What follows belongs to an exercise in optimizing a design on an open flow for small area and a short achievable clock period; a production flow would make more cautious choices.
At most, simulation tests tie the RTL to the original design; equivalence was not proved.
The series may have gaps, and a smaller design here may also do less where the tests do not look.
Only the layout flow was run in run 2; the RTL was not checked for function there.
No activity file was given, so power comes from the tool's default toggle rates.

===== flow/design.v =====
module core(clk,
            rst_n,
            mem_wen_D,
            mem_addr_D,
            mem_wdata_D,
            mem_rdata_D,
            mem_addr_I,
            mem_rdata_I
);
input         clk, rst_n ;
output        mem_wen_D  ;   
output [31:0] mem_addr_D ;   
output [31:0] mem_wdata_D;   
input  [31:0] mem_rdata_D;   
output [31:0] mem_addr_I ;   
input  [31:0] mem_rdata_I;   
function [31:0] ble_conv ;
    input [31:0] data;
    ble_conv = {data[7:0], data[15:8], data[23:16], data[31:24]};
endfunction
wire [31:0] instruction;  
wire [31:0] reg_write_data;  
wire [31:0] d_mem_mux;
wire [31:0] alu_data_2;   
wire [31:0] pc_next ;     
wire [31:0] pc_mux ;      
wire [31:0] pc_add4;      
wire [31:0] adder_sum;    
reg [31:0] pc;           
wire [31:0] read_data1;
wire [31:0] read_data2;
wire reg_write;
register regfile0(
    .clk(clk), 
    .rst_n(rst_n), 
    .read_reg1(instruction[19:15]), 
    .read_reg2(instruction[24:20]),
    .write_reg(instruction[11:7]),
    .write_data(reg_write_data),
    .reg_write(reg_write),
    .read_data1(read_data1),
    .read_data2(read_data2)
);
wire jalr, jal, branch, mem_read, mem_write;
wire mem_to_reg, alu_src;
Control ctrl0(
    .instruction(instruction[6:0]),
    .jalr(jalr),
    .jal(jal),
    .branch(branch),
    .mem_read(mem_read),
    .mem_write(mem_write),
    .mem_to_reg(mem_to_reg),
    .alu_src(alu_src),
    .reg_write(reg_write)
);
wire [3:0] alu_ctrl;
ALU_control alu_control0(
    .op_43(instruction[4:3]),
    .funct3(instruction[14:12]),
    .funct7_5(instruction[30]),
    .alu_ctrl(alu_ctrl)
);
wire [31:0] alu_result;
wire        alu_zero;
ALU alu0(
    .data1(read_data1),
    .data2(alu_data_2),
    .alu_ctrl(alu_ctrl),
    .zero(alu_zero),
    .result(alu_result)
);
wire [31:0] imm;
Imm_Gen imm_gen0(
    .instruction(instruction),
    .imm(imm)
);
assign instruction = ble_conv(mem_rdata_I);  
assign pc_add4 = pc + 4;
assign adder_sum = pc + imm;
assign mem_addr_I = pc;
assign mem_addr_D = alu_result;
assign mem_wen_D = mem_write;
assign mem_wdata_D = ble_conv(read_data2);  
assign pc_next = (jalr) ? ((read_data1 + imm) & 32'hFFFFFFFE) : pc_mux;
assign pc_mux = (jal | branch & alu_zero) ? adder_sum : pc_add4;
assign d_mem_mux = (mem_read) ? ble_conv(mem_rdata_D) : alu_result;
assign alu_data_2 = (alu_src) ? imm : read_data2;
assign reg_write_data = (jal | jalr) ? pc_add4 : d_mem_mux;
always @(posedge clk) begin
    if (~rst_n) begin  
        pc <= 32'b0 ;
    end else begin
        pc <= pc_next ;
    end
end
endmodule
module Control (
    instruction,
    jalr,
    jal,
    branch,
    mem_read,
    mem_write,
    mem_to_reg,
    alu_src,
    reg_write
);
    input [6:0]     instruction ;
    output          jalr ;
    output          jal ;
    output          branch ;
    output          mem_read ;
    output          mem_write ;
    output          mem_to_reg ;
    output          alu_src ;
    output          reg_write ;
    assign jalr         = (instruction == 7'b1100111) ? 1'b1 : 1'b0 ;
    assign jal          = (instruction == 7'b1101111) ? 1'b1 : 1'b0 ;
    assign branch       = (instruction == 7'b1100011) ? 1'b1 : 1'b0 ;
    assign mem_read     = (instruction == 7'b0000011) ? 1'b1 : 1'b0 ;
    assign mem_write    = (instruction == 7'b0100011) ? 1'b1 : 1'b0 ;
    assign mem_to_reg   = (instruction == 7'b0000011) ? 1'b1 : 1'b0 ;
    assign alu_src      = (instruction == 7'b0110011 || instruction == 7'b1100011) ? 1'b0 : 1'b1 ;  
    assign reg_write    = (instruction == 7'b0100011 || instruction == 7'b1100011) ? 1'b0 : 1'b1 ;  
endmodule
module Imm_Gen (
    input       [31:0]      instruction,
    output  reg [31:0]      imm
);
always @(*) begin
    case(instruction[6:0])
        7'b0000011, 7'b1100111:  
            imm = {{21{instruction[31]}}, instruction[30:20]};
        7'b0100011:  
            imm = {{21{instruction[31]}}, instruction[30:25], instruction[11:7]};
        7'b1100011:  
            imm = {{20{instruction[31]}}, instruction[7], instruction[30:25], instruction[11:8], 1'b0};
        7'b0110111:  
            imm = {instruction[31:12], 12'b0};
        7'b1101111:  
            imm = {{12{instruction[31]}}, instruction[19:12], instruction[20], instruction[30:21], 1'b0};
        default: 
            imm = 32'b0; 
    endcase
end
endmodule
module ALU(
    input       [31:0] data1,
    input       [31:0] data2,
    input       [ 3:0] alu_ctrl,
    output             zero,
    output reg  [31:0] result
);
    assign zero = data1 == data2;  
    always @(*) begin
        case(alu_ctrl)
            4'b0000: result = data1 & data2;
            4'b0001: result = data1 | data2;
            4'b0010: result = data1 + data2;
            4'b0110: result = data1 - data2;
            4'b1000: result = ($signed(data1) < $signed(data2)) ? 32'b1 : 32'b0;
            default: result = 32'b0;
        endcase
    end
endmodule
module ALU_control (
    op_43,
    funct3,
    funct7_5,
    alu_ctrl
);
    input   [4:3] op_43;  
    input   [2:0] funct3;
    input   [5:5] funct7_5;  
    output  [3:0] alu_ctrl;
    assign alu_ctrl[0] = op_43[4] & funct3[2] & funct3[1] & (!funct3[0]);
    assign alu_ctrl[1] = !(op_43[4] & (!op_43[3]) & funct3[1]);
    assign alu_ctrl[2] = ((!op_43[4]) & (!funct3[1])) | (funct7_5 & op_43[4]);
    assign alu_ctrl[3] = op_43[4] & (!funct3[2]) & funct3[1];
endmodule
module register( 
    clk,
    rst_n,
    reg_write,
    read_reg1,
    read_reg2,
    write_reg,
    write_data,
    read_data1,
    read_data2
);
    input                   clk;
    input                   rst_n;
    input                   reg_write;
    input  [4:0]            read_reg1;
    input  [4:0]            read_reg2;
    input  [4:0]            write_reg;
    input  [31:0]           write_data;
    output [31:0]           read_data1;
    output [31:0]           read_data2;
    reg [31:0] regfile      [0:31];
    reg [31:0] regfile_next [1:31];
    assign read_data1 = regfile[read_reg1];
    assign read_data2 = regfile[read_reg2];
    integer i;
    always @(*) begin
        for (i = 1; i < 32; i = i + 1) begin
            regfile_next[i] = regfile[i];
        end
        if (reg_write && (write_reg != 5'b0)) begin 
            regfile_next[write_reg] = write_data;
        end 
    end
    always @(posedge clk) begin
        regfile[0] <= 32'b0;  
        if (~rst_n) begin  
            for (i = 1; i < 32; i = i + 1) begin
                regfile[i] <= 32'b0;
            end
        end else begin
            for (i = 1; i < 32; i = i + 1) begin
                regfile[i] <= regfile_next[i];
            end
        end
    end
endmodule

===== flow/run.sh =====
#!/bin/bash
# synth_recipe.tcl (not shown) runs the flow's synth.tcl, then flattens the netlist and writes it again
# the make line also repeats each setting of config.mk as NAME=value (left out here)
make -C /OpenROAD-flow-scripts/flow DESIGN_CONFIG=/design/flow/config.mk WORK_HOME=/design/flow/orfs CLKGATE_MAP_FILE= SYNTH_SCRIPT=/design/flow/synth_recipe.tcl finish

===== flow/config.mk =====
export PLATFORM = sky130hd
export DESIGN_NAME = core
export DESIGN_NICKNAME = core
export VERILOG_FILES = /design/flow/design.v
export SDC_FILE = /design/flow/constraint.sdc
export NUM_CORES = 4
export LEC_CHECK = 0
export CAP_MARGIN = 20
export CORE_MARGIN = 2
export CORE_UTILIZATION = 30
export SETUP_SLACK_MARGIN = 0.5
export SLEW_MARGIN = 20

===== flow/constraint.sdc =====
create_clock -name core_clock -period 11.5 [get_ports {clk}]
set_input_delay 2.3000 -clock core_clock [delete_from_list [all_inputs] [get_ports {clk}]]
set_output_delay 2.3000 -clock core_clock [all_outputs]
set_load 0.01 [all_outputs]

Run 1, signal wires on met3:
Scale: 1 px per um. Cells faint in the background.
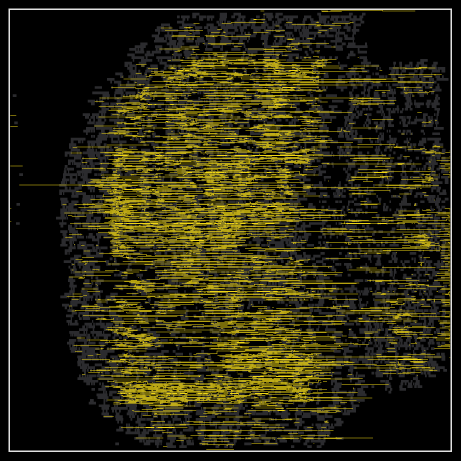
The longest straight run is 232 um. The layer carries 53.3 mm of wire.

Run 1, routed metal, one color a layer:
Scale: 1.5 px per um.
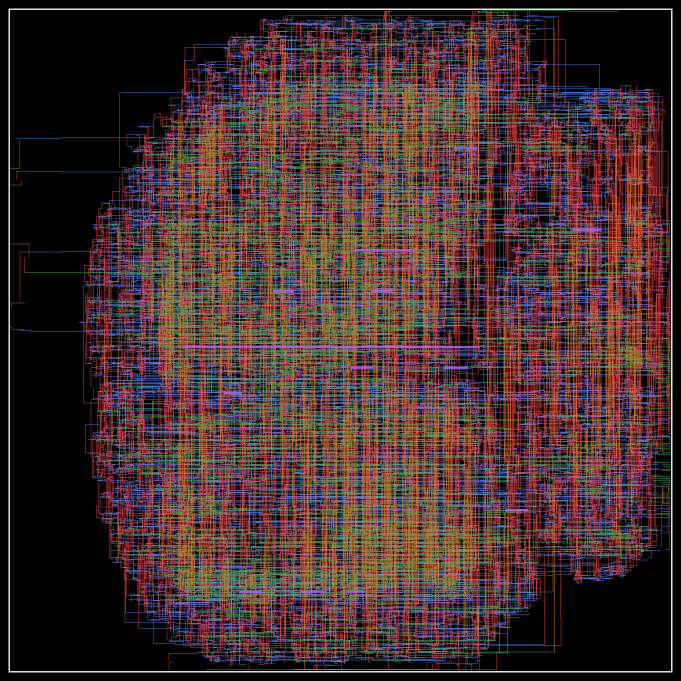
M5: marked purple, wire length 380 um. M3: marked green, wire length 53.3 mm. M2: marked red, wire length 157 mm. M4: marked orange, wire length 34.2 mm. M1: marked blue, wire length 145 mm.
WL/cell: 39.0 um
Post-Route WL: 390000 um
vias: 68.6k
total track usage: 38.4%

==> results_dict.tcl, run 1 <==
set metrics [dict create \
    power_leader "the clock network" \
    cts_num_sinks 1024 \
    syn_to_final_growth_pct 21.1 \
    rrSetupSlack_ns 5.42 \
    grt_remaining_overflow 0 \
    post-route-worst-setup-slack_ns 0.597 \
    yosysMostFrequentCell "dfxtp_1" \
    finalHoldViolCount 0 \
    fin_area_um2 69300 \
    crit_required_ns 9.20 \
    yosys.area.top_type_share_pct 35.8 \
    synth_compound_area_share_pct 36.9 \
    dp_cells 9745 \
    drv_slew 0 \
    pg_clk_mw 3.92 \
    post_drt_via_cell_ratio 6.85 \
    grt_antenna_before_repair 32 \
    synth_commonest_cells "1024 x dfxtp_1, 690 x a22oi_1, 685 x o21ai_0, 669 x clkbuf_1, 651 x a21oi_1" \
    crit_arrival_ns 8.60 \
    crit_end "mem_addr_D[29]" \
    multi_input_area_um2 34400 \
    finalSetupViolCount 0 \
    cts_tree "done" \
    ys_top_cells_by_area "dfxtp_1 36%, a22oi_1 9.1%, o21ai_0 6.0%" \
    clk_pin_slew_worst_paths_ns 0.06 \
    reg2reg_to "regfile0.regfile[26][27]$_SDFFE_PN0P_" \
    postRouteAntennaNets 0 \
    yosysWarningCount 6 \
    portBuffers 162 \
    synth-simple-area-share_pct 15.7 \
    ys_ff_latch 1024 \
    seq_area_frac_synth_pct 35.8 \
    synthXorXnorAreaFrac_pct 1.42 \
    grtUsageMet1_pct 47.3 \
    dp_hpwl_um 267000 \
    synth.distinct_cells 102 \
    crit_start "mem_rdata_I[10]" \
    syn_inst 7268 \
    combPwrFrac_pct 15.8 \
    max_slew_margin_pct 10.5 \
    drcViolationCount 0 \
    peakVddDrop_mv 0.114 \
    synth-adder-area-share_pct 3.60 \
    grt_max_degree 195 \
    total_power_mw 9.06 \
    max_slew.worst_pin.slew_ns 1.34 \
    dpl_cell_area_um2 64700 \
    drt_iter0_markers 12660 \
    p_leak_nw 26.0 \
    status "complete, no violations" \
    cpMaxStageDelayCell "or4_1" \
    rr_worst_depth 20 \
    worst_path_largest_cell_delay_ns 0.83 \
    power_density_nw_per_um2 131 \
    io_pins 163 \
    crit_buf_inv 7 \
    p_clk_share_pct 43.3 \
    grt_pass1_wl_um 524000 \
    grt_util_met2_pct 54.7 \
    fill_cells 19682 \
    place.gp.congestion 1.12 \
    post_layout_nonfiller_instances 10022 \
    htreeDepth 3 \
    synth_top_area_cell "dfxtp_1" \
    nNonClkInverters 145 \
    use_met3_pct 13.8 \
    cts_buffers 113 \
    buffer_area_share_pct 9.71 \
    clockBufferDepth 3 \
    num-nets-final 7621 \
    synth_edf_count 0 \
    switchingPower_mw 2.83 \
    dieArea_um2 194000 \
    cp_cell_sequence "clkdlybuf4s50_1, or3b_2, nor2_4, buf_4, a22o_1, a221oi_1, nand3_1, or4_1, ha_2, inv_2, o31ai_1, a41oi_1, o21a_1, a21o_1, a2111oi_0, buf_4, nor2_4, buf_12, inv_1, clkdlybuf4s50_1" \
    seq_power_mw 3.71 \
    setup.worst_path.start_class "input pin" \
    dp_slack_ns -0.153 \
    diodes 27 \
    finalCriticalPeriod_ns 10.90 \
    synth_ff_type "dfxtp_1" \
    chipHeight_um 441 \
    synthArstFlopShare_pct 0 \
    max_freq_mhz 91.7 \
    crit_path_max_fanout 11 \
    cp_top_family "compound AO/OA/AOI/OAI gates" \
    nMultiInputCombCells 5348 \
    fin_setup_tns_ns 0 \
    multi_input_area_share_pct 49.7 \
    hold_path_class "reg -> reg" \
    cap_violations 0 \
    firstDrtPassIters 12 \
    r2r-start "regfile0.regfile[25][8]$_SDFFE_PN0P_" \
    whs_ns 0.480 \
    intPower_mw 6.23 \
    initial_core_util_pct 30.1 \
    postSynthAreaPerCell_um2 7.87 \
    seq_cells 1024 \
    signal_buffers 761 \
    seq_power_share_pct 40.9 \
    cp_num_cells 20 \
    critPathCaptureType "output pin" \
    critical_path_class "in -> out" \
    rsz0062_at_grt "false" \
    synth_mux_area_share_pct 0.422 \
]
Run 1, placed standard cells:
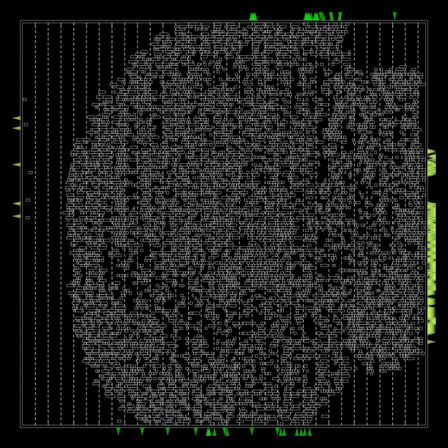
post-layout util: 36.5%
Seq/total area: 29.6%
Site Rows: 160
Tapcell Cnt: 2511

[run 1: cells by family (layout without fill, tap and decap cells)]
family	Yosys count	after routing
other	0	27
AO/OA/AOI/OAI	3153	3153
multiplexers	23	23
flip-flops	1024	1024
buffers and inverters	896	1112
adder cells (fa/ha/maj)	162	162
AND/OR/NAND/NOR	1917	1917
XOR/XNOR	93	93
[run 1: timing repair]
action / in CTS / in global routing
cloned: 0 / 0
resized for setup: 18 / 45
hold buffers: 0 / 0
buffers inserted: 38 / 6
pin swaps: 15 / 7
endpoints found under the setup margin: 19 / 14
[run 1: how the worst min path moves through the flow]
stage	start	end	slack (ns)	cells past startpoint
floorplan	regfile0.regfile[8][16]$_SDFFE_PN0P_	regfile0.regfile[8][16]$_SDFFE_PN0P_	0.45	2
global placement	regfile0.regfile[28][17]$_SDFFE_PN0P_	regfile0.regfile[28][17]$_SDFFE_PN0P_	0.46	2
detailed placement	regfile0.regfile[19][16]$_SDFFE_PN0P_	regfile0.regfile[19][16]$_SDFFE_PN0P_	0.47	2
CTS	regfile0.regfile[19][16]$_SDFFE_PN0P_	regfile0.regfile[19][16]$_SDFFE_PN0P_	0.48	2
global route	regfile0.regfile[12][16]$_SDFFE_PN0P_	regfile0.regfile[12][16]$_SDFFE_PN0P_	0.50	2
finish	regfile0.regfile[19][16]$_SDFFE_PN0P_	regfile0.regfile[19][16]$_SDFFE_PN0P_	0.48	2
[run 1: per-layer routing]
layer / up-vias / share of wire (%)
met5: - / 0.097
met3: 1705 / 14
met4: 26 / 8.8
met2: 5942 / 40
met1: 33137 / 37
li1: 27802 / -
[run 1: cells in the final DEF, fill, tap and decap left out, types with 39 or more instances in the layout]
cell and instances:
o211ai_1 47, nor3_1 93, nor2_1 498, nor2_4 89, buf_12 48, clkbuf_16 113
nand4_1 111, dfxtp_1 1024, nand3_1 469, a21oi_1 643, o31ai_1 47, xnor2_1 59
a21o_1 58, inv_1 140, a222oi_1 50, o21ai_1 101, a211oi_1 261, or4_1 39
o21ai_0 674, clkdlybuf4s50_1 152, a221oi_1 120, a22oi_1 690, ha_1 154, nand2_1 383
a31oi_1 74, buf_4 551, a22o_1 120
[run 1: state kept, by name, summed over array words and instances, names as in the netlist, named ones only]
name / count
regfile0.regfile: 992
pc: 31
Run 1, cell classes on the final placement:
Scale: 1 px per um. Fill, decap, tap and diode cells in gray.
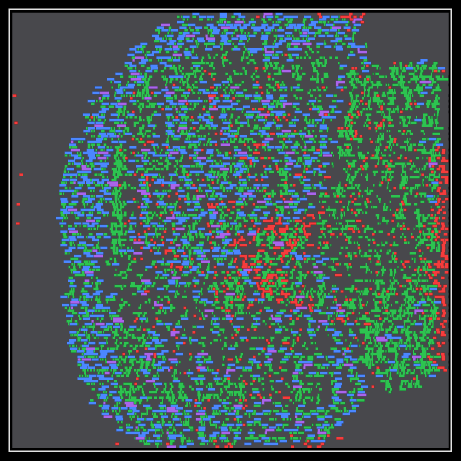

==> inputs of run 2 (changes only) <==
==> flow/design.v (replaced) <==
module core(clk,
            rst_n,
            mem_wen_D,
            mem_addr_D,
            mem_wdata_D,
            mem_rdata_D,
            mem_addr_I,
            mem_rdata_I
);
input         clk, rst_n;
output        mem_wen_D;
output [31:0] mem_addr_D;
output [31:0] mem_wdata_D;
input  [31:0] mem_rdata_D;
output [31:0] mem_addr_I;
input  [31:0] mem_rdata_I;
function [31:0] bswap;
    input [31:0] d;
    bswap = {d[7:0], d[15:8], d[23:16], d[31:24]};
endfunction
wire [31:0] inst = bswap(mem_rdata_I);
wire [4:0]  rs1  = inst[19:15];
wire [4:0]  rs2  = inst[24:20];
wire [4:0]  rd   = inst[11:7];
wire op_r    = inst[4];
wire op_lw   = ~inst[5];
wire op_sw   = ~inst[6] & inst[5] & ~inst[4];
wire op_beq  = inst[6] & ~inst[2];
wire op_jal  = inst[3];
wire op_jalr = inst[6] & inst[2] & ~inst[3];
wire op_link = inst[2];                       
wire reg_we  = inst[4] | ~inst[5] | inst[2];  
reg  [31:0] pc;
reg  [31:0] rf [1:31];
reg  [31:0] rdata1, rdata2;
integer i;
always @(*) begin
    rdata1 = 32'b0;
    rdata2 = 32'b0;
    for (i = 1; i < 32; i = i + 1) begin
        rdata1 = rdata1 | (rf[i] & {32{rs1 == i}});
        rdata2 = rdata2 | (rf[i] & {32{rs2 == i}});
    end
end
wire [31:0] imm_ls = {{21{inst[31]}}, inst[30:25], (inst[5] & ~inst[6]) ? inst[11:7] : inst[24:20]};
wire [31:0] addr   = rdata1 + imm_ls;
wire        is_sub = inst[30];
wire [31:0] addsub = is_sub ? (rdata1 - rdata2) : (rdata1 + rdata2);
wire [32:0] diff   = {1'b0, rdata1} - {1'b0, rdata2};
wire        lt     = (rdata1[31] ^ rdata2[31]) ? rdata1[31] : diff[31];
reg  [31:0] alu;
always @(*) begin
    if (inst[14])
        alu = inst[12] ? (rdata1 & rdata2) : (rdata1 | rdata2);
    else if (inst[13])
        alu = {31'b0, lt};
    else
        alu = addsub;
end
wire [31:0] pc4    = pc + 32'd4;
wire [31:0] imm_bj = inst[3] ? {{12{inst[31]}}, inst[19:12], inst[20], inst[30:21], 1'b0}
                             : {{20{inst[31]}}, inst[7], inst[30:25], inst[11:8], 1'b0};
wire [31:0] pc_tgt = pc + imm_bj;
wire        eq     = rdata1 == rdata2;
wire [31:0] pc_nxt = op_jalr ? {addr[31:1], 1'b0} :
                     (op_jal | (op_beq & eq)) ? pc_tgt : pc4;
wire [31:0] wdata = op_link ? pc4 : (op_lw ? bswap(mem_rdata_D) : alu);
always @(posedge clk) begin
    if (~rst_n) pc <= 32'b0;
    else        pc <= pc_nxt;
end
wire [31:0] wdata_g = wdata & {32{rst_n}};
integer j;
always @(posedge clk) begin
    for (j = 1; j < 32; j = j + 1)
        if (~rst_n | (reg_we & (rd == j)))
            rf[j] <= wdata_g;
end
assign mem_addr_I  = pc;
assign mem_wen_D   = op_sw;
assign mem_addr_D  = addr;
assign mem_wdata_D = bswap(rdata2);
endmodule
--- a/flow/config.mk
+++ b/flow/config.mk
@@ -7,6 +7,6 @@
 export LEC_CHECK = 0
 export CAP_MARGIN = 20
 export CORE_MARGIN = 2
-export CORE_UTILIZATION = 30
-export SETUP_SLACK_MARGIN = 0.5
+export CORE_UTILIZATION = 50
+export SETUP_SLACK_MARGIN = 3.0
 export SLEW_MARGIN = 20
Run 2, cell classes on the final placement:
Scale: 1.5 px per um. Fill, decap, tap and diode cells in gray.
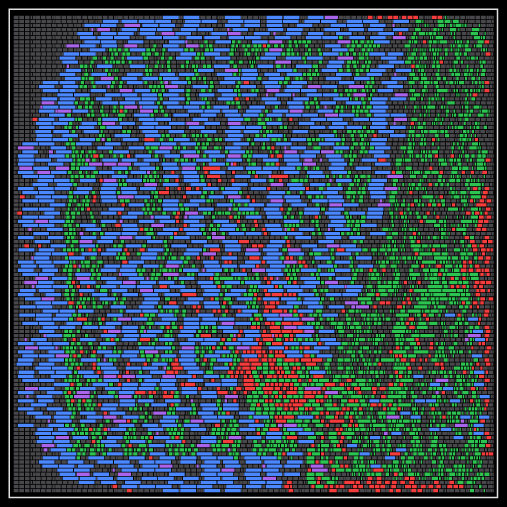
registers: marked blue, cells 1023, share of their area 49%. clock drivers and dummy loads: marked purple, cells 191, share of their area 5.6%. remaining logic cells: marked green, cells 2894, share of their area 36%. remaining buffers and delay cells: marked red, cells 646, share of their area 9.9%.
post-layout util: 62.6%
core area: 102000 um^2

Run 2, placed standard cells:
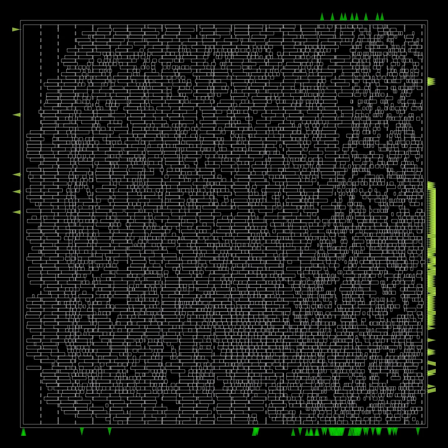
Tapcell Cnt: 1368
Post-Layout Cell Count: 6140
Seq Cell Count: 1023
Layout fillers: 7916

Run 2, gate-type map:
Scale: 1.5 px per um.
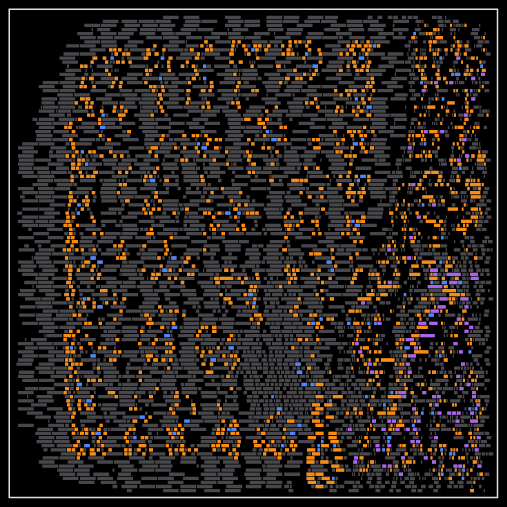
and/or cells: marked blue, cells 115, where spread over the die. aoi and oai cells: marked orange, cells 1317, where spread over the die. xor and xnor cells: marked purple, cells 103, where a vertical strip on the right.
multi-input combinational area share: 33.8%
commonest non-fill, non-tap cell in the layout: edfxtp_1

==> run 2 against run 1 <==
Effect of this change:
- worst setup slack better by 1.8 ns
- count of clock-buffer cells in the layout decreased by 28
- non-clock buffer count decreased by 115
- via count down 29%
- utilization rose by 26 points
- global-route usage rose by 11 points
- sequential share of layout area increased by 18 points
- clock power decreased by about 10%
- register-to-register slack improved by 0.04 ns
- area after synthesis is 10% lower
- cell area fell by 7.9%
- synthesized cell count shrank 42%
==> results_dict.tcl, run 2 <==
set metrics [dict create \
    status "complete, no violations" \
    fin_setup_tns_ns 0 \
    post-route-worst-setup-slack_ns 2.42 \
    synth.distinct_cells 98 \
    grt_antenna_before_repair 22 \
    crit_arrival_ns 6.78 \
    synth_commonest_cells "992 x edfxtp_1, 634 x a22oi_1, 236 x nand3_1, 230 x clkbuf_1, 228 x nor2_1" \
    dpl_cell_area_um2 56300 \
    cts_buffers 106 \
    drv_slew 0 \
    hold_start "pc[1]$_SDFFE_PN0P_" \
    grt.total_usage_pct 49.1 \
    hold_end "pc[1]$_SDFFE_PN0P_" \
    fin_crit_sh_pct 79.0 \
    max_slew.worst_pin.slew_ns 1.16 \
    ys_ff_latch 1023 \
    yosys.area.top_type_share_pct 58.0 \
    finalSetupViolCount 0 \
    syn_inst 4190 \
    synth_area_um2 51300 \
    postRouteAntennaNets 0 \
    r2r-start "rf[12][0]$_DFFE_PP_" \
    vias 48729 \
    yosysWarningCount 2 \
    grt_pass1_wl_um 358000 \
    clk_pin_slew_worst_paths_ns 0.06 \
    rrSetupSlack_ns 5.46 \
    io_pins 163 \
    cp_top_family "simple AND/OR/NAND/NOR gates" \
    p_leak_nw 23.1 \
    wirelength_um 269000 \
    dp_slack_ns 0.615 \
    place.gp.congestion 1.02 \
    grt_max_degree 64 \
    finalCriticalPeriod_ns 9.08 \
    seq_area_frac_synth_pct 59.2 \
    synthArstFlopShare_pct 0 \
    dp_hpwl_um 156000 \
    cp_cell_sequence "buf_12, nand2b_4, buf_12, buf_4, nor2_4, buf_4, buf_4, a22oi_1, nand4_1, or4_4, ha_1, a21oi_1, nand2b_4, nor2b_2, or3b_4, o2111ai_4, a21oi_2, o41a_1, a21oi_2, xnor2_2, buf_2" \
    critical_path_class "in -> out" \
    num-nets-final 4899 \
    synth_top_area_cell "edfxtp_1" \
    max_slew_margin_pct 22.5 \
    critPathCaptureType "output pin" \
    setup.worst_path.start_class "input pin" \
    max_freq_mhz 110 \
    chipHeight_um 324 \
    cts_hold_buf 0 \
    finalHoldViolCount 0 \
    grt_remaining_overflow 0 \
    reg2reg_to "rf[28][22]$_DFFE_PP_" \
    yosysMostFrequentCell "edfxtp_1" \
    finClkSkew_ns 0.0371 \
    wl_per_cell_um 43.9 \
    whs_ns 0.634 \
    crit_path_max_fanout 7 \
    top_register "rf" \
    cts_tree "done" \
    drcViolationCount 0 \
    crit_buf_inv 6 \
    crit_required_ns 9.20 \
    peakVddDrop_mv 0.183 \
    dp_cells 5648 \
    largest_reg_flops 992 \
    dieArea_um2 105000 \
    fin_area_um2 63800 \
    cts_setup_buffers 233 \
    hold_path_class "reg -> reg" \
    drive_gt1_share_pct 21.4 \
    clockBufferDepth 3 \
    worst_path_largest_cell_delay_ns 0.55 \
    firstDrtPassIters 12 \
    rsz0062_at_grt "true" \
    postSynthAreaPerCell_um2 12.3 \
    first_global_vias 44509 \
    portBuffers 159 \
    path_common_cell "buf_4" \
    drt_iter0_markers 11937 \
    rr_worst_depth 18 \
    syn_to_final_growth_pct 24.3 \
    total_power_mw 11.4 \
    initial_core_util_pct 50.4 \
    synth_edf_count 992 \
    cts_resized 318 \
    synth_ff_type "edfxtp_1" \
    cpMaxStageDelayCell "or4_4" \
    worstHoldPathCells 3 \
    htreeDepth 3 \
    power_density_nw_per_um2 178 \
    cts-root-buf "clkbuf_16" \
    clock_latency_ns 0.72 \
    reg_top3 "rf: 992 flops, pc: 31 flops" \
    ys_top_cells_by_area "edfxtp_1 58%, a22oi_1 9.3%, ha_1 3.8%" \
    cap_violations 0 \
    fp.dieW_um 324 \
    mostFrequentLayoutCells "992 x edfxtp_1, 629 x a22oi_1, 387 x buf_4" \
    cts_num_sinks 1023 \
    rows 117 \
    post_drt_via_cell_ratio 7.94 \
]
run 2: cell count changes after synthesis, sizes merged, moves of 56 or more:
| cell | before | now |
|---|---|---|
| dfxtp | 1024 | 31 |
| edfxtp | 0 | 992 |
| o21ai | 786 | 160 |
| a21oi | 651 | 148 |
| clkbuf | 669 | 230 |
| nor2 | 591 | 230 |
| a211oi | 266 | 29 |
| nand3 | 471 | 237 |
| nand2 | 397 | 183 |
| o31ai | 79 | 15 |
| a31oi | 77 | 15 |
| nor3 | 100 | 39 |
| a22oi | 690 | 634 |
run 2: cells by family (layout without fill, tap and decap cells):
logic type,count (synthesis),in the layout,share of synthesized area [%]
AO/OA/AOI/OAI,1533,1534,22.4
flip-flops,1023,1023,59.2
AND/OR/NAND/NOR,946,949,9.15
buffers and inverters,403,963,3.03
adder cells (fa/ha/maj),162,162,4.02
XOR/XNOR,103,103,1.77
multiplexers,19,19,0.395
other,1,19,0.00730
run 2: routing by layer:
layer  global-route usage [%]  routed length, um
met5                    0.362                479
met3                     24.5              48400
met1                     57.7              86000
met4                     37.3              27800
met2                     68.4             107000
run 2: cell type report:
cell class                      count  area, um^2  area share [%]
Tap cell                         1368        1710            2.68
Sequential cell                  1023       30400            47.6
Antenna cell                       18        45.0          0.0706
Timing Repair Buffer              646        6130            9.60
Clock inverter                     64         681            1.07
Clock buffer                      127        2800            4.38
Inverter                          126         473           0.741
Multi-Input combinational cell   2768       21600            33.8
run 2: how the worst max path moves through the flow:
| stage | slack, ns | from | cells after the start | to |
|---|---|---|---|---|
| 3_3_place_gp | 0.64 | mem_rdata_I[23] | 20 | mem_addr_D[28] |
| 2_1_floorplan | 3.00 | mem_rdata_I[23] | 20 | mem_addr_D[30] |
| 4_1_cts | 2.59 | mem_rdata_I[23] | 22 | mem_addr_D[31] |
| 5_1_grt | 2.38 | mem_rdata_I[9] | 22 | mem_addr_D[31] |
| 3_5_place_dp | 0.62 | mem_rdata_I[11] | 20 | mem_addr_D[28] |
| 6_report | 2.42 | mem_rdata_I[10] | 21 | mem_addr_D[31] |
run 2: where the power goes:
part / internal [mW] / switching, mW / total [mW]
Sequential: 4.66 / 0.296 / 4.96
Clock: 1.98 / 1.53 / 3.51
Combinational: 1.01 / 1.90 / 2.92
Total: 7.66 / 3.73 / 11.4
Run 2, signal wires on met3:
Scale: 1 px per um. Cells faint in the background.
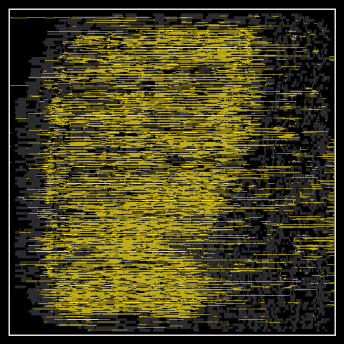

==> inputs of run 3 (changes only) <==
--- a/flow/design.v
+++ b/flow/design.v
@@ -22,7 +22,6 @@
 wire [4:0]  rs1  = inst[19:15];
 wire [4:0]  rs2  = inst[24:20];
 wire [4:0]  rd   = inst[11:7];
-wire op_r    = inst[4];
 wire op_lw   = ~inst[5];
 wire op_sw   = ~inst[6] & inst[5] & ~inst[4];
 wire op_beq  = inst[6] & ~inst[2];
@@ -32,22 +31,34 @@
 wire reg_we  = inst[4] | ~inst[5] | inst[2];  
 reg  [31:0] pc;
 reg  [31:0] rf [1:31];
-reg  [31:0] rdata1, rdata2;
+wire [32*32-1:0] rf_flat;
+assign rf_flat[31:0] = 32'b0;
+genvar g;
+generate
+    for (g = 1; g < 32; g = g + 1) begin : flat
+        assign rf_flat[g*32 +: 32] = rf[g];
+    end
+endgenerate
+wire [31:0] rdata1, rdata2;
+reg  [31:0] rdata1_r, rdata2_r;
 integer i;
 always @(*) begin
-    rdata1 = 32'b0;
-    rdata2 = 32'b0;
-    for (i = 1; i < 32; i = i + 1) begin
-        rdata1 = rdata1 | (rf[i] & {32{rs1 == i}});
-        rdata2 = rdata2 | (rf[i] & {32{rs2 == i}});
+    rdata1_r = 32'b0;
+    rdata2_r = 32'b0;
+    for (i = 0; i < 32; i = i + 1) begin
+        rdata1_r = rdata1_r | (rf_flat[i*32 +: 32] & {32{rs1 == i}});
+        rdata2_r = rdata2_r | (rf_flat[i*32 +: 32] & {32{rs2 == i}});
     end
 end
+assign rdata1 = rdata1_r;
+assign rdata2 = rdata2_r;
 wire [31:0] imm_ls = {{21{inst[31]}}, inst[30:25], (inst[5] & ~inst[6]) ? inst[11:7] : inst[24:20]};
-wire [31:0] addr   = rdata1 + imm_ls;
-wire        is_sub = inst[30];
-wire [31:0] addsub = is_sub ? (rdata1 - rdata2) : (rdata1 + rdata2);
-wire [32:0] diff   = {1'b0, rdata1} - {1'b0, rdata2};
-wire        lt     = (rdata1[31] ^ rdata2[31]) ? rdata1[31] : diff[31];
+wire [31:0] addr;
+ks_add32 addr_add(.a(rdata1), .b(imm_ls), .ci(1'b0), .s(addr));
+wire        inv_b  = inst[30] | inst[13] | inst[6];    
+wire [31:0] addsub;
+ks_add32 alu_add(.a(rdata1), .b(rdata2 ^ {32{inv_b}}), .ci(inv_b), .s(addsub));
+wire        lt     = (rdata1[31] ^ rdata2[31]) ? rdata1[31] : addsub[31];
 reg  [31:0] alu;
 always @(*) begin
     if (inst[14])
@@ -81,3 +92,57 @@
 assign mem_addr_D  = addr;
 assign mem_wdata_D = bswap(rdata2);
 endmodule
+module ks_add32(
+    input  [31:0] a,
+    input  [31:0] b,
+    input         ci,
+    output [31:0] s
+);
+wire [31:0] p0, g0;
+ks_pg    pg(.a(a), .b(b), .ci(ci), .p(p0), .g(g0));
+wire [31:0] gn1, pn1, g2, p2, gn3, pn3, g4, p4, gn5, pn5;
+ks_lvl_n #(.D(1))  l1(.g(g0),  .p(p0),  .go(gn1), .po(pn1));
+ks_lvl_p #(.D(2))  l2(.gn(gn1), .pn(pn1), .go(g2),  .po(p2));
+ks_lvl_n #(.D(4))  l3(.g(g2),  .p(p2),  .go(gn3), .po(pn3));
+ks_lvl_p #(.D(8))  l4(.gn(gn3), .pn(pn3), .go(g4),  .po(p4));
+ks_lvl_n #(.D(16)) l5(.g(g4),  .p(p4),  .go(gn5), .po(pn5));
+ks_sum   sm(.p(p0), .ci(ci), .cn(gn5), .s(s));
+endmodule
+module ks_pg(
+    input  [31:0] a,
+    input  [31:0] b,
+    input         ci,
+    output [31:0] p,
+    output [31:0] g
+);
+assign p = a ^ b;
+assign g = {a[31:1] & b[31:1], (a[0] & b[0]) | ((a[0] | b[0]) & ci)};
+endmodule
+module ks_lvl_n #(parameter D = 1) (
+    input  [31:0] g,
+    input  [31:0] p,
+    output [31:0] go,
+    output [31:0] po
+);
+localparam [31:0] LOW = (32'd1 << D) - 32'd1;
+assign go = ~(g | (p & (g << D)));
+assign po = ~(p & ((p << D) | LOW));
+endmodule
+module ks_lvl_p #(parameter D = 1) (
+    input  [31:0] gn,
+    input  [31:0] pn,
+    output [31:0] go,
+    output [31:0] po
+);
+localparam [31:0] LOW = (32'd1 << D) - 32'd1;
+assign go = ~(gn & (pn | (gn << D) | LOW));
+assign po = ~(pn | (pn << D));
+endmodule
+module ks_sum(
+    input  [31:0] p,
+    input         ci,
+    input  [31:0] cn,
+    output [31:0] s
+);
+assign s = p ^ {~cn[30:0], ci};
+endmodule
--- a/flow/config.mk
+++ b/flow/config.mk
@@ -10,3 +10,5 @@
 export CORE_UTILIZATION = 50
 export SETUP_SLACK_MARGIN = 3.0
 export SLEW_MARGIN = 20
+export SYNTH_HIERARCHICAL = 1
+export SYNTH_MINIMUM_KEEP_SIZE = 0
Run 3, signal wires on met3:
Scale: 1 px per um. Cells faint in the background.
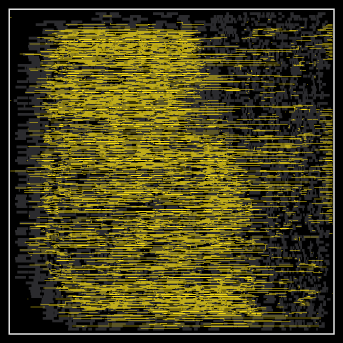
1128 nets have wire on it. The layer carries 49.1 mm of wire. The longest straight run is 247 um. The wires run mostly horizontal. The layer holds 18% of the routed length.

Run 3, placed standard cells:
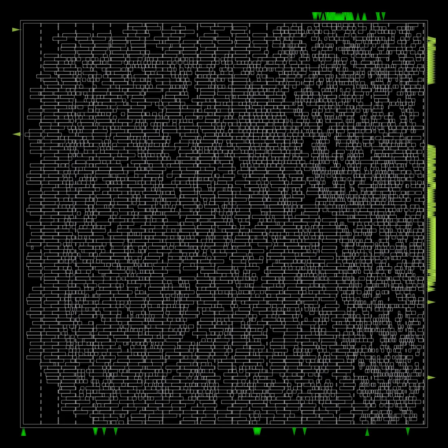
Seq/total area: 48.6%
Site Rows: 117

Run 3, cell classes on the final placement:
Scale: 1.5 px per um. Fill, decap, tap and diode cells in gray.
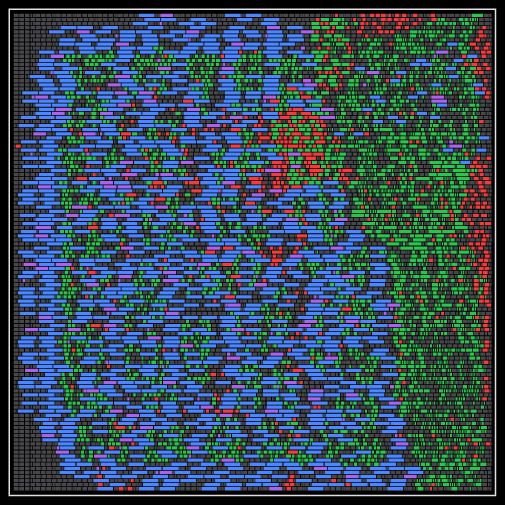
Final Instance Area: 62600 um^2
core area: 101000 um^2
post-layout util: 61.7%

==> run 3 against run 2 <==
Effect of this change:
- critical endpoint is now mem_wdata_D[12]
- largest cell class unchanged
- sequential share of layout area increased by 0.95 points
- sequential power shrank 3%
- die area is 0.75% lower
- hold slack better by 0.044 ns
- critical path type unchanged
- highest routed layer unchanged
- still clean on timing, DRC and antenna
- count of clock-buffer cells in the layout shrank 11
- synthesized cell count decreased by 0.31%
==> results_dict.tcl, run 3 <==
set metrics [dict create \
    status "complete, no violations" \
    critical_path_class "in -> out" \
    p_leak_nw 22.5 \
    power_density_nw_per_um2 178 \
    hold_path_class "reg -> reg" \
    place.gp.congestion 1.03 \
    cts_hold_buf 0 \
    grt_antenna_before_repair 23 \
    clock_latency_ns 0.73 \
    switchingPower_mw 3.67 \
    crit_required_ns 9.20 \
    yosysWarningCount 8 \
    dpl_cell_area_um2 55900 \
    initial_core_util_pct 50.2 \
    grt_remaining_overflow 0 \
    dp_cells 5650 \
    drive_gt1_share_pct 20.7 \
    reg_top3 "rf: 992 flops, pc: 31 flops" \
    chipHeight_um 323 \
    largest_reg_flops 992 \
    num-nets-final 4818 \
    vias 47713 \
    syn_to_final_growth_pct 22.8 \
    cts_buffers 104 \
    post_layout_nonfiller_instances 6055 \
    clockBufferDepth 3 \
    use_met3_pct 26.5 \
    finalHoldViolCount 0 \
    crit_arrival_ns 6.50 \
    grt_pass1_wl_um 356000 \
    dp_slack_ns 1.01 \
    drcViolationCount 0 \
    cap_violations 0 \
    finClkSkew_ns 0.0303 \
    fin_crit_sh_pct 76.5 \
    p_clk_share_pct 30.9 \
    critPathCaptureType "output pin" \
    total_power_mw 11.2 \
    setup.worst_path.start_class "input pin" \
    cts_tree "done" \
    whs_ns 0.678 \
    combPwrFrac_pct 26.0 \
    wirelength_um 270000 \
    drv_slew 0 \
    wl_per_cell_um 44.6 \
    grtUsageMet1_pct 58.1 \
    cts_num_sinks 1023 \
    post-route-worst-setup-slack_ns 2.70 \
    io_pins 163 \
    final_common_cell "edfxtp_1" \
    synth_area_um2 51000 \
    intPower_mw 7.49 \
    grt_busiest_layer "met2" \
    max_slew_margin_pct 17.1 \
    rsz0062_at_grt "true" \
    mostFrequentLayoutCells "992 x edfxtp_1, 615 x a22oi_1, 339 x buf_4" \
    max_slew.worst_pin.slew_ns 1.23 \
    grt.total_usage_pct 50.4 \
    grt_util_met2_pct 69.6 \
    htreeDepth 3 \
    fin_setup_tns_ns 0 \
    top_register "rf" \
    drt_iter0_markers 12114 \
    syn_inst 4177 \
    dp_hpwl_um 158000 \
    postSynthAreaPerCell_um2 12.2 \
    cts-root-buf "clkbuf_16" \
    grt_max_degree 67 \
    firstDrtPassIters 10 \
    peakVddDrop_mv 0.171 \
    post_drt_via_cell_ratio 7.88 \
    max_freq_mhz 114 \
    crit_path_max_fanout 32 \
    fp.dieW_um 323 \
    dieArea_um2 104000 \
    clk_pin_slew_worst_paths_ns 0.06 \
    finalCriticalPeriod_ns 8.80 \
    postRouteAntennaNets 0 \
    seq_power_share_pct 43.1 \
    finalSetupViolCount 0 \
    portBuffers 159 \
    first_global_vias 43373 \
    switching_share_pct 32.9 \
]
-- run 3: cell type report --
class	instances	area (um^2)
Clock buffer	116	2690
Inverter	143	537
Fill cell	7930	38900
Clock inverter	66	667
Timing Repair Buffer	559	5280
Sequential cell	1023	30400
Tap cell	1368	1710
Antenna cell	21	52.6
Multi-Input combinational cell	2759	21200
-- run 3: final timing paths --
kind / start / to / slack (ns) / depth (start not counted)
worst max-delay path: mem_rdata_I[12] / mem_wdata_D[12] / 2.70 / 10
worst min register to register: pc[1]$_SDFFE_PN0P_ / pc[1]$_SDFFE_PN0P_ / 0.68 / 2
worst min-delay path: pc[1]$_SDFFE_PN0P_ / pc[1]$_SDFFE_PN0P_ / 0.68 / 2
worst max register to register: rf[27][31]$_DFFE_PP_ / pc[12]$_SDFF_PN0_ / 6.13 / 15
-- run 3: critical path, stage by stage --
cell	delay, ns
clkdlybuf4s50_1	0.68
or2_2	0.59
nor2_4	0.15
buf_4	0.80
a22o_1	0.25
a221oi_1	0.06
nand4_1	0.15
or3_1	0.61
buf_4	0.31
clkdlybuf4s50_1	0.55
-- run 3: power by group through the flow --
stage | Sequential (mW) | Combinational, mW | Clock, mW
floorplan | 4.79 | 1.32 | 0
global placement | 4.86 | 2.46 | 0
detailed placement | 4.86 | 2.46 | 0
CTS | 4.79 | 2.68 | 3.42
global route | 4.83 | 2.98 | 3.56
finish | 4.81 | 2.90 | 3.45
-- run 3: metal layers --
layer	vias up	routed length (um)
met4	22	28600
met3	1722	49100
li1	17744	-
met2	5583	107000
met5	-	402
met1	22642	84700
-- run 3: what timing repair did --
item / in CTS / in global routing
cloned: 2 / 3
buffers inserted: 171 / 22
gates resized for setup: 236 / 106
endpoints found under the setup margin: 555 / 370
pin swaps: 95 / 50
Run 3, routed metal, one color a layer:
Scale: 2 px per um.
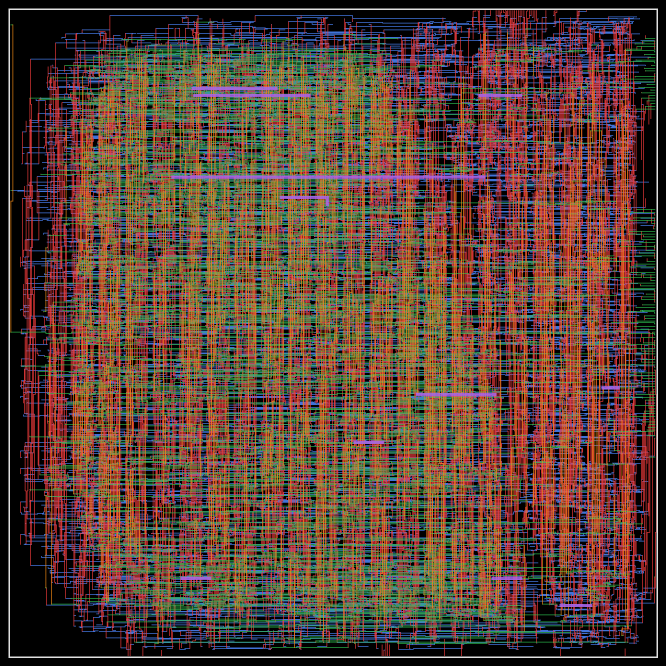

==> inputs of run 4 (changes only) <==
==> flow/flow/run.sh (new file) <==
#!/bin/bash
# The standard layout, with the port buffers made as buf_4 instead of the
# default choice (a delay buffer). Runs in the standard flow's work folder.
set -euo pipefail
export BUFFER_PORTS_ARGS="-buffer_cell sky130_fd_sc_hd__buf_4"
bash standard.sh > standard.log 2>&1
==> flow/standard.sh (new file) <==
#!/bin/bash
# synth_recipe.tcl (not shown) runs the flow's synth.tcl, then flattens the netlist and writes it again
# the make line also repeats each setting of config.mk as NAME=value (left out here)
make -C /OpenROAD-flow-scripts/flow DESIGN_CONFIG=/design/flow/config.mk WORK_HOME=/design/flow/orfs CLKGATE_MAP_FILE= SYNTH_SCRIPT=/design/flow/synth_recipe.tcl "${@:-finish}"
--- a/flow/config.mk
+++ b/flow/config.mk
@@ -7,7 +7,7 @@
 export LEC_CHECK = 0
 export CAP_MARGIN = 20
 export CORE_MARGIN = 2
-export CORE_UTILIZATION = 50
+export CORE_UTILIZATION = 40
 export SETUP_SLACK_MARGIN = 3.0
 export SLEW_MARGIN = 20
 export SYNTH_HIERARCHICAL = 1
removed: flow/run.sh
Run 4, routed metal, one color a layer:
Scale: 2 px per um.
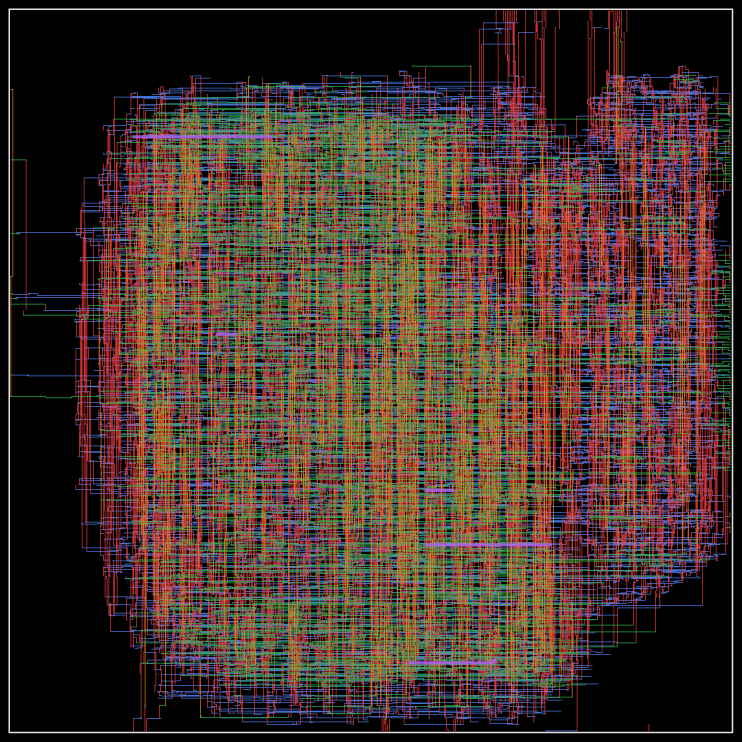
M3: marked green, wire length 49.1 mm. M2: marked red, wire length 103 mm. M1: marked blue, wire length 85.3 mm. M4: marked orange, wire length 23.4 mm. M5: marked purple, wire length 195 um.

Run 4, cell classes on the final placement:
Scale: 1 px per um. Fill, decap, tap and diode cells in gray.
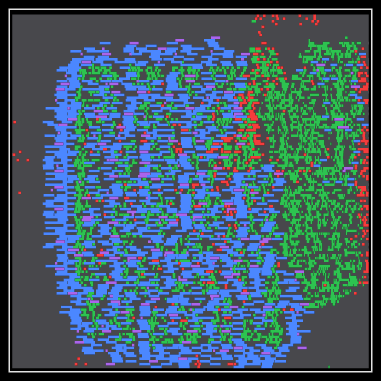
registers: marked blue, cells 1023, share of their area 52%. remaining buffers and delay cells: marked red, cells 398, share of their area 5.9%. remaining logic cells: marked green, cells 2900, share of their area 36%. clock drivers and dummy loads: marked purple, cells 190, share of their area 5.8%.

==> run 4 against run 3 <==
Effect of this change:
- register-to-register slack got worse by 0.39 ns
- sequential power about the same
- die area increased by 25%
- largest power group unchanged
- critical path depth increased by 7
- maximum frequency increased by 1.8%
- synthesized cell count unchanged
- combinational power decreased by about 10%
- global-route usage decreased by 12 points
- routed wire length decreased by 3.1%
==> results_dict.tcl, run 4 <==
set metrics [dict create \
    peakVddDrop_mv 0.117 \
    status "complete, no violations" \
    p_leak_nw 21.5 \
    cts-root-buf "clkbuf_16" \
    path_common_cell "buf_4" \
    critical_path_class "in -> out" \
    post-route-worst-setup-slack_ns 2.85 \
    intPower_mw 7.35 \
    max_slew_margin_pct 17.3 \
    reg2reg_to "rf[17][16]$_DFFE_PP_" \
    grt_max_degree 67 \
    fp.dieW_um 361 \
    total_power_mw 10.9 \
    yosysWarningCount 8 \
    worstHoldPathCells 2 \
    syn_to_final_growth_pct 18.4 \
    grt_pass1_wl_um 347000 \
    wl_per_cell_um 42.4 \
    cts_tree "done" \
    postSynthAreaPerCell_um2 12.2 \
    drcViolationCount 0 \
    initial_core_util_pct 40.4 \
    syn_inst 4177 \
    largest_reg_flops 992 \
    reg_top3 "rf: 992 flops, pc: 31 flops" \
    chipHeight_um 361 \
    crit_buf_inv 3 \
    rsz0062_at_grt "true" \
    cpMaxStageDelayCell "nor2_4" \
    dp_slack_ns 2.01 \
    drv_slew 0 \
    rrSetupSlack_ns 5.74 \
    fin_crit_sh_pct 75.2 \
    cap_violations 0 \
    worst_path_largest_cell_delay_ns 0.86 \
    seq_power_share_pct 44.2 \
    postRouteAntennaNets 0 \
    fin_setup_tns_ns 0 \
    clock_latency_ns 0.72 \
    hold_end "pc[1]$_SDFFE_PN0P_" \
    crit_required_ns 9.20 \
    post_drt_via_cell_ratio 7.49 \
    fp.coreArea_um2 126000 \
    cp_cell_sequence "buf_4, nand3_2, nor2_4, buf_4, a22o_1, a221oi_1, nand3_1, nor2_1, nand2_2, ha_2, a21oi_1, o21ai_1, a21oi_1, o21ai_1, a21oi_2, xnor2_2, buf_4" \
    finClkSkew_ns 0.0509 \
    synth_area_um2 51000 \
    dp_hpwl_um 152000 \
    switching_share_pct 32.5 \
    drive_gt1_share_pct 19.0 \
    grt.total_usage_pct 38.4 \
    max_slew.worst_pin.slew_ns 1.24 \
    io_pins 163 \
    finalCriticalPeriod_ns 8.65 \
    portBuffers 159 \
    switchingPower_mw 3.53 \
    fin_area_um2 60300 \
    dieArea_um2 130000 \
    crit_arrival_ns 6.35 \
    grt_antenna_before_repair 12 \
    first_global_vias 42280 \
    hold_start "pc[1]$_SDFFE_PN0P_" \
    dpl_cell_area_um2 55500 \
    combPwrFrac_pct 23.9 \
    max_freq_mhz 116 \
    top_register "rf" \
    power_density_nw_per_um2 180 \
    cp_top_family "simple AND/OR/NAND/NOR gates" \
]
Run 4, signal wires on met3:
Scale: 1 px per um. Cells faint in the background.
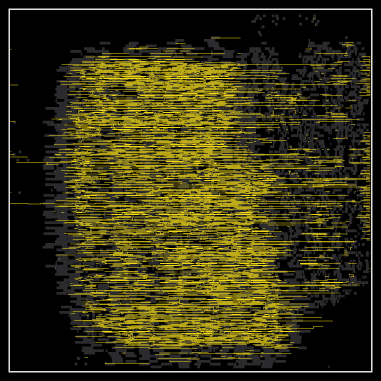
The wires run mostly horizontal. The layer carries 49.1 mm of wire. The layer holds 19% of the routed length. 1002 nets have wire on it.
vias: 46.2k
Post-Route WL: 261000 um
met3 GRT Util: 19.2%

-- run 4: routing by layer --
metal | wire length, um | share of wire [%] | global-route usage [%]
met3 | 49100 | 19 | 19.2
met2 | 103000 | 40 | 53.1
met5 | 195 | 0.075 | 0.407
met4 | 23400 | 9.0 | 26.9
met1 | 85300 | 33 | 46.4
-- run 4: worst max path at each step --
stage                         start              to  slack, ns  cells after the start
CTS                 mem_rdata_I[11]  mem_addr_D[12]       2.96                     17
finish              mem_rdata_I[10]  mem_addr_D[24]       2.85                     17
detailed placement  mem_rdata_I[23]  mem_addr_D[12]       2.01                     15
global route         mem_rdata_I[9]  mem_addr_D[24]       2.91                     17
floorplan           mem_rdata_I[11]  mem_addr_D[25]       4.01                     15
global placement    mem_rdata_I[23]  mem_addr_D[12]       2.04                     15
-- run 4: cell type report --
cell class,count,area (um^2)
Antenna cell,9,22.5
Clock buffer,121,2710
Clock inverter,69,686
Fill cell,11110,65700
Inverter,143,537
Multi-Input combinational cell,2757,20500
Sequential cell,1023,30400
Tap cell,1650,2060
Timing Repair Buffer,398,3420
-- run 4: power groups by stage --
| stage | clock [mW] | combinational (mW) | sequential (mW) |
|---|---|---|---|
| 6_report | 3.47 | 2.60 | 4.81 |
| 5_1_grt | 3.58 | 2.70 | 4.83 |
| 4_1_cts | 3.44 | 2.41 | 4.79 |
| 3_5_place_dp | 0 | 2.35 | 4.86 |
| 3_3_place_gp | 0 | 2.35 | 4.86 |
| 2_1_floorplan | 0 | 1.32 | 4.79 |
-- run 4: timing repair --
| item | 4_1_cts | 5_1_grt |
|---|---|---|
| hold buffers | 0 | 0 |
| gates resized for setup | 61 | 70 |
| endpoints found under the setup margin | 93 | 183 |
| buffers inserted | 44 | 29 |
| gates cloned | 1 | 2 |
| pin swaps | 12 | 24 |
-- run 4: per-stage QoR --
stage,hold slack [ns],instances,utilization (%)
3_3_place_gp,0.553,5889,44.0
5_1_grt,0.597,6164,47.9
6_report,0.576,6170,47.9
3_5_place_dp,0.557,5889,44.0
4_1_cts,0.567,6124,47.3
2_1_floorplan,0.527,4179,-
Run 4, placed standard cells:
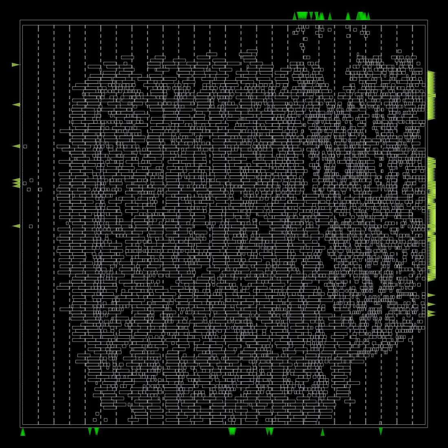

## Run 5: files that changed since run 4, shown whole
==> flow/design.v <==
module core(clk,
            rst_n,
            mem_wen_D,
            mem_addr_D,
            mem_wdata_D,
            mem_rdata_D,
            mem_addr_I,
            mem_rdata_I
);
input         clk, rst_n;
output        mem_wen_D;
output [31:0] mem_addr_D;
output [31:0] mem_wdata_D;
input  [31:0] mem_rdata_D;
output [31:0] mem_addr_I;
input  [31:0] mem_rdata_I;
function [31:0] bswap;
    input [31:0] d;
    bswap = {d[7:0], d[15:8], d[23:16], d[31:24]};
endfunction
wire [31:0] inst = bswap(mem_rdata_I);
wire [4:0]  rs1  = inst[19:15];
wire [4:0]  rs2  = inst[24:20];
wire [4:0]  rd   = inst[11:7];
wire op_lw   = ~inst[5];
wire op_sw   = ~inst[6] & inst[5] & ~inst[4];
wire op_beq  = inst[6] & ~inst[2];
wire op_jal  = inst[3];
wire op_jalr = inst[6] & inst[2] & ~inst[3];
wire op_link = inst[2];                       
wire reg_we  = inst[4] | ~inst[5] | inst[2];  
reg  [31:0] pc;
reg  [31:0] rf [1:31];
wire [32*32-1:0] rf_flat;
assign rf_flat[31:0] = 32'b0;
genvar g;
generate
    for (g = 1; g < 32; g = g + 1) begin : flat
        assign rf_flat[g*32 +: 32] = rf[g];
    end
endgenerate
wire [31:0] rdata1, rdata2;
wire [31:0] rdata1_a, rdata2_a;    
rf_port rp1(.sel(rs1), .regs(rf_flat), .q(rdata1_a), .q2(rdata1));
rf_port rp2(.sel(rs2), .regs(rf_flat), .q(rdata2_a), .q2(rdata2));
wire [31:0] imm_ls = {{21{inst[31]}}, inst[30:25], (inst[5] & ~inst[6]) ? inst[11:7] : inst[24:20]};
wire [31:0] addr;
ks_add32 #(.CI(0)) addr_add(.a(rdata1_a), .b(imm_ls), .ci(1'b0), .s(addr));
wire        inv_b  = inst[30] | inst[13] | inst[6];    
wire [31:0] addsub;
ks_add32 #(.CI(1)) alu_add(.a(rdata1), .b(rdata2 ^ {32{inv_b}}), .ci(inv_b), .s(addsub));
wire        lt     = (rdata1[31] ^ rdata2[31]) ? rdata1[31] : addsub[31];
reg  [31:0] alu;
always @(*) begin
    if (inst[14])
        alu = inst[12] ? (rdata1 & rdata2) : (rdata1 | rdata2);
    else if (inst[13])
        alu = {31'b0, lt};
    else
        alu = addsub;
end
wire [31:0] pc4    = pc + 32'd4;
wire [31:0] imm_bj = inst[3] ? {{12{inst[31]}}, inst[19:12], inst[20], inst[30:21], 1'b0}
                             : {{20{inst[31]}}, inst[7], inst[30:25], inst[11:8], 1'b0};
wire [31:0] pc_tgt = pc + imm_bj;
wire        eq     = rdata1 == rdata2;
wire [31:0] pc_nxt = op_jalr ? {addr[31:1], 1'b0} :
                     (op_jal | (op_beq & eq)) ? pc_tgt : pc4;
wire [31:0] wdata = op_link ? pc4 : (op_lw ? bswap(mem_rdata_D) : alu);
always @(posedge clk) begin
    if (~rst_n) pc <= 32'b0;
    else        pc <= pc_nxt;
end
wire [31:0] wdata_g = wdata & {32{rst_n}};
integer j;
always @(posedge clk) begin
    for (j = 1; j < 32; j = j + 1)
        if (~rst_n | (reg_we & (rd == j)))
            rf[j] <= wdata_g;
end
assign mem_addr_I  = pc;
assign mem_wen_D   = op_sw;
assign mem_addr_D  = addr;
assign mem_wdata_D = bswap(rdata2_a);
endmodule
module ks_add32 #(parameter CI = 1) (
    input  [31:0] a,
    input  [31:0] b,
    input         ci,
    output [31:0] s
);
wire [31:0] p0, g0;
wire ci_u = CI ? ci : 1'b0;
ks_pg #(.CI(CI)) pg(.a(a), .b(b), .ci(ci_u), .p(p0), .g(g0));
wire [31:0] gn1, pn1, g2, p2, gn3, pn3, g4, p4, gn5, pn5;
ks_lvl_n #(.D(1))  l1(.g(g0),  .p(p0),  .go(gn1), .po(pn1));
ks_lvl_p #(.D(2))  l2(.gn(gn1), .pn(pn1), .go(g2),  .po(p2));
ks_lvl_n #(.D(4))  l3(.g(g2),  .p(p2),  .go(gn3), .po(pn3));
ks_lvl_p #(.D(8))  l4(.gn(gn3), .pn(pn3), .go(g4),  .po(p4));
ks_lvl_n #(.D(16)) l5(.g(g4),  .p(p4),  .go(gn5), .po(pn5));
ks_sum #(.CI(CI)) sm(.p(p0), .ci(ci_u), .cn(gn5), .s(s));
endmodule
module ks_pg #(parameter CI = 1) (
    input  [31:0] a,
    input  [31:0] b,
    input         ci,
    output [31:0] p,
    output [31:0] g
);
ks_xor  px(.a(a), .b(b), .y(p));
ks_gen #(.CI(CI)) gx(.a(a), .b(b), .ci(ci), .g(g));
endmodule
module ks_xor(input [31:0] a, input [31:0] b, output [31:0] y);
assign y = a ^ b;
endmodule
module ks_gen #(parameter CI = 1) (input [31:0] a, input [31:0] b, input ci, output [31:0] g);
wire c = CI ? ci : 1'b0;
assign g = {a[31:1] & b[31:1], (a[0] & b[0]) | ((a[0] | b[0]) & c)};
endmodule
module ks_lvl_n #(parameter D = 1) (
    input  [31:0] g,
    input  [31:0] p,
    output [31:0] go,
    output [31:0] po
);
localparam [31:0] LOW = (32'd1 << D) - 32'd1;
assign go = ~(g | (p & (g << D)));
assign po = ~(p & ((p << D) | LOW));
endmodule
module ks_lvl_p #(parameter D = 1) (
    input  [31:0] gn,
    input  [31:0] pn,
    output [31:0] go,
    output [31:0] po
);
localparam [31:0] LOW = (32'd1 << D) - 32'd1;
assign go = ~(gn & (pn | (gn << D) | LOW));
assign po = ~(pn | (pn << D));
endmodule
module ks_sum #(parameter CI = 1) (
    input  [31:0] p,
    input         ci,
    input  [31:0] cn,
    output [31:0] s
);
wire c = CI ? ci : 1'b0;
assign s = p ^ {~cn[30:0], c};
endmodule
module rf_port(
    input  [4:0]       sel,
    input  [32*32-1:0] regs,
    output [31:0]      q,
    output [31:0]      q2
);
wire [3:0] lo_n;
wire [7:0] hi_n;
rf_pre2 p2(.s(sel[1:0]), .y_n(lo_n));
rf_pre3 p3(.s(sel[4:2]), .y_n(hi_n));
wire [31:0] oh_l, oh_h;
rf_dec dl(.lo_n(lo_n), .hi_n(hi_n), .oh(oh_l));
rf_dec dh(.lo_n(lo_n), .hi_n(hi_n), .oh(oh_h));
genvar r, k;
generate
    for (k = 0; k < 32; k = k + 1) begin : bt
        wire [31:1] col;
        for (r = 1; r < 32; r = r + 1) begin : c
            assign col[r] = regs[r*32 + k];
        end
        if (k < 16) begin : l
            rf_bit m(.oh(oh_l[31:1]), .d(col), .q(q[k]), .q2(q2[k]));
        end else begin : h
            rf_bit m(.oh(oh_h[31:1]), .d(col), .q(q[k]), .q2(q2[k]));
        end
    end
endgenerate
endmodule
module rf_pre2(input [1:0] s, output [3:0] y_n);
assign y_n = ~(4'd1 << s);
endmodule
module rf_pre3(input [2:0] s, output [7:0] y_n);
assign y_n = ~(8'd1 << s);
endmodule
module rf_dec(input [3:0] lo_n, input [7:0] hi_n, output [31:0] oh);
genvar r;
generate
    for (r = 0; r < 32; r = r + 1) begin : d
        g_nor2 n(.a(lo_n[r % 4]), .b(hi_n[r / 4]), .y(oh[r]));
    end
endgenerate
endmodule
module rf_bit(input [31:1] oh, input [31:1] d, output q, output q2);
wire [3:0] o;
wire [1:0] n;
rf_oct7 g0(.oh(oh[7:1]), .d(d[7:1]), .q(o[0]));
rf_oct g1(.oh(oh[15:8]),  .d(d[15:8]),  .q(o[1]));
rf_oct g2(.oh(oh[23:16]), .d(d[23:16]), .q(o[2]));
rf_oct g3(.oh(oh[31:24]), .d(d[31:24]), .q(o[3]));
g_nor2  n0(.a(o[0]), .b(o[1]), .y(n[0]));
g_nor2  n1(.a(o[2]), .b(o[3]), .y(n[1]));
g_nand2 n2(.a(n[0]), .b(n[1]), .y(q));
g_nand2 n3(.a(n[0]), .b(n[1]), .y(q2));
endmodule
module rf_oct(input [7:0] oh, input [7:0] d, output q);
assign q = |(oh & d);
endmodule
module rf_oct7(input [7:1] oh, input [7:1] d, output q);
assign q = |(oh & d);
endmodule
module g_nor2(input a, input b, output y);
assign y = ~(a | b);
endmodule
module g_nand2(input a, input b, output y);
assign y = ~(a & b);
endmodule
==> flow/config.mk <==
export PLATFORM = sky130hd
export DESIGN_NAME = core
export DESIGN_NICKNAME = core
export VERILOG_FILES = /design/flow/design.v
export SDC_FILE = /design/flow/constraint.sdc
export NUM_CORES = 4
export LEC_CHECK = 0
export CAP_MARGIN = 20
export CORE_MARGIN = 2
export CORE_UTILIZATION = 40
export SETUP_SLACK_MARGIN = 3.5
export SLEW_MARGIN = 20
export SYNTH_HIERARCHICAL = 1
export SYNTH_MINIMUM_KEEP_SIZE = 0
export TNS_END_PERCENT = 5
Run 5, placed standard cells:
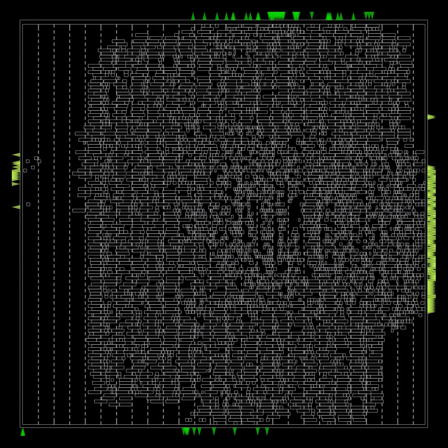
Layout fillers: 11.1k
Site Rows: 130
post-layout util: 48.7%
Seq/total area: 49.7%

Run 5, signal wires on met3:
Scale: 1 px per um. Cells faint in the background.
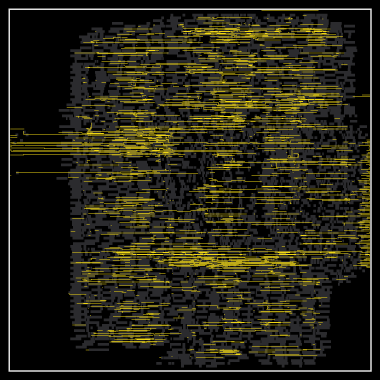
vias: 42.2k
Post-Route WL: 198000 um
met3 GRT Util: 6.79%

Run 5, routed metal, one color a layer:
Scale: 2 px per um.
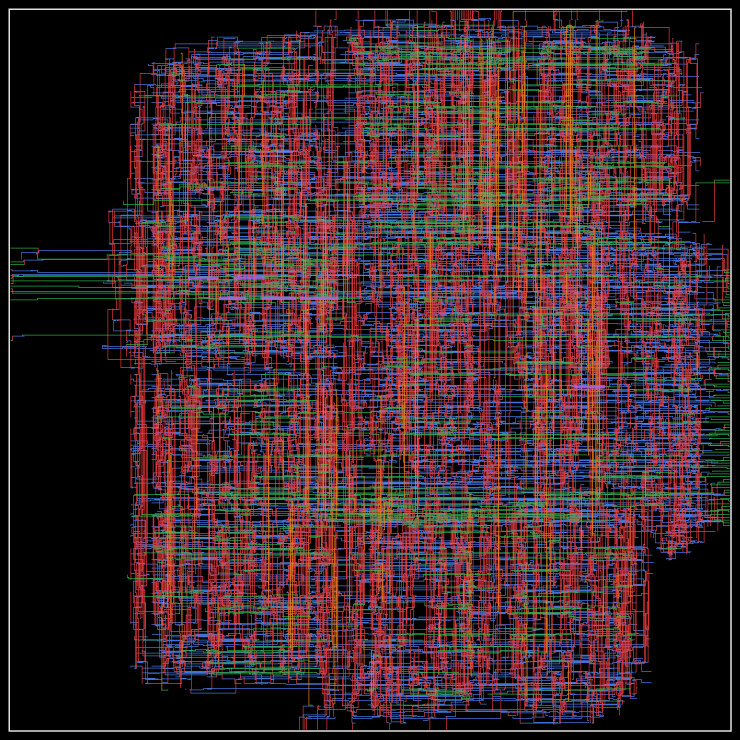
WL/cell: 30.8 um
total track usage: 28.9%

==> run 5 against run 4 <==
Effect of this change:
- hold slack improved by 0.13 ns
- final cell count rose by 4.1%
- still clean on timing, DRC and antenna
- sequential power decreased by 0.8%
- global-route usage fell by 9.5 points
- highest routed layer unchanged
- register-to-register slack improved by 0.46 ns
- power fell by 0.93%
- maximum frequency is 6.1% higher
- largest power group unchanged
- synthesized cell count up 2.1%
- cell area up 1.4%
- critical endpoint is now mem_addr_D[8]
- clock power decreased by 3%
- worst setup slack improved by 0.50 ns
==> results_dict.tcl, run 5 <==
set metrics [dict create \
    worst_path_largest_cell_delay_ns 0.37 \
    grt_pass1_wl_um 271000 \
    portBuffers 159 \
    cp_top_family "simple AND/OR/NAND/NOR gates" \
    post_layout_nonfiller_instances 6424 \
    critical_path_class "in -> out" \
    crit_buf_inv 7 \
    io_pins 163 \
    dieArea_um2 130000 \
    cpMaxStageDelayCell "xnor2_1" \
    p_leak_nw 21.6 \
    chipHeight_um 360 \
    finalSetupViolCount 0 \
    max_slew_margin_pct 18.3 \
    firstDrtPassIters 7 \
    fp.coreArea_um2 126000 \
    fin_crit_sh_pct 70.8 \
    yosysWarningCount 8 \
    finClkSkew_ns 0.0274 \
    clockBufferDepth 3 \
    crit_arrival_ns 5.85 \
    final_common_cell "edfxtp_1" \
    num-nets-final 4852 \
    fin_area_um2 61200 \
    cap_violations 0 \
    clock_latency_ns 0.75 \
    htreeDepth 3 \
    finalCriticalPeriod_ns 8.15 \
    power_density_nw_per_um2 176 \
    first_global_vias 38748 \
    cts_tree "done" \
    peakVddDrop_mv 0.134 \
    postSynthAreaPerCell_um2 11.9 \
    crit_path_max_fanout 13 \
    reg_top3 "rf: 992 flops, pc: 31 flops" \
    max_slew.worst_pin.slew_ns 1.23 \
    cts-root-buf "clkbuf_16" \
    path_common_cell "buf_4" \
    fin_setup_tns_ns 0 \
    postRouteAntennaNets 0 \
    drive_gt1_share_pct 19.7 \
    dpl_cell_area_um2 55500 \
    drv_slew 0 \
    mostFrequentLayoutCells "992 x edfxtp_1, 926 x a22oi_1, 364 x buf_4" \
    finalHoldViolCount 0 \
    crit_required_ns 9.20 \
    grt_remaining_overflow 0 \
    max_freq_mhz 123 \
    grt_max_degree 66 \
    top_register "rf" \
    place.gp.congestion 0.981 \
    grt_antenna_before_repair 10 \
    cp_cell_sequence "buf_4, or2_4, clkbuf_16, nor2_4, buf_12, buf_4, a22oi_1, nand4_1, nor2_4, nand2_2, xor2_4, nand2_2, o21ai_2, a21oi_2, inv_1, inv_1, xnor2_1, buf_4" \
    dp_hpwl_um 129000 \
    drt_iter0_markers 6432 \
    largest_reg_flops 992 \
    syn_to_final_growth_pct 20.6 \
    cts_num_sinks 1023 \
    synth_area_um2 50700 \
    dp_cells 6179 \
    cts_buffers 103 \
    status "complete, no violations" \
]
run 5: through the flow:
stage | hold WS (ns) | worst slack, ns | utilization, % | power [mW]
floorplan | 0.592 | 4.23 | - | 6.15
global placement | 0.670 | 2.54 | 44.2 | 7.11
detailed placement | 0.678 | 2.44 | 44.2 | 7.15
CTS | 0.695 | 3.42 | 47.6 | 10.6
global route | 0.723 | 3.34 | 48.7 | 11.1
finish | 0.709 | 3.35 | 48.7 | 10.8
run 5: area by class of cell:
class / instances / area (um^2) / area share (%)
repair buffers: 384 / 3090 / 5.05
clock buffers: 128 / 2710 / 4.43
multi-input cells: 3044 / 21800 / 35.6
inverters: 134 / 503 / 0.822
clock inverters: 58 / 628 / 1.03
flip-flops and latches: 1023 / 30400 / 49.7
well taps: 1650 / 2060 / 3.37
diodes: 3 / 7.51 / 0.0123
run 5: worst min-delay path: stages, from the launching register on:
cell and delay (ns):
dfxtp_1 0.41, mux2i_1 0.17, a211oi_1 0.08
run 5: worst paths after layout:
path	start	cells after the start	endpoint	slack [ns]
min	pc[1]$_SDFFE_PN0P_	2	pc[1]$_SDFFE_PN0P_	0.71
min reg2reg	pc[1]$_SDFFE_PN0P_	2	pc[1]$_SDFFE_PN0P_	0.71
max	mem_rdata_I[23]	18	mem_addr_D[8]	3.35
max reg2reg	rf[1][26]$_DFFE_PP_	14	pc[10]$_SDFF_PN0_	6.20
run 5: layer usage:
metal	vias to the layer above	global-route usage, %	routed length [um]
met2	2727	45.1	88800
met1	21031	38.6	76400
met5	-	0	86
met4	12	12.6	9080
li1	18001	-	-
met3	393	6.79	23300
run 5: what timing repair did:
item	in CTS	in global routing
setup buffers	22	32
cloned	0	2
endpoints found under the setup margin	31	29
hold buffers	0	0
pin swaps	22	79
gates resized for setup	134	228
run 5: power breakdown:
part / switching, mW / internal (mW) / total (mW)
Combinational: 1.77 / 0.863 / 2.63
Clock: 1.46 / 1.92 / 3.38
Sequential: 0.209 / 4.56 / 4.77
Total: 3.44 / 7.34 / 10.8
Run 5, cell classes on the final placement:
Scale: 1 px per um. Fill, decap, tap and diode cells in gray.
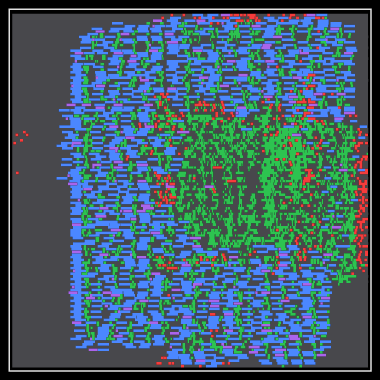

==> inputs of run 6 (changes only) <==
--- a/flow/design.v
+++ b/flow/design.v
@@ -22,7 +22,7 @@
 wire [4:0]  rs1  = inst[19:15];
 wire [4:0]  rs2  = inst[24:20];
 wire [4:0]  rd   = inst[11:7];
-wire op_lw   = ~inst[5];
+wire op_lw_n = inst[5];
 wire op_sw   = ~inst[6] & inst[5] & ~inst[4];
 wire op_beq  = inst[6] & ~inst[2];
 wire op_jal  = inst[3];
@@ -45,20 +45,11 @@
 rf_port rp2(.sel(rs2), .regs(rf_flat), .q(rdata2_a), .q2(rdata2));
 wire [31:0] imm_ls = {{21{inst[31]}}, inst[30:25], (inst[5] & ~inst[6]) ? inst[11:7] : inst[24:20]};
 wire [31:0] addr;
-ks_add32 #(.CI(0)) addr_add(.a(rdata1_a), .b(imm_ls), .ci(1'b0), .s(addr));
+ks_add32 #(.CI(0), .INV(0)) addr_add(.a(rdata1_a), .b(imm_ls), .ci(1'b0), .s(addr));
 wire        inv_b  = inst[30] | inst[13] | inst[6];    
 wire [31:0] addsub;
-ks_add32 #(.CI(1)) alu_add(.a(rdata1), .b(rdata2 ^ {32{inv_b}}), .ci(inv_b), .s(addsub));
+ks_add32 #(.CI(1), .INV(1)) alu_add(.a(rdata1), .b(rdata2), .ci(inv_b), .s(addsub));    
 wire        lt     = (rdata1[31] ^ rdata2[31]) ? rdata1[31] : addsub[31];
-reg  [31:0] alu;
-always @(*) begin
-    if (inst[14])
-        alu = inst[12] ? (rdata1 & rdata2) : (rdata1 | rdata2);
-    else if (inst[13])
-        alu = {31'b0, lt};
-    else
-        alu = addsub;
-end
 wire [31:0] pc4    = pc + 32'd4;
 wire [31:0] imm_bj = inst[3] ? {{12{inst[31]}}, inst[19:12], inst[20], inst[30:21], 1'b0}
                              : {{20{inst[31]}}, inst[7], inst[30:25], inst[11:8], 1'b0};
@@ -66,12 +57,25 @@
 wire        eq     = rdata1 == rdata2;
 wire [31:0] pc_nxt = op_jalr ? {addr[31:1], 1'b0} :
                      (op_jal | (op_beq & eq)) ? pc_tgt : pc4;
-wire [31:0] wdata = op_link ? pc4 : (op_lw ? bswap(mem_rdata_D) : alu);
+wire        r_op    = ~op_link & op_lw_n & ~inst[14];           
+wire        sel_add = rst_n & r_op & ~inst[13];
+wire        sel_slt = rst_n & r_op & inst[13];
+wire [31:0] logic_r = inst[12] ? (rdata1 & rdata2) : (rdata1 | rdata2);
+wire [31:0] rest    = {32{rst_n}} & (op_link ? pc4 :
+                                    (~op_lw_n ? bswap(mem_rdata_D) :
+                                    (inst[14] ? logic_r : 32'b0)));
+wire [31:0] wdata_g;
+g_ao221 wb0(.a1(addsub[0]), .a2(sel_add), .b1(lt), .b2(sel_slt), .c(rest[0]), .y(wdata_g[0]));
+genvar w;
+generate
+    for (w = 1; w < 32; w = w + 1) begin : wb
+        g_ao21 m(.a1(addsub[w]), .a2(sel_add), .b(rest[w]), .y(wdata_g[w]));
+    end
+endgenerate
 always @(posedge clk) begin
     if (~rst_n) pc <= 32'b0;
     else        pc <= pc_nxt;
 end
-wire [31:0] wdata_g = wdata & {32{rst_n}};
 integer j;
 always @(posedge clk) begin
     for (j = 1; j < 32; j = j + 1)
@@ -83,7 +87,7 @@
 assign mem_addr_D  = addr;
 assign mem_wdata_D = bswap(rdata2_a);
 endmodule
-module ks_add32 #(parameter CI = 1) (
+module ks_add32 #(parameter CI = 1, parameter INV = 0) (
     input  [31:0] a,
     input  [31:0] b,
     input         ci,
@@ -91,7 +95,7 @@
 );
 wire [31:0] p0, g0;
 wire ci_u = CI ? ci : 1'b0;
-ks_pg #(.CI(CI)) pg(.a(a), .b(b), .ci(ci_u), .p(p0), .g(g0));
+ks_pg #(.CI(CI), .INV(INV)) pg(.a(a), .b(b), .ci(ci_u), .p(p0), .g(g0));
 wire [31:0] gn1, pn1, g2, p2, gn3, pn3, g4, p4, gn5, pn5;
 ks_lvl_n #(.D(1))  l1(.g(g0),  .p(p0),  .go(gn1), .po(pn1));
 ks_lvl_p #(.D(2))  l2(.gn(gn1), .pn(pn1), .go(g2),  .po(p2));
@@ -100,22 +104,24 @@
 ks_lvl_n #(.D(16)) l5(.g(g4),  .p(p4),  .go(gn5), .po(pn5));
 ks_sum #(.CI(CI)) sm(.p(p0), .ci(ci_u), .cn(gn5), .s(s));
 endmodule
-module ks_pg #(parameter CI = 1) (
+module ks_pg #(parameter CI = 1, parameter INV = 0) (
     input  [31:0] a,
     input  [31:0] b,
     input         ci,
     output [31:0] p,
     output [31:0] g
 );
-ks_xor  px(.a(a), .b(b), .y(p));
-ks_gen #(.CI(CI)) gx(.a(a), .b(b), .ci(ci), .g(g));
-endmodule
-module ks_xor(input [31:0] a, input [31:0] b, output [31:0] y);
-assign y = a ^ b;
-endmodule
-module ks_gen #(parameter CI = 1) (input [31:0] a, input [31:0] b, input ci, output [31:0] g);
+ks_xor #(.INV(INV)) px(.a(a), .b(b), .inv(ci), .y(p));
+ks_gen #(.CI(CI), .INV(INV)) gx(.a(a), .b(b), .ci(ci), .g(g));
+endmodule
+module ks_xor #(parameter INV = 0) (input [31:0] a, input [31:0] b, input inv, output [31:0] y);
+wire i = INV ? inv : 1'b0;
+assign y = a ^ b ^ {32{i}};
+endmodule
+module ks_gen #(parameter CI = 1, parameter INV = 0) (input [31:0] a, input [31:0] b, input ci, output [31:0] g);
 wire c = CI ? ci : 1'b0;
-assign g = {a[31:1] & b[31:1], (a[0] & b[0]) | ((a[0] | b[0]) & c)};
+wire [31:0] bx = INV ? (b ^ {32{ci}}) : b;
+assign g = {a[31:1] & bx[31:1], (a[0] & bx[0]) | ((a[0] | bx[0]) & c)};
 endmodule
 module ks_lvl_n #(parameter D = 1) (
     input  [31:0] g,
@@ -212,3 +218,9 @@
 module g_nand2(input a, input b, output y);
 assign y = ~(a & b);
 endmodule
+module g_ao21(input a1, input a2, input b, output y);
+assign y = (a1 & a2) | b;
+endmodule
+module g_ao221(input a1, input a2, input b1, input b2, input c, output y);
+assign y = (a1 & a2) | (b1 & b2) | c;
+endmodule
--- a/flow/config.mk
+++ b/flow/config.mk
@@ -8,6 +8,8 @@
 export CAP_MARGIN = 20
 export CORE_MARGIN = 2
 export CORE_UTILIZATION = 40
+export CTS_CLUSTER_DIAMETER = 80
+export CTS_CLUSTER_SIZE = 20
 export SETUP_SLACK_MARGIN = 3.5
 export SLEW_MARGIN = 20
 export SYNTH_HIERARCHICAL = 1
Run 6, cell classes on the final placement:
Scale: 1 px per um. Fill, decap, tap and diode cells in gray.
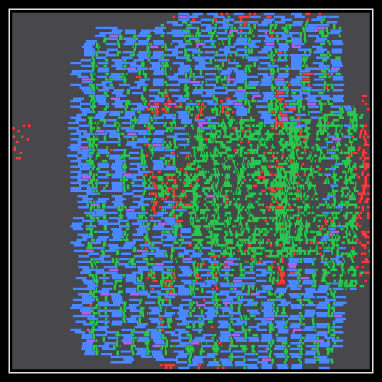
post-layout util: 46.9%
Seq/total area: 50.9%
core area: 127000 um^2
Final Instance Area: 59800 um^2

Run 6, placed standard cells:
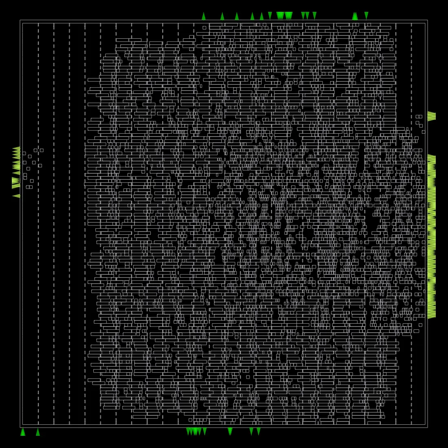
Tapcell Cnt: 1662
Post-Layout Cell Count: 6348

Run 6, signal wires on met3:
Scale: 1 px per um. Cells faint in the background.
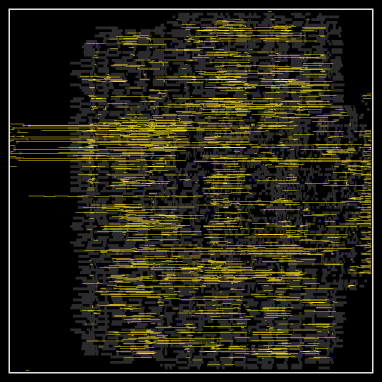
The layer carries 24.3 mm of wire. The layer holds 12% of the routed length. The longest straight run is 172 um. The wires run mostly horizontal. 915 nets have wire on it.

==> run 6 against run 5 <==
Effect of this change:
- via count rose by 0.33%
- power fell by 10%
- maximum frequency rose by 1.3%
- final cell count fell by 1.2%
- die area rose by 0.98%
- worst setup slack improved by 0.11 ns
- first-iteration DRC count rose by 3.1%
- clock power fell by 35%
- register-to-register slack improved by 0.24 ns
- non-clock buffer count rose by 14
- sequential power barely moved
- count of clock-buffer cells in the layout fell by 48
==> results_dict.tcl, run 6 <==
set metrics [dict create \
    status "complete, no violations" \
    dp_hpwl_um 133000 \
    first_global_vias 38682 \
    chipHeight_um 362 \
    finalCriticalPeriod_ns 8.04 \
    drive_gt1_share_pct 17.4 \
    drt_iter0_markers 6633 \
    grt_remaining_overflow 0 \
    finalHoldViolCount 0 \
    place.gp.congestion 1.03 \
    drv_slew 0 \
    reg_top3 "rf: 992 flops, pc: 31 flops" \
    fill_cells 11402 \
    critPathCaptureType "output pin" \
    clk_pin_slew_worst_paths_ns 0.08 \
    power_density_nw_per_um2 162 \
    critical_path_class "in -> out" \
    post_drt_via_cell_ratio 6.66 \
    crit_required_ns 9.20 \
    peakVddDrop_mv 0.126 \
    cp_cell_sequence "buf_6, nand3b_1, buf_12, nor2_4, buf_4, a22oi_1, nand4_1, nor2_1, nand2_2, xor2_4, nand2_1, nor2_2, nand2_1, o21ai_2, a21oi_2, xnor2_2, buf_4" \
    max_slew.worst_pin.slew_ns 1.16 \
    cp_num_cells 17 \
    crit_arrival_ns 5.74 \
    largest_reg_flops 992 \
    vias 42302 \
    worst_path_largest_cell_delay_ns 0.40 \
    postSynthAreaPerCell_um2 12.0 \
    cpMaxStageDelayCell "nor2_1" \
    cts-root-buf "clkbuf_16" \
    finalSetupViolCount 0 \
    r2r-start "rf[1][28]$_DFFE_PP_" \
    rr_worst_depth 13 \
    clock_latency_ns 0.70 \
    cts_num_sinks 1023 \
    cp_top_family "simple AND/OR/NAND/NOR gates" \
    postRouteAntennaNets 0 \
    max_slew_margin_pct 22.8 \
    hold_start "pc[1]$_SDFFE_PN0P_" \
    portBuffers 159 \
    crit_buf_inv 4 \
    cap_violations 0 \
    rows 131 \
    num-nets-final 4820 \
    htreeDepth 2 \
    fp.dieW_um 362 \
    rrSetupSlack_ns 6.44 \
    top_register "rf" \
    grt_max_degree 69 \
    io_pins 163 \
    fin_setup_tns_ns 0 \
    p_leak_nw 21.2 \
    finClkSkew_ns 0.0486 \
    fin_crit_sh_pct 69.9 \
    grt_pass1_wl_um 276000 \
    grt.total_usage_pct 29.3 \
    syn_inst 4259 \
    final_common_cell "edfxtp_1" \
    worstHoldPathCells 2 \
    reg2reg_to "pc[28]$_SDFF_PN0_" \
    crit_path_max_fanout 9 \
    mostFrequentLayoutCells "992 x edfxtp_1, 896 x a22oi_1, 365 x buf_4" \
    max_freq_mhz 124 \
    yosysWarningCount 8 \
    hold_path_class "reg -> reg" \
    setup.worst_path.start_class "input pin" \
    drcViolationCount 0 \
    firstDrtPassIters 7 \
    rsz0062_at_grt "true" \
    synth_area_um2 51200 \
    grt_antenna_before_repair 6 \
    cts_tree "done" \
    initial_core_util_pct 40.2 \
    cts_buffers 60 \
    clockBufferDepth 3 \
    syn_to_final_growth_pct 16.7 \
    dieArea_um2 131000 \
    wirelength_um 201000 \
    hold_end "pc[1]$_SDFFE_PN0P_" \
    wl_per_cell_um 31.6 \
]
==> run 6: cell types whose count changed in the layout (fill, tap and decap cells not counted), sizes merged, moves of 12 or more <==
cell	delta
nand2	-26
a21o	+34
xnor2	-39
nor3	+12
a22oi	-30
xor3	+32
clkinv	-36
buf	+14
a211oi	+24
o21ai	-30
clkbuf	-48
==> run 6: repair_timing <==
action | in CTS | in global routing
gates cloned | 0 | 2
gates resized for setup | 161 | 146
pin swaps | 27 | 62
hold endpoints to repair | 0 | 0
hold buffers | 0 | 0
buffers inserted | 42 | 31
setup endpoints to repair | 31 | 29
==> run 6: area by class of cell <==
type                    count  area [um^2]  area share [%]
flip-flops and latches   1023        30400            50.9
multi-input cells        3034        21800            36.5
repair buffers            398         3260            5.45
well taps                1662         2080            3.48
clock buffers              80         1600            2.67
inverters                 141          529           0.885
clock inverters             9          108           0.180
diodes                      1         2.50         0.00419
==> run 6: worst max-delay path by stage <==
| stage | startpoint | end | slack [ns] |
|---|---|---|---|
| floorplan | mem_rdata_I[11] | mem_addr_D[31] | 4.23 |
| detailed placement | mem_rdata_I[8] | mem_addr_D[31] | 2.20 |
| global route | mem_rdata_I[8] | mem_addr_D[28] | 3.44 |
| finish | mem_rdata_I[9] | mem_addr_D[31] | 3.46 |
| global placement | mem_rdata_I[8] | mem_addr_D[30] | 2.18 |
| CTS | mem_rdata_I[9] | mem_addr_D[24] | 3.39 |
==> run 6: report_power, final <==
part / internal [mW] / switching [mW]
Clock: 0.982 / 1.22
Sequential: 4.58 / 0.217
Combinational: 0.882 / 1.77
Total: 6.45 / 3.21
==> run 6: metrics by stage <==
step | instances | worst slack, ns | hold WS, ns | area [um^2] | power [mW]
detailed placement | 6182 | 2.20 | 0.668 | 55900 | 7.26
CTS | 6313 | 3.39 | 0.680 | 58800 | 9.50
floorplan | 4259 | 4.23 | 0.592 | 51200 | 6.24
global route | 6348 | 3.44 | 0.711 | 59800 | 9.97
finish | 6348 | 3.46 | 0.695 | 59800 | 9.66
global placement | 6182 | 2.18 | 0.678 | 55900 | 7.23
==> run 6: per-layer routing <==
layer | vias up | share of wire, % | global-route usage [%]
met5 | - | 0.019 | 0
met4 | 6 | 4.2 | 11.3
met3 | 352 | 12 | 5.90
met2 | 2796 | 44 | 44.7
met1 | 21230 | 39 | 41.0
li1 | 17918 | - | -
Run 6, routed metal, one color a layer:
Scale: 2 px per um.
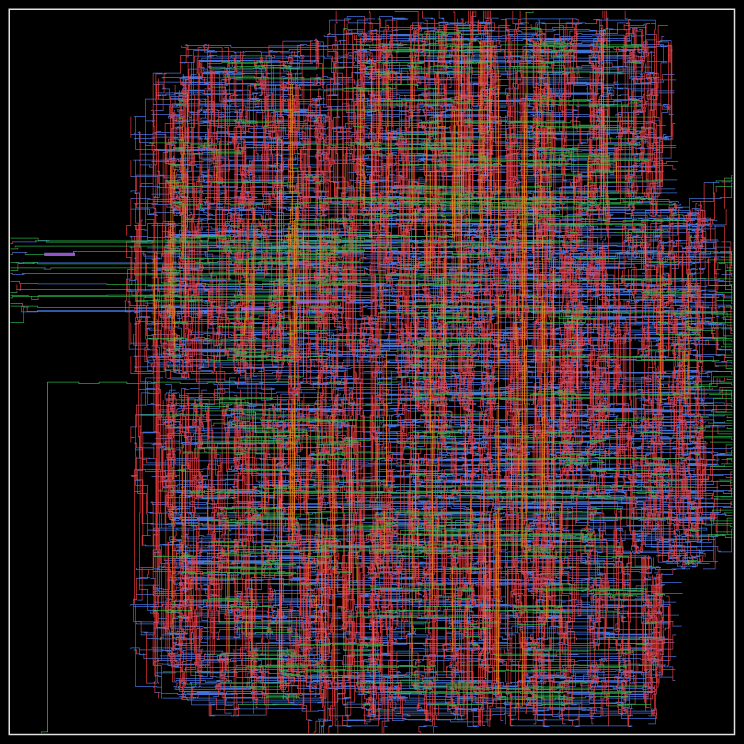

==> inputs of run 7 (changes only) <==
--- a/flow/config.mk
+++ b/flow/config.mk
@@ -10,7 +10,7 @@
 export CORE_UTILIZATION = 40
 export CTS_CLUSTER_DIAMETER = 80
 export CTS_CLUSTER_SIZE = 20
-export SETUP_SLACK_MARGIN = 3.5
+export SETUP_SLACK_MARGIN = 4.0
 export SLEW_MARGIN = 20
 export SYNTH_HIERARCHICAL = 1
 export SYNTH_MINIMUM_KEEP_SIZE = 0
Run 7, routed metal, one color a layer:
Scale: 2 px per um.
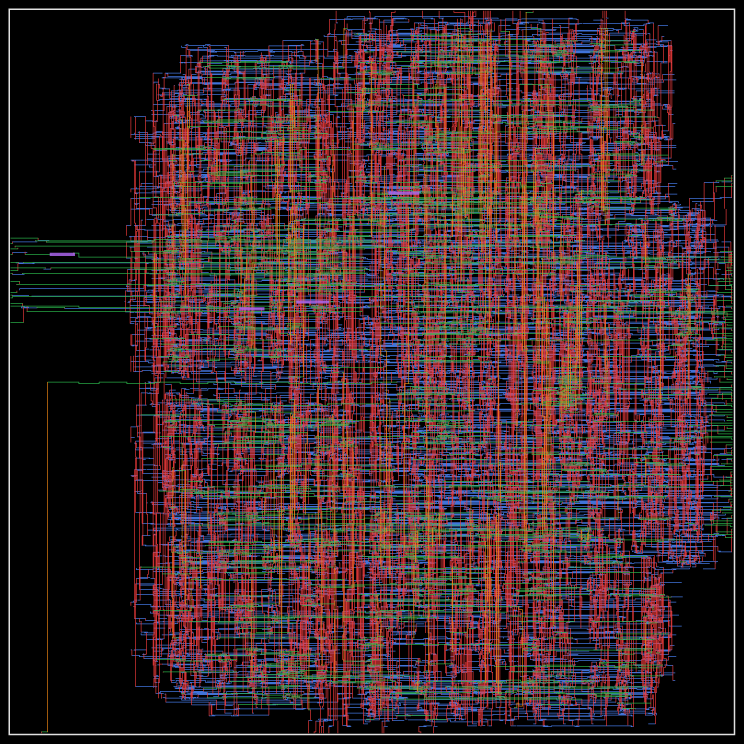
M2: marked red, wire length 89.8 mm. M3: marked green, wire length 24.7 mm. M5: marked purple, wire length 50.6 um. M1: marked blue, wire length 79.2 mm. M4: marked orange, wire length 9200 um.
WL/cell: 31.8 um
total track usage: 29.7%

Run 7, placed standard cells:
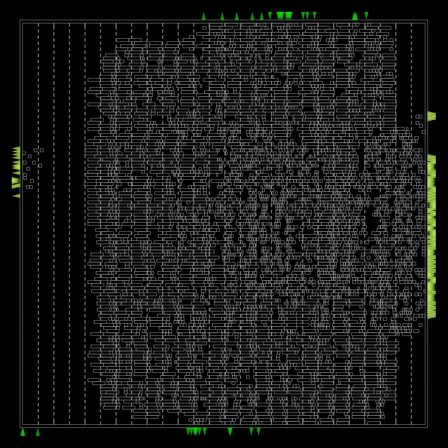
Site Rows: 131
Post-Layout Cell Count: 6383
Seq/total area: 49.8%

==> run 7 against run 6 <==
Effect of this change:
- combinational power is 5% higher
- die area stayed put
- routed wire length grew 1.1%
- clock skew down 0.0040 ns
- final cell count grew 0.55%
- largest cell class unchanged
- synthesized cell count stayed put
- via count increased by 0.55%
- still clean
- cell area up 2.1%
- worst setup slack gained 0.056 ns
- count of clock-buffer cells in the layout unchanged
==> results_dict.tcl, run 7 <==
set metrics [dict create \
    p_leak_nw 21.7 \
    peakVddDrop_mv 0.130 \
    drcViolationCount 0 \
    portBuffers 159 \
    cts_num_sinks 1023 \
    crit_required_ns 9.20 \
    clock_latency_ns 0.70 \
    cts_buffers 60 \
    htreeDepth 2 \
    fill_cells 11218 \
    r2r-start "rf[1][28]$_DFFE_PP_" \
    finalCriticalPeriod_ns 7.98 \
    critPathCaptureType "output pin" \
    synth_area_um2 51200 \
    crit_path_max_fanout 9 \
    first_global_vias 39275 \
    cts-root-buf "clkbuf_16" \
    postRouteAntennaNets 0 \
    fp.coreArea_um2 127000 \
    rr_worst_depth 13 \
    drv_slew 0 \
    dp_hpwl_um 133000 \
    dieArea_um2 131000 \
    initial_core_util_pct 40.2 \
    final_common_cell "edfxtp_1" \
    reg_top3 "rf: 992 flops, pc: 31 flops" \
    max_slew_margin_pct 21.1 \
    clockBufferDepth 3 \
    finClkSkew_ns 0.0446 \
    max_freq_mhz 125 \
    cp_cell_sequence "buf_6, or3b_4, nor2_4, buf_4, a22oi_1, nand4_1, nor2_4, nand2_2, xor2_4, nand2_2, nor2_4, nand2_1, o21ai_1, a21oi_2, xnor2_2, buf_4" \
    status "complete, no violations" \
    grt_antenna_before_repair 9 \
    whs_ns 0.693 \
    grt_remaining_overflow 0 \
    chipHeight_um 362 \
    max_slew.worst_pin.slew_ns 1.18 \
    cts_tree "done" \
    crit_arrival_ns 5.68 \
    worst_path_largest_cell_delay_ns 0.51 \
    finalHoldViolCount 0 \
    multi_input_area_um2 22700 \
    hold_path_class "reg -> reg" \
    drt_iter0_markers 6852 \
    postSynthAreaPerCell_um2 12.0 \
    rrSetupSlack_ns 6.46 \
    yosysWarningCount 8 \
    largest_reg_flops 992 \
    fp.dieW_um 362 \
    setup.worst_path.start_class "input pin" \
    cts_hold_buf 0 \
    io_pins 163 \
    seqCellArea_um2 30400 \
    rsz0062_at_grt "true" \
    cap_violations 0 \
    path_common_cell "nor2_4" \
    hold_end "pc[1]$_SDFFE_PN0P_" \
    hold_start "pc[1]$_SDFFE_PN0P_" \
    num-nets-final 4851 \
    syn_to_final_growth_pct 19.1 \
    post_drt_via_cell_ratio 6.66 \
    mostFrequentLayoutCells "992 x edfxtp_1, 893 x a22oi_1, 384 x buf_4" \
    cpMaxStageDelayCell "or3b_4" \
    finalSetupViolCount 0 \
    vias 42534 \
    drive_gt1_share_pct 20.0 \
    top_register "rf" \
    grt_max_degree 69 \
    grt_pass1_wl_um 281000 \
    syn_inst 4259 \
    power_density_nw_per_um2 161 \
    fin_setup_tns_ns 0 \
    fin_crit_sh_pct 69.4 \
    firstDrtPassIters 7 \
    clk_pin_slew_worst_paths_ns 0.08 \
    place.gp.congestion 1.03 \
    critical_path_class "in -> out" \
    worstHoldPathCells 2 \
    wirelength_um 203000 \
    reg2reg_to "pc[28]$_SDFF_PN0_" \
]
Run 7, signal wires on met3:
Scale: 1 px per um. Cells faint in the background.
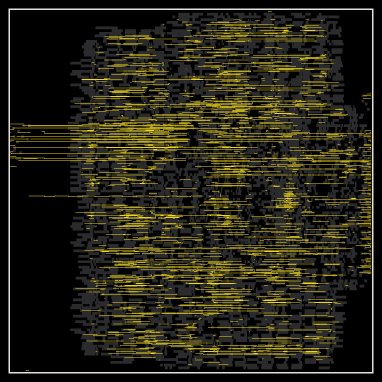
The wires run mostly horizontal. The layer carries 24.7 mm of wire. 929 nets have wire on it.

run 7: layer usage:
layer,share of wire (%),global-route usage (%)
met1,39,41.3
met2,44,45.5
met3,12,6.23
met4,4.5,11.8
met5,0.025,0
run 7: layout make-up:
| class | instances | share of cell area [%] |
|---|---|---|
| well taps | 1662 | 3.41 |
| diodes | 5 | 0.0205 |
| inverters | 141 | 0.867 |
| repair buffers | 429 | 5.94 |
| multi-input cells | 3034 | 37.1 |
| flip-flops and latches | 1023 | 49.8 |
| clock inverters | 9 | 0.176 |
| clock buffers | 80 | 2.62 |
run 7: worst max path at each step:
stage | start | to | slack [ns] | depth (start not counted)
final | mem_rdata_I[10] | mem_addr_D[21] | 3.52 | 16
after global routing | mem_rdata_I[10] | mem_addr_D[21] | 3.57 | 16
after CTS | mem_rdata_I[9] | mem_addr_D[31] | 3.76 | 16
after detailed placement | mem_rdata_I[8] | mem_addr_D[31] | 2.20 | 17
after global placement | mem_rdata_I[8] | mem_addr_D[30] | 2.18 | 16
after floorplan | mem_rdata_I[11] | mem_addr_D[31] | 4.23 | 13
run 7: critical path, delay by kind of cell:
kind / cells / cell delay [ns]
xor+xnor: 2 / 0.57
simple gates: 8 / 1.86
compound gates: 3 / 0.39
buf+inv: 3 / 0.54
run 7: what timing repair did:
| action | 4_1_cts | 5_1_grt |
|---|---|---|
| pin swaps | 120 | 68 |
| gates resized for setup | 438 | 74 |
| gates cloned | 6 | 0 |
| endpoints found under the hold margin | 0 | 0 |
| endpoints found under the setup margin | 36 | 56 |
| setup buffers | 90 | 10 |
run 7: where the power goes:
part	total, mW	switching, mW	internal (mW)
combinational	2.80	1.85	0.950
clock	2.21	1.22	0.982
sequential	4.80	0.217	4.58
total	9.81	3.29	6.51
run 7: through the flow:
stage | setup WS, ns | area, um^2 | power, mW | cells | util (%)
floorplan | 4.23 | 51200 | 6.24 | 4259 | -
global placement | 2.18 | 55900 | 7.23 | 6182 | 43.9
detailed placement | 2.20 | 55900 | 7.26 | 6182 | 43.9
CTS | 3.76 | 60500 | 9.67 | 6367 | 47.5
global route | 3.57 | 61000 | 10.1 | 6379 | 47.9
finish | 3.52 | 61000 | 9.81 | 6383 | 47.9
Run 7, cell classes on the final placement:
Scale: 1 px per um. Fill, decap, tap and diode cells in gray.
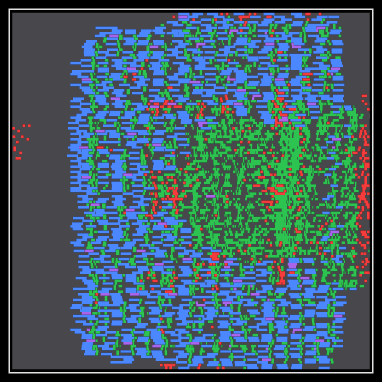

==> inputs of run 8 (changes only) <==
--- a/flow/design.v
+++ b/flow/design.v
@@ -40,15 +40,17 @@
     end
 endgenerate
 wire [31:0] rdata1, rdata2;
-wire [31:0] rdata1_a, rdata2_a;    
-rf_port rp1(.sel(rs1), .regs(rf_flat), .q(rdata1_a), .q2(rdata1));
-rf_port rp2(.sel(rs2), .regs(rf_flat), .q(rdata2_a), .q2(rdata2));
+wire [31:0] rdata2_a;              
+wire [31:0] rd1_n0, rd1_n1;        
+wire [31:0] unused_q;
+rf_port rp1(.sel(rs1), .regs(rf_flat), .q(unused_q), .q2(rdata1), .n0(rd1_n0), .n1(rd1_n1));
+rf_port rp2(.sel(rs2), .regs(rf_flat), .q(rdata2_a), .q2(rdata2), .n0(), .n1());
 wire [31:0] imm_ls = {{21{inst[31]}}, inst[30:25], (inst[5] & ~inst[6]) ? inst[11:7] : inst[24:20]};
 wire [31:0] addr;
-ks_add32 #(.CI(0), .INV(0)) addr_add(.a(rdata1_a), .b(imm_ls), .ci(1'b0), .s(addr));
+ks_addr32 addr_add(.an0(rd1_n0), .an1(rd1_n1), .a(rdata1), .b(imm_ls), .s(addr));
 wire        inv_b  = inst[30] | inst[13] | inst[6];    
 wire [31:0] addsub;
-ks_add32 #(.CI(1), .INV(1)) alu_add(.a(rdata1), .b(rdata2), .ci(inv_b), .s(addsub));    
+ks_add32 #(.CI(1), .INV(0)) alu_add(.a(rdata1), .b(rdata2 ^ {32{inv_b}}), .ci(inv_b), .s(addsub));
 wire        lt     = (rdata1[31] ^ rdata2[31]) ? rdata1[31] : addsub[31];
 wire [31:0] pc4    = pc + 32'd4;
 wire [31:0] imm_bj = inst[3] ? {{12{inst[31]}}, inst[19:12], inst[20], inst[30:21], 1'b0}
@@ -104,6 +106,50 @@
 ks_lvl_n #(.D(16)) l5(.g(g4),  .p(p4),  .go(gn5), .po(pn5));
 ks_sum #(.CI(CI)) sm(.p(p0), .ci(ci_u), .cn(gn5), .s(s));
 endmodule
+module ks_addr32(
+    input  [31:0] an0,
+    input  [31:0] an1,
+    input  [31:0] a,
+    input  [31:0] b,
+    output [31:0] s
+);
+wire [31:0] g0, t0, p0;
+ks_gt    gt(.an0(an0), .an1(an1), .b(b), .g(g0), .t(t0));
+ks_xor #(.INV(0)) px(.a(a), .b(b), .inv(1'b0), .y(p0));
+wire [31:0] gn1, pn1, g2, p2, gn3, pn3, g4, p4, gn5, pn5;
+ks_lvl_n #(.D(1))  l1(.g(g0),  .p(t0),  .go(gn1), .po(pn1));
+ks_lvl_p #(.D(2))  l2(.gn(gn1), .pn(pn1), .go(g2),  .po(p2));
+ks_lvl_n #(.D(4))  l3(.g(g2),  .p(p2),  .go(gn3), .po(pn3));
+ks_lvl_p #(.D(8))  l4(.gn(gn3), .pn(pn3), .go(g4),  .po(p4));
+ks_lvl_n #(.D(16)) l5(.g(g4),  .p(p4),  .go(gn5), .po(pn5));
+ks_sum #(.CI(0)) sm(.p(p0), .ci(1'b0), .cn(gn5), .s(s));
+endmodule
+module ks_gt(
+    input  [31:0] an0,
+    input  [31:0] an1,
+    input  [31:0] b,
+    output [31:0] g,
+    output [31:0] t
+);
+wire [31:0] bn;
+ks_inv32 ib(.a(b), .y(bn));
+genvar i;
+generate
+    for (i = 0; i < 32; i = i + 1) begin : b_
+        g_aoi21 ga(.a1(an0[i]), .a2(an1[i]), .b(bn[i]), .y(g[i]));
+        g_nand3 ta(.a(an0[i]), .b(an1[i]), .c(bn[i]), .y(t[i]));
+    end
+endgenerate
+endmodule
+module ks_inv32(input [31:0] a, output [31:0] y);
+assign y = ~a;
+endmodule
+module g_aoi21(input a1, input a2, input b, output y);
+assign y = ~((a1 & a2) | b);
+endmodule
+module g_nand3(input a, input b, input c, output y);
+assign y = ~(a & b & c);
+endmodule
 module ks_pg #(parameter CI = 1, parameter INV = 0) (
     input  [31:0] a,
     input  [31:0] b,
@@ -156,7 +202,9 @@
     input  [4:0]       sel,
     input  [32*32-1:0] regs,
     output [31:0]      q,
-    output [31:0]      q2
+    output [31:0]      q2,
+    output [31:0]      n0,
+    output [31:0]      n1
 );
 wire [3:0] lo_n;
 wire [7:0] hi_n;
@@ -173,9 +221,9 @@
             assign col[r] = regs[r*32 + k];
         end
         if (k < 16) begin : l
-            rf_bit m(.oh(oh_l[31:1]), .d(col), .q(q[k]), .q2(q2[k]));
+            rf_bit m(.oh(oh_l[31:1]), .d(col), .q(q[k]), .q2(q2[k]), .h0(n0[k]), .h1(n1[k]));
         end else begin : h
-            rf_bit m(.oh(oh_h[31:1]), .d(col), .q(q[k]), .q2(q2[k]));
+            rf_bit m(.oh(oh_h[31:1]), .d(col), .q(q[k]), .q2(q2[k]), .h0(n0[k]), .h1(n1[k]));
         end
     end
 endgenerate
@@ -194,7 +242,7 @@
     end
 endgenerate
 endmodule
-module rf_bit(input [31:1] oh, input [31:1] d, output q, output q2);
+module rf_bit(input [31:1] oh, input [31:1] d, output q, output q2, output h0, output h1);
 wire [3:0] o;
 wire [1:0] n;
 rf_oct7 g0(.oh(oh[7:1]), .d(d[7:1]), .q(o[0]));
@@ -205,6 +253,8 @@
 g_nor2  n1(.a(o[2]), .b(o[3]), .y(n[1]));
 g_nand2 n2(.a(n[0]), .b(n[1]), .y(q));
 g_nand2 n3(.a(n[0]), .b(n[1]), .y(q2));
+assign h0 = n[0];
+assign h1 = n[1];
 endmodule
 module rf_oct(input [7:0] oh, input [7:0] d, output q);
 assign q = |(oh & d);
--- a/flow/config.mk
+++ b/flow/config.mk
@@ -10,7 +10,7 @@
 export CORE_UTILIZATION = 40
 export CTS_CLUSTER_DIAMETER = 80
 export CTS_CLUSTER_SIZE = 20
-export SETUP_SLACK_MARGIN = 4.0
+export SETUP_SLACK_MARGIN = 3.5
 export SLEW_MARGIN = 20
 export SYNTH_HIERARCHICAL = 1
 export SYNTH_MINIMUM_KEEP_SIZE = 0
Run 8, cell classes on the final placement:
Scale: 1 px per um. Fill, decap, tap and diode cells in gray.
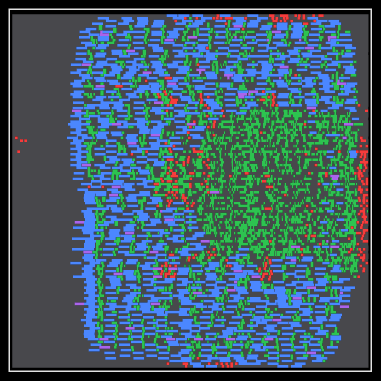
Final Instance Area: 57900 um^2
post-layout util: 46.0%
core area: 126000 um^2

Run 8, placed standard cells:
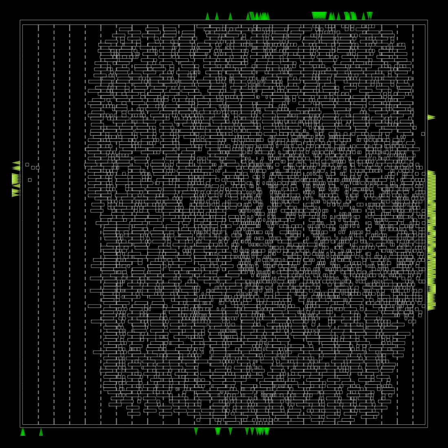
Seq/total area: 52.5%
Site Rows: 130
Layout fillers: 11.6k

Run 8, signal wires on met3:
Scale: 1 px per um. Cells faint in the background.
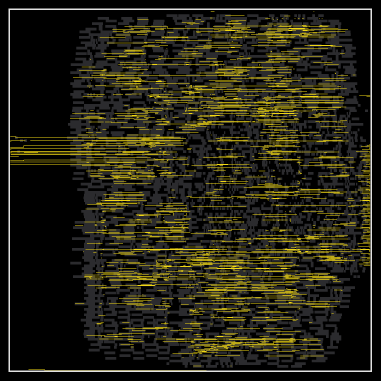
785 nets have wire on it. The longest straight run is 165 um. The layer holds 12% of the routed length. The wires run mostly horizontal. The layer carries 23.4 mm of wire.
Post-Route WL: 198000 um
vias: 41.8k
met3 GRT Util: 6.06%

==> run 8 against run 7 <==
Effect of this change:
- worst setup slack got worse by 0.23 ns
- final cell count decreased by 1.6%
- synthesized cell count increased by 0.19%
- area after synthesis decreased by 0.77%
- power decreased by 3.0%
- die area decreased by 0.76%
- first-iteration DRC count decreased by 6.4%
- largest cell class unchanged
==> results_dict.tcl, run 8 <==
set metrics [dict create \
    crit_start "mem_rdata_I[11]" \
    fin_crit_sh_pct 71.4 \
    finClkSkew_ns 0.0336 \
    grt.total_usage_pct 29.1 \
    initial_core_util_pct 40.4 \
    crit_path_max_fanout 11 \
    finalHoldViolCount 0 \
    clk_pin_slew_worst_paths_ns 0.08 \
    cap_violations 0 \
    mostFrequentLayoutCells "992 x edfxtp_1, 896 x a22oi_1, 363 x nor2_1" \
    power_density_nw_per_um2 164 \
    post-route-worst-setup-slack_ns 3.28 \
    syn_to_final_growth_pct 13.9 \
    synth_area_um2 50800 \
    num-nets-final 4767 \
    syn_inst 4267 \
    hold_start "pc[1]$_SDFFE_PN0P_" \
    worstHoldPathCells 2 \
    place.gp.congestion 0.970 \
    io_pins 163 \
    fp.dieW_um 361 \
    reg_top3 "rf: 992 flops, pc: 31 flops" \
    crit_arrival_ns 5.92 \
    drt_iter0_markers 6415 \
    dieArea_um2 130000 \
    fin_setup_tns_ns 0 \
    finalCriticalPeriod_ns 8.22 \
    finalSetupViolCount 0 \
    hold_path_class "reg -> reg" \
    clock_latency_ns 0.70 \
    grt_max_degree 67 \
    critical_path_class "in -> out" \
    r2r-start "rf[8][29]$_DFFE_PP_" \
    postRouteAntennaNets 0 \
    critPathCaptureType "output pin" \
    drcViolationCount 0 \
    firstDrtPassIters 6 \
    grt_remaining_overflow 0 \
    p_leak_nw 20.4 \
    status "complete, no violations" \
    cts-root-buf "clkbuf_16" \
    cts_tree "done" \
    max_slew_margin_pct 20.6 \
    grt_pass1_wl_um 275000 \
    drive_gt1_share_pct 14.2 \
    rsz0062_at_grt "true" \
    setup.worst_path.start_class "input pin" \
    dp_hpwl_um 131000 \
    hold_end "pc[1]$_SDFFE_PN0P_" \
    cts_buffers 59 \
    peakVddDrop_mv 0.155 \
    max_freq_mhz 122 \
    cts_num_sinks 1023 \
    htreeDepth 2 \
    max_slew.worst_pin.slew_ns 1.19 \
    postSynthAreaPerCell_um2 11.9 \
    yosysWarningCount 8 \
    chipHeight_um 361 \
    post_drt_via_cell_ratio 6.65 \
    largest_reg_flops 992 \
    rrSetupSlack_ns 6.24 \
    rr_worst_depth 14 \
    final_common_cell "edfxtp_1" \
    first_global_vias 38423 \
    whs_ns 0.607 \
    reg2reg_to "pc[28]$_SDFF_PN0_" \
    clockBufferDepth 3 \
    wl_per_cell_um 31.5 \
    top_register "rf" \
    dp_slack_ns 2.59 \
    grt_antenna_before_repair 13 \
    drv_slew 0 \
    crit_required_ns 9.20 \
    portBuffers 159 \
]
-- run 8: metal layers --
| layer | vias up | routed length [um] | track usage, % |
|---|---|---|---|
| met4 | 12 | 8960 | 11.6 |
| li1 | 17792 | - | - |
| met1 | 20854 | 77800 | 40.2 |
| met2 | 2703 | 87700 | 44.8 |
| met3 | 390 | 23400 | 6.06 |
| met5 | - | 85 | 0 |
-- run 8: stage by stage --
step | cells | power, mW | cell area [um^2] | utilization (%)
floorplan | 4267 | 6.20 | 50800 | -
global placement | 6171 | 7.22 | 55400 | 44.0
detailed placement | 6172 | 7.25 | 55400 | 44.0
CTS | 6269 | 9.41 | 57600 | 45.8
global route | 6274 | 9.82 | 57900 | 46.0
finish | 6278 | 9.51 | 57900 | 46.0
-- run 8: report_power, final --
part / internal [mW] / leakage (nW) / total, mW / switching [mW]
sequential: 4.58 / 10.4 / 4.80 / 0.215
clock: 0.975 / 0.803 / 2.20 / 1.22
combinational: 0.772 / 9.14 / 2.52 / 1.75
-- run 8: worst max-delay path by stage --
stage,end,depth (start not counted)
2_1_floorplan,mem_addr_D[29],12
3_3_place_gp,mem_addr_D[9],15
3_5_place_dp,mem_addr_D[9],15
4_1_cts,mem_addr_D[21],16
5_1_grt,mem_addr_D[15],15
6_report,mem_addr_D[12],15
-- run 8: final cells by class --
type / instances / area [um^2]
sequential: 1023 / 30400
antenna: 5 / 12.5
fill: 11603 / 68000
timing repair buffer: 330 / 2620
inverter: 172 / 646
tap: 1650 / 2060
multi-input combinational: 3019 / 20500
clock buffer: 71 / 1540
clock inverter: 8 / 113
-- run 8: what timing repair did --
| item | CTS | global route |
|---|---|---|
| cloned | 1 | 0 |
| pin swaps | 8 | 4 |
| setup buffers | 17 | 4 |
| hold buffers | 0 | 0 |
| endpoints found under the setup margin | 32 | 30 |
| hold endpoints to repair | 0 | 0 |
| gates resized for setup | 71 | 53 |
-- run 8: worst max-delay path: stages --
cell     delay [ns]
buf_4          0.18
or3b_4         0.55
nor2_2         0.34
buf_4          0.30
a22oi_1        0.14
nand4_1        0.17
nor2_2         0.10
nand3_1        0.15
nand2_1        0.13
nor2_1         0.23
nand2_1        0.11
o21ai_1        0.28
inv_1          0.13
xnor2_1        0.52
buf_4          0.24
Run 8, routed metal, one color a layer:
Scale: 2 px per um.
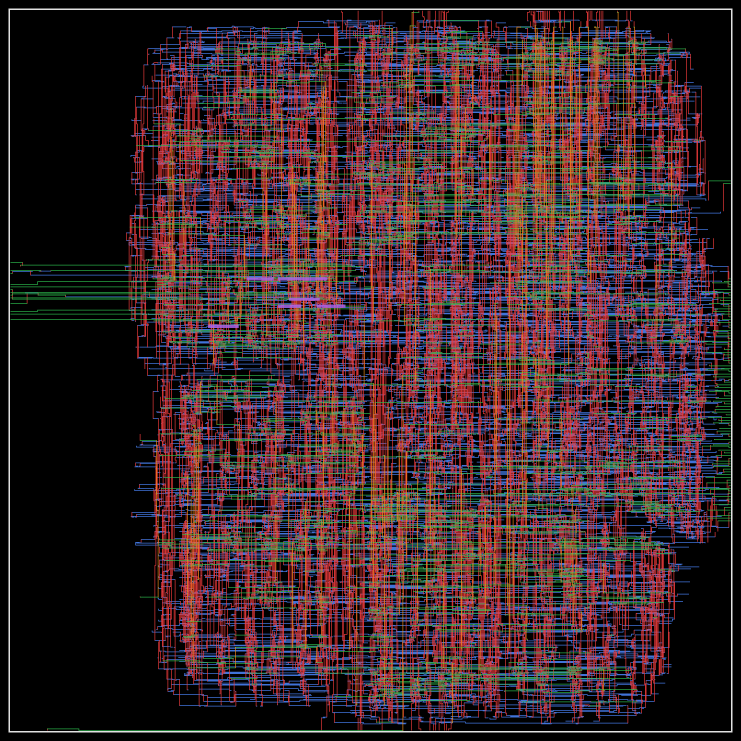

==> inputs of run 9 (changes only) <==
--- a/flow/config.mk
+++ b/flow/config.mk
@@ -5,13 +5,13 @@
 export SDC_FILE = /design/flow/constraint.sdc
 export NUM_CORES = 4
 export LEC_CHECK = 0
-export CAP_MARGIN = 20
+export CAP_MARGIN = 10
 export CORE_MARGIN = 2
 export CORE_UTILIZATION = 40
 export CTS_CLUSTER_DIAMETER = 80
 export CTS_CLUSTER_SIZE = 20
 export SETUP_SLACK_MARGIN = 3.5
-export SLEW_MARGIN = 20
+export SLEW_MARGIN = 10
 export SYNTH_HIERARCHICAL = 1
 export SYNTH_MINIMUM_KEEP_SIZE = 0
 export TNS_END_PERCENT = 5
Run 9, routed metal, one color a layer:
Scale: 2 px per um.
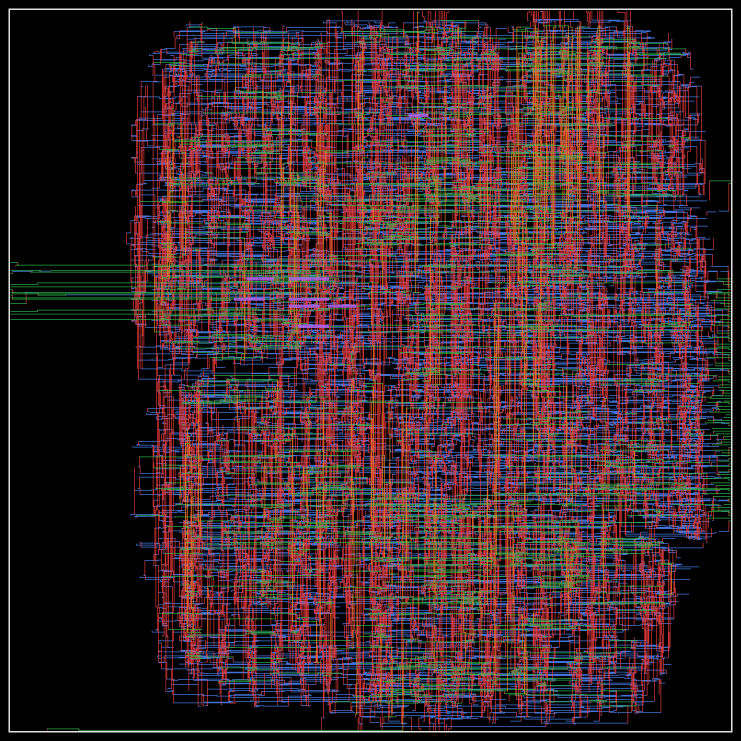
M4: marked orange, wire length 8430 um. M1: marked blue, wire length 77.4 mm. M3: marked green, wire length 24.0 mm. M5: marked purple, wire length 111 um. M2: marked red, wire length 87.8 mm.

Run 9, cell classes on the final placement:
Scale: 1 px per um. Fill, decap, tap and diode cells in gray.
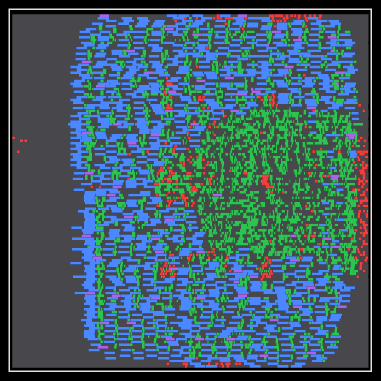
Final Instance Area: 57800 um^2
post-layout util: 45.9%
Seq/total area: 52.6%

Run 9, placed standard cells:
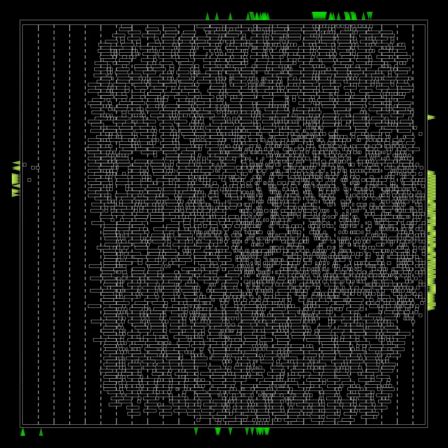
Tapcell Cnt: 1650
Layout fillers: 11.7k
Post-Layout Cell Count: 6270

==> run 9 against run 8 <==
Effect of this change:
- largest power group unchanged
- largest cell class unchanged
- cell area fell by 0.18%
- critical path type unchanged
- sequential share of layout area grew 0.094 points
- first-iteration DRC count decreased by 1.7%
- still clean on timing, DRC and antenna
- global-route usage is essentially flat
- sequential cell count unchanged
==> results_dict.tcl, run 9 <==
set metrics [dict create \
    worst_path_largest_cell_delay_ns 0.40 \
    finalCriticalPeriod_ns 8.19 \
    synth_area_um2 50800 \
    vias 41784 \
    htreeDepth 2 \
    crit_path_max_fanout 16 \
    cts_num_sinks 1023 \
    combPwrFrac_pct 26.4 \
    finalSetupViolCount 0 \
    top_register "rf" \
    finClkSkew_ns 0.0377 \
    drt_iter0_markers 6304 \
    setup.worst_path.start_class "input pin" \
    wirelength_um 198000 \
    finalHoldViolCount 0 \
    peakVddDrop_mv 0.131 \
    critPathCaptureType "output pin" \
    fin_setup_tns_ns 0 \
    p_leak_nw 20.4 \
    largest_reg_flops 992 \
    cp_cell_sequence "buf_4, nand3b_1, buf_12, nor2_1, buf_4, a22oi_1, nand4_1, nor2_4, nand3_1, a21oi_1, o21ai_1, a21oi_1, o21ai_1, a21oi_2, xnor2_1, buf_4" \
    rr_worst_depth 14 \
    hold_path_class "reg -> reg" \
    max_freq_mhz 122 \
    crit_arrival_ns 5.89 \
    cts_hold_buf 0 \
    first_global_vias 38402 \
    num-nets-final 4763 \
    rrSetupSlack_ns 6.22 \
    firstDrtPassIters 9 \
    worstHoldPathCells 2 \
    max_slew.worst_pin.slew_ns 1.38 \
    drive_gt1_share_pct 13.7 \
    grt.total_usage_pct 29.1 \
    fp.dieW_um 361 \
    cts_tree "done" \
    switching_share_pct 33.4 \
    postRouteAntennaNets 0 \
    grt_pass1_wl_um 274000 \
    yosysWarningCount 8 \
    critical_path_class "in -> out" \
    post_drt_via_cell_ratio 6.66 \
    wl_per_cell_um 31.5 \
    seq_power_share_pct 50.4 \
    path_common_cell "buf_4" \
    intPower_mw 6.33 \
    power_density_nw_per_um2 165 \
    cts_buffers 59 \
    clockBufferDepth 3 \
    drcViolationCount 0 \
    drv_slew 0 \
    reg_top3 "rf: 992 flops, pc: 31 flops" \
    max_slew_margin_pct 8.22 \
    final_common_cell "edfxtp_1" \
    place.gp.congestion 0.970 \
    syn_inst 4267 \
    cp_num_cells 16 \
    io_pins 163 \
    p_clk_share_pct 23.2 \
    dieArea_um2 130000 \
    clk_pin_slew_worst_paths_ns 0.07 \
    postSynthAreaPerCell_um2 11.9 \
    dpl_cell_area_um2 55400 \
    mostFrequentLayoutCells "992 x edfxtp_1, 896 x a22oi_1, 366 x nor2_1" \
    status "complete, no violations" \
    grt_remaining_overflow 0 \
    rsz0062_at_grt "true" \
    whs_ns 0.598 \
    grt_antenna_before_repair 15 \
    cp_top_family "compound AO/OA/AOI/OAI gates" \
    rows 130 \
    fp.coreArea_um2 126000 \
    portBuffers 159 \
    crit_required_ns 9.20 \
    initial_core_util_pct 40.4 \
    switchingPower_mw 3.18 \
    fin_crit_sh_pct 71.2 \
    clock_latency_ns 0.70 \
    crit_buf_inv 4 \
    syn_to_final_growth_pct 13.7 \
    cts-root-buf "clkbuf_16" \
    grt_max_degree 67 \
    cap_violations 0 \
    chipHeight_um 361 \
    dp_hpwl_um 131000 \
    cpMaxStageDelayCell "nand4_1" \
]
==> run 9: cell count changes in the layout (fill, tap and decap cells not counted), sizes merged <==
| cell | previous run | this run |
|---|---|---|
| buf | 330 | 326 |
| clkbuf | 71 | 67 |
| clkinv | 1 | 4 |
| inv | 177 | 175 |
| bufinv | 1 | 2 |
| clkinvlp | 1 | 0 |
| diode | 5 | 4 |
==> run 9: tightest hold or removal path, stage by stage, from the launching register on <==
cell,delay (ns)
dfxtp_1,0.39
nand2_1,0.09
a311oi_1,0.08
==> run 9: area by class of cell <==
class	instances	area, um^2
tap	1650	2060
antenna	4	10.0
multi-input combinational	3019	20500
inverter	172	646
clock inverter	9	173
fill	11692	68100
timing repair buffer	326	2540
clock buffer	67	1510
sequential	1023	30400
==> run 9: path summary, 6_finish.rpt <==
| path | startpoint | endpoint |
|---|---|---|
| max reg2reg | rf[1][31]$_DFFE_PP_ | pc[28]$_SDFF_PN0_ |
| min reg2reg | pc[1]$_SDFFE_PN0P_ | pc[1]$_SDFFE_PN0P_ |
| min | pc[1]$_SDFFE_PN0P_ | pc[1]$_SDFFE_PN0P_ |
| max | mem_rdata_I[9] | mem_addr_D[17] |
==> run 9: through the flow <==
stage | std cells | worst slack [ns] | utilization (%) | power (mW)
2_1_floorplan | 4267 | 4.50 | - | 6.20
3_3_place_gp | 6171 | 2.61 | 44.0 | 7.22
3_5_place_dp | 6171 | 2.56 | 44.0 | 7.25
4_1_cts | 6259 | 3.32 | 45.6 | 9.43
5_1_grt | 6267 | 3.32 | 45.9 | 9.84
6_report | 6270 | 3.31 | 45.9 | 9.52
==> run 9: power groups by stage <==
stage	clock, mW	sequential (mW)	combinational (mW)
3_5_place_dp	0	4.87	2.38
5_1_grt	2.35	4.84	2.65
3_3_place_gp	0	4.85	2.37
2_1_floorplan	0	4.83	1.36
4_1_cts	2.22	4.79	2.41
6_report	2.21	4.80	2.51
==> run 9: metal layers <==
layer  vias to the layer above  global-route usage, %  part of all wire (%)
met1                     20855                   40.1                    39
li1                      17778                      -                     -
met2                      2744                   45.1                    44
met5                         -                      0                 0.056
met4                        16                   11.0                   4.3
met3                       391                   6.33                    12
==> run 9: repair_timing <==
action	4_1_cts	5_1_grt
buffers inserted	11	7
cloned	1	0
endpoints found under the hold margin	0	0
endpoints found under the setup margin	32	31
pin swaps	3	7
gates resized for setup	67	49
Run 9, signal wires on met3:
Scale: 1 px per um. Cells faint in the background.
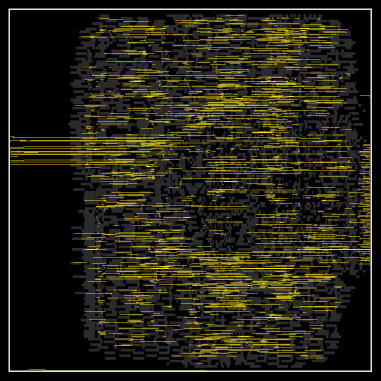

==> inputs of run 10 (changes only) <==
--- a/flow/design.v
+++ b/flow/design.v
@@ -56,9 +56,11 @@
 wire [31:0] imm_bj = inst[3] ? {{12{inst[31]}}, inst[19:12], inst[20], inst[30:21], 1'b0}
                              : {{20{inst[31]}}, inst[7], inst[30:25], inst[11:8], 1'b0};
 wire [31:0] pc_tgt = pc + imm_bj;
-wire        eq     = rdata1 == rdata2;
-wire [31:0] pc_nxt = op_jalr ? {addr[31:1], 1'b0} :
-                     (op_jal | (op_beq & eq)) ? pc_tgt : pc4;
+wire        eq;
+eq32 cmp(.a(rdata1), .b(rdata2), .eq(eq));
+wire        to_tgt = op_jal | (op_beq & eq);
+wire [31:0] pc_br  = to_tgt ? pc_tgt : pc4;
+wire [31:0] pc_nxt = op_jalr ? {addr[31:1], 1'b0} : pc_br;
 wire        r_op    = ~op_link & op_lw_n & ~inst[14];           
 wire        sel_add = rst_n & r_op & ~inst[13];
 wire        sel_slt = rst_n & r_op & inst[13];
@@ -274,3 +276,27 @@
 module g_ao221(input a1, input a2, input b1, input b2, input c, output y);
 assign y = (a1 & a2) | (b1 & b2) | c;
 endmodule
+module eq32(input [31:0] a, input [31:0] b, output eq);
+wire [31:0] x;
+wire [15:0] l1;
+wire [7:0]  l2;
+wire [3:0]  l3;
+wire [1:0]  l4;
+ks_xor #(.INV(0)) dx(.a(a), .b(b), .inv(1'b0), .y(x));
+genvar i;
+generate
+    for (i = 0; i < 16; i = i + 1) begin : e1
+        g_nor2 n(.a(x[2*i]), .b(x[2*i+1]), .y(l1[i]));
+    end
+    for (i = 0; i < 8; i = i + 1) begin : e2
+        g_nand2 n(.a(l1[2*i]), .b(l1[2*i+1]), .y(l2[i]));
+    end
+    for (i = 0; i < 4; i = i + 1) begin : e3
+        g_nor2 n(.a(l2[2*i]), .b(l2[2*i+1]), .y(l3[i]));
+    end
+    for (i = 0; i < 2; i = i + 1) begin : e4
+        g_nand2 n(.a(l3[2*i]), .b(l3[2*i+1]), .y(l4[i]));
+    end
+endgenerate
+g_nor2 e5(.a(l4[0]), .b(l4[1]), .y(eq));
+endmodule
==> flow/config.mk (replaced) <==
export PLATFORM = sky130hd
export DESIGN_NAME = core
export DESIGN_NICKNAME = core
export VERILOG_FILES = /design/flow/design.v
export SDC_FILE = /design/flow/constraint.sdc
export NUM_CORES = 4
export LEC_CHECK = 0
export CAP_MARGIN = 20
export CORE_MARGIN = 2
export CORE_UTILIZATION = 40
export CTS_CLUSTER_DIAMETER = 80
export CTS_CLUSTER_SIZE = 20
export SETUP_SLACK_MARGIN = 3.5
export SLEW_MARGIN = 20
export SYNTH_HIERARCHICAL = 1
export SYNTH_MINIMUM_KEEP_SIZE = 0
export TNS_END_PERCENT = 100
Run 10, signal wires on met3:
Scale: 1 px per um. Cells faint in the background.
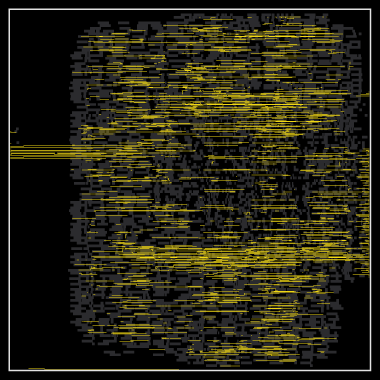
vias: 42.1k
Post-Route WL: 198000 um

Run 10, gate-type map:
Scale: 1.5 px per um.
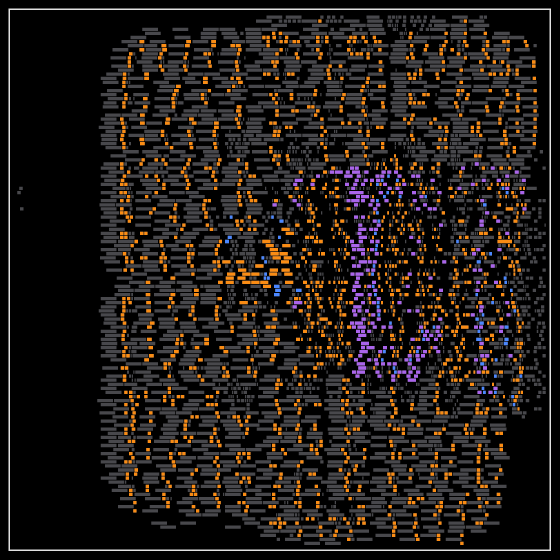
xor and xnor cells: marked purple, cells 238. aoi and oai cells: marked orange, cells 1494, where spread over the die. and/or cells: marked blue, cells 75.
Post-Layout Cell Count: 6345
multi-input combinational area share: 35.4%

Run 10, placed standard cells:
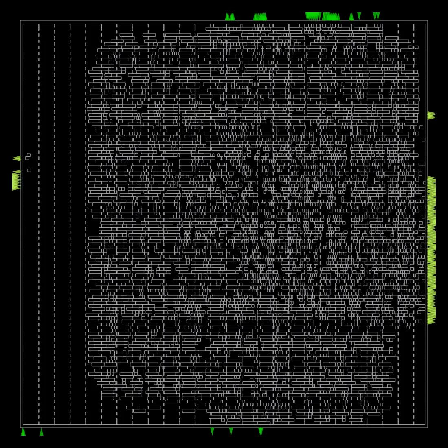
Seq/total area: 52.2%
Layout fillers: 11.5k
post-layout util: 46.4%
core area: 126000 um^2

==> run 10 against run 9 <==
Effect of this change:
- area after synthesis down 0.46%
- largest cell class unchanged
- final cell count grew 1.2%
- clock skew grew 0.016 ns
- critical path type unchanged
- clock power barely moved
- synthesized cell count grew 0.68%
- count of clock-buffer cells in the layout grew 12
- maximum frequency is 1.3% higher
- routed wire length is 0.35% higher
- register-to-register slack better by 0.44 ns
- non-clock buffer count is 31 higher
==> results_dict.tcl, run 10 <==
set metrics [dict create \
    dpl_cell_area_um2 55300 \
    intPower_mw 6.39 \
    max_slew.worst_pin.slew_ns 1.28 \
    critical_path_class "in -> out" \
    seq_power_share_pct 49.8 \
    drcViolationCount 0 \
    cts_num_sinks 1023 \
    synth_area_um2 50600 \
    hold_path_class "reg -> reg" \
    postRouteAntennaNets 0 \
    dp_cells 6208 \
    max_freq_mhz 124 \
    finalHoldViolCount 0 \
    crit_required_ns 9.20 \
    power_density_nw_per_um2 166 \
    syn_inst 4296 \
    cts_tree "done" \
    worstHoldPathCells 2 \
    post-route-worst-setup-slack_ns 3.41 \
    total_power_mw 9.66 \
    mostFrequentLayoutCells "992 x edfxtp_1, 899 x a22oi_1, 414 x nor2_1" \
    final_common_cell "edfxtp_1" \
    combPwrFrac_pct 27.1 \
    cts-root-buf "clkbuf_16" \
    crit_path_max_fanout 12 \
    crit_arrival_ns 5.79 \
    fin_crit_sh_pct 70.3 \
    finClkSkew_ns 0.0537 \
    status "complete, no violations" \
    setup.worst_path.start_class "input pin" \
    grt_antenna_before_repair 9 \
    p_leak_nw 20.4 \
    portBuffers 159 \
    initial_core_util_pct 40.3 \
    fp.dieW_um 360 \
    postSynthAreaPerCell_um2 11.8 \
    switchingPower_mw 3.27 \
    place.gp.congestion 0.989 \
    clock_latency_ns 0.72 \
    whs_ns 0.661 \
    fin_area_um2 58200 \
    rows 130 \
    first_global_vias 38565 \
    fin_setup_tns_ns 0 \
    grt_pass1_wl_um 275000 \
    top_register "rf" \
    dp_hpwl_um 133000 \
    syn_to_final_growth_pct 15.0 \
    dp_slack_ns 2.60 \
    htreeDepth 2 \
    grt_remaining_overflow 0 \
    io_pins 163 \
    drt_iter0_markers 6436 \
    max_slew_margin_pct 14.2 \
    drv_slew 0 \
    wl_per_cell_um 31.3 \
    clockBufferDepth 3 \
    grt_max_degree 64 \
    firstDrtPassIters 6 \
    grt.total_usage_pct 29.3 \
    yosysWarningCount 8 \
    chipHeight_um 360 \
    post_drt_via_cell_ratio 6.63 \
    reg_top3 "rf: 992 flops, pc: 31 flops" \
    clk_pin_slew_worst_paths_ns 0.07 \
    p_clk_share_pct 23.1 \
    critPathCaptureType "output pin" \
    cap_violations 0 \
    finalCriticalPeriod_ns 8.09 \
    switching_share_pct 33.9 \
    rr_worst_depth 15 \
    peakVddDrop_mv 0.129 \
    cts_buffers 61 \
    rsz0062_at_grt "true" \
    finalSetupViolCount 0 \
    largest_reg_flops 992 \
    num-nets-final 4763 \
    drive_gt1_share_pct 15.2 \
    dieArea_um2 129000 \
]
==> run 10: cell type report <==
| class | count | area, um^2 |
|---|---|---|
| fillers | 11498 | 67400 |
| flip-flops and latches | 1023 | 30400 |
| multi-input cells | 3080 | 20600 |
| repair buffers | 357 | 2860 |
| well taps | 1650 | 2060 |
| clock buffers | 79 | 1590 |
| inverters | 140 | 526 |
| clock inverters | 11 | 151 |
| diodes | 5 | 12.5 |
==> run 10: worst paths after layout <==
path                                           from  slack (ns)             endpoint
worst min register to register   pc[1]$_SDFFE_PN0P_        0.66   pc[1]$_SDFFE_PN0P_
worst max-delay path                mem_rdata_I[11]        3.41       mem_addr_D[21]
worst min-delay path             pc[1]$_SDFFE_PN0P_        0.66   pc[1]$_SDFFE_PN0P_
worst max register to register  rf[1][18]$_DFFE_PP_        6.66  rf[27][0]$_DFFE_PP_
==> run 10: power groups by stage <==
stage / logic, mW / clock network [mW] / registers (mW)
2_1_floorplan: 1.41 / 0 / 4.85
3_3_place_gp: 2.42 / 0 / 4.86
3_5_place_dp: 2.43 / 0 / 4.88
4_1_cts: 2.49 / 2.24 / 4.80
5_1_grt: 2.75 / 2.38 / 4.85
6_report: 2.62 / 2.23 / 4.81
==> run 10: what timing repair did <==
action,in CTS,in global routing
cloned,2,0
gates resized for setup,102,62
buffers inserted,22,16
pin swaps,16,23
hold buffers,0,0
endpoints found under the setup margin,32,29
hold endpoints to repair,0,0
==> run 10: routing by layer <==
| layer | GRT usage (%) | wire length (um) | vias to the layer above |
|---|---|---|---|
| met3 | 7.82 | 25100 | 367 |
| met2 | 44.7 | 87500 | 2703 |
| li1 | - | - | 18004 |
| met1 | 39.7 | 76500 | 21006 |
| met4 | 12.2 | 9310 | 12 |
| met5 | 0 | 75 | - |
==> run 10: critical path: stages <==
cell,delay [ns]
buf_4,0.17
or3_4,0.51
nor2_1,0.37
buf_4,0.31
a222oi_1,0.15
nand3_1,0.15
nor2_4,0.08
nand3_1,0.14
nand2_1,0.12
nor2_1,0.22
nand2_1,0.18
o21ai_1,0.20
a21oi_2,0.08
xnor2_1,0.52
buf_4,0.24

==> what the ideal ports hide <==
The flow's constraints put no driver on any port. The routed layouts listed below were extracted and timed again, unchanged, in two steps.
Step 1, drivers: a clkbuf_16 drives clk and a buf_2 each remaining input, both assumed.
Step 2 moves the port delays by t, midway between the first and last clock arrival at a register: inputs arrive t later, outputs are due t later. That takes back most of the time a late clock gives input paths.
Slacks: no drivers / after step 1 / after step 2; pairs: no drivers / after step 1.
run | t (ns) | slack for setup (ns) | worst setup path at the end
run 1 | 0.886 | 0.597 / 0.447 / 0.447 | input to output
run 2 | 0.776 | 2.419 / 2.318 / 2.230 | input to register
run 3 | 0.786 | 2.700 / 2.669 / 2.410 | input to register
run 4 | 0.772 | 2.853 / 2.818 / 2.220 | input to register
run 5 | 0.805 | 3.353 / 3.320 / 2.763 | input to register
run 6 | 0.748 | 3.462 / 3.415 / 2.981 | input to register
run 7 | 0.749 | 3.518 / 3.420 / 2.978 | input to register
run 8 | 0.756 | 3.284 / 3.236 / 2.815 | input to register
run 9 | 0.754 | 3.308 / 3.275 / 2.700 | input to register
run 10 | 0.769 | 3.410 / 3.379 / 2.995 | input to register
After both steps every run listed still meets setup and hold. The setup slack of run 4, which loses most, moves by -0.035 ns with the drivers and by -0.633 ns with both steps.
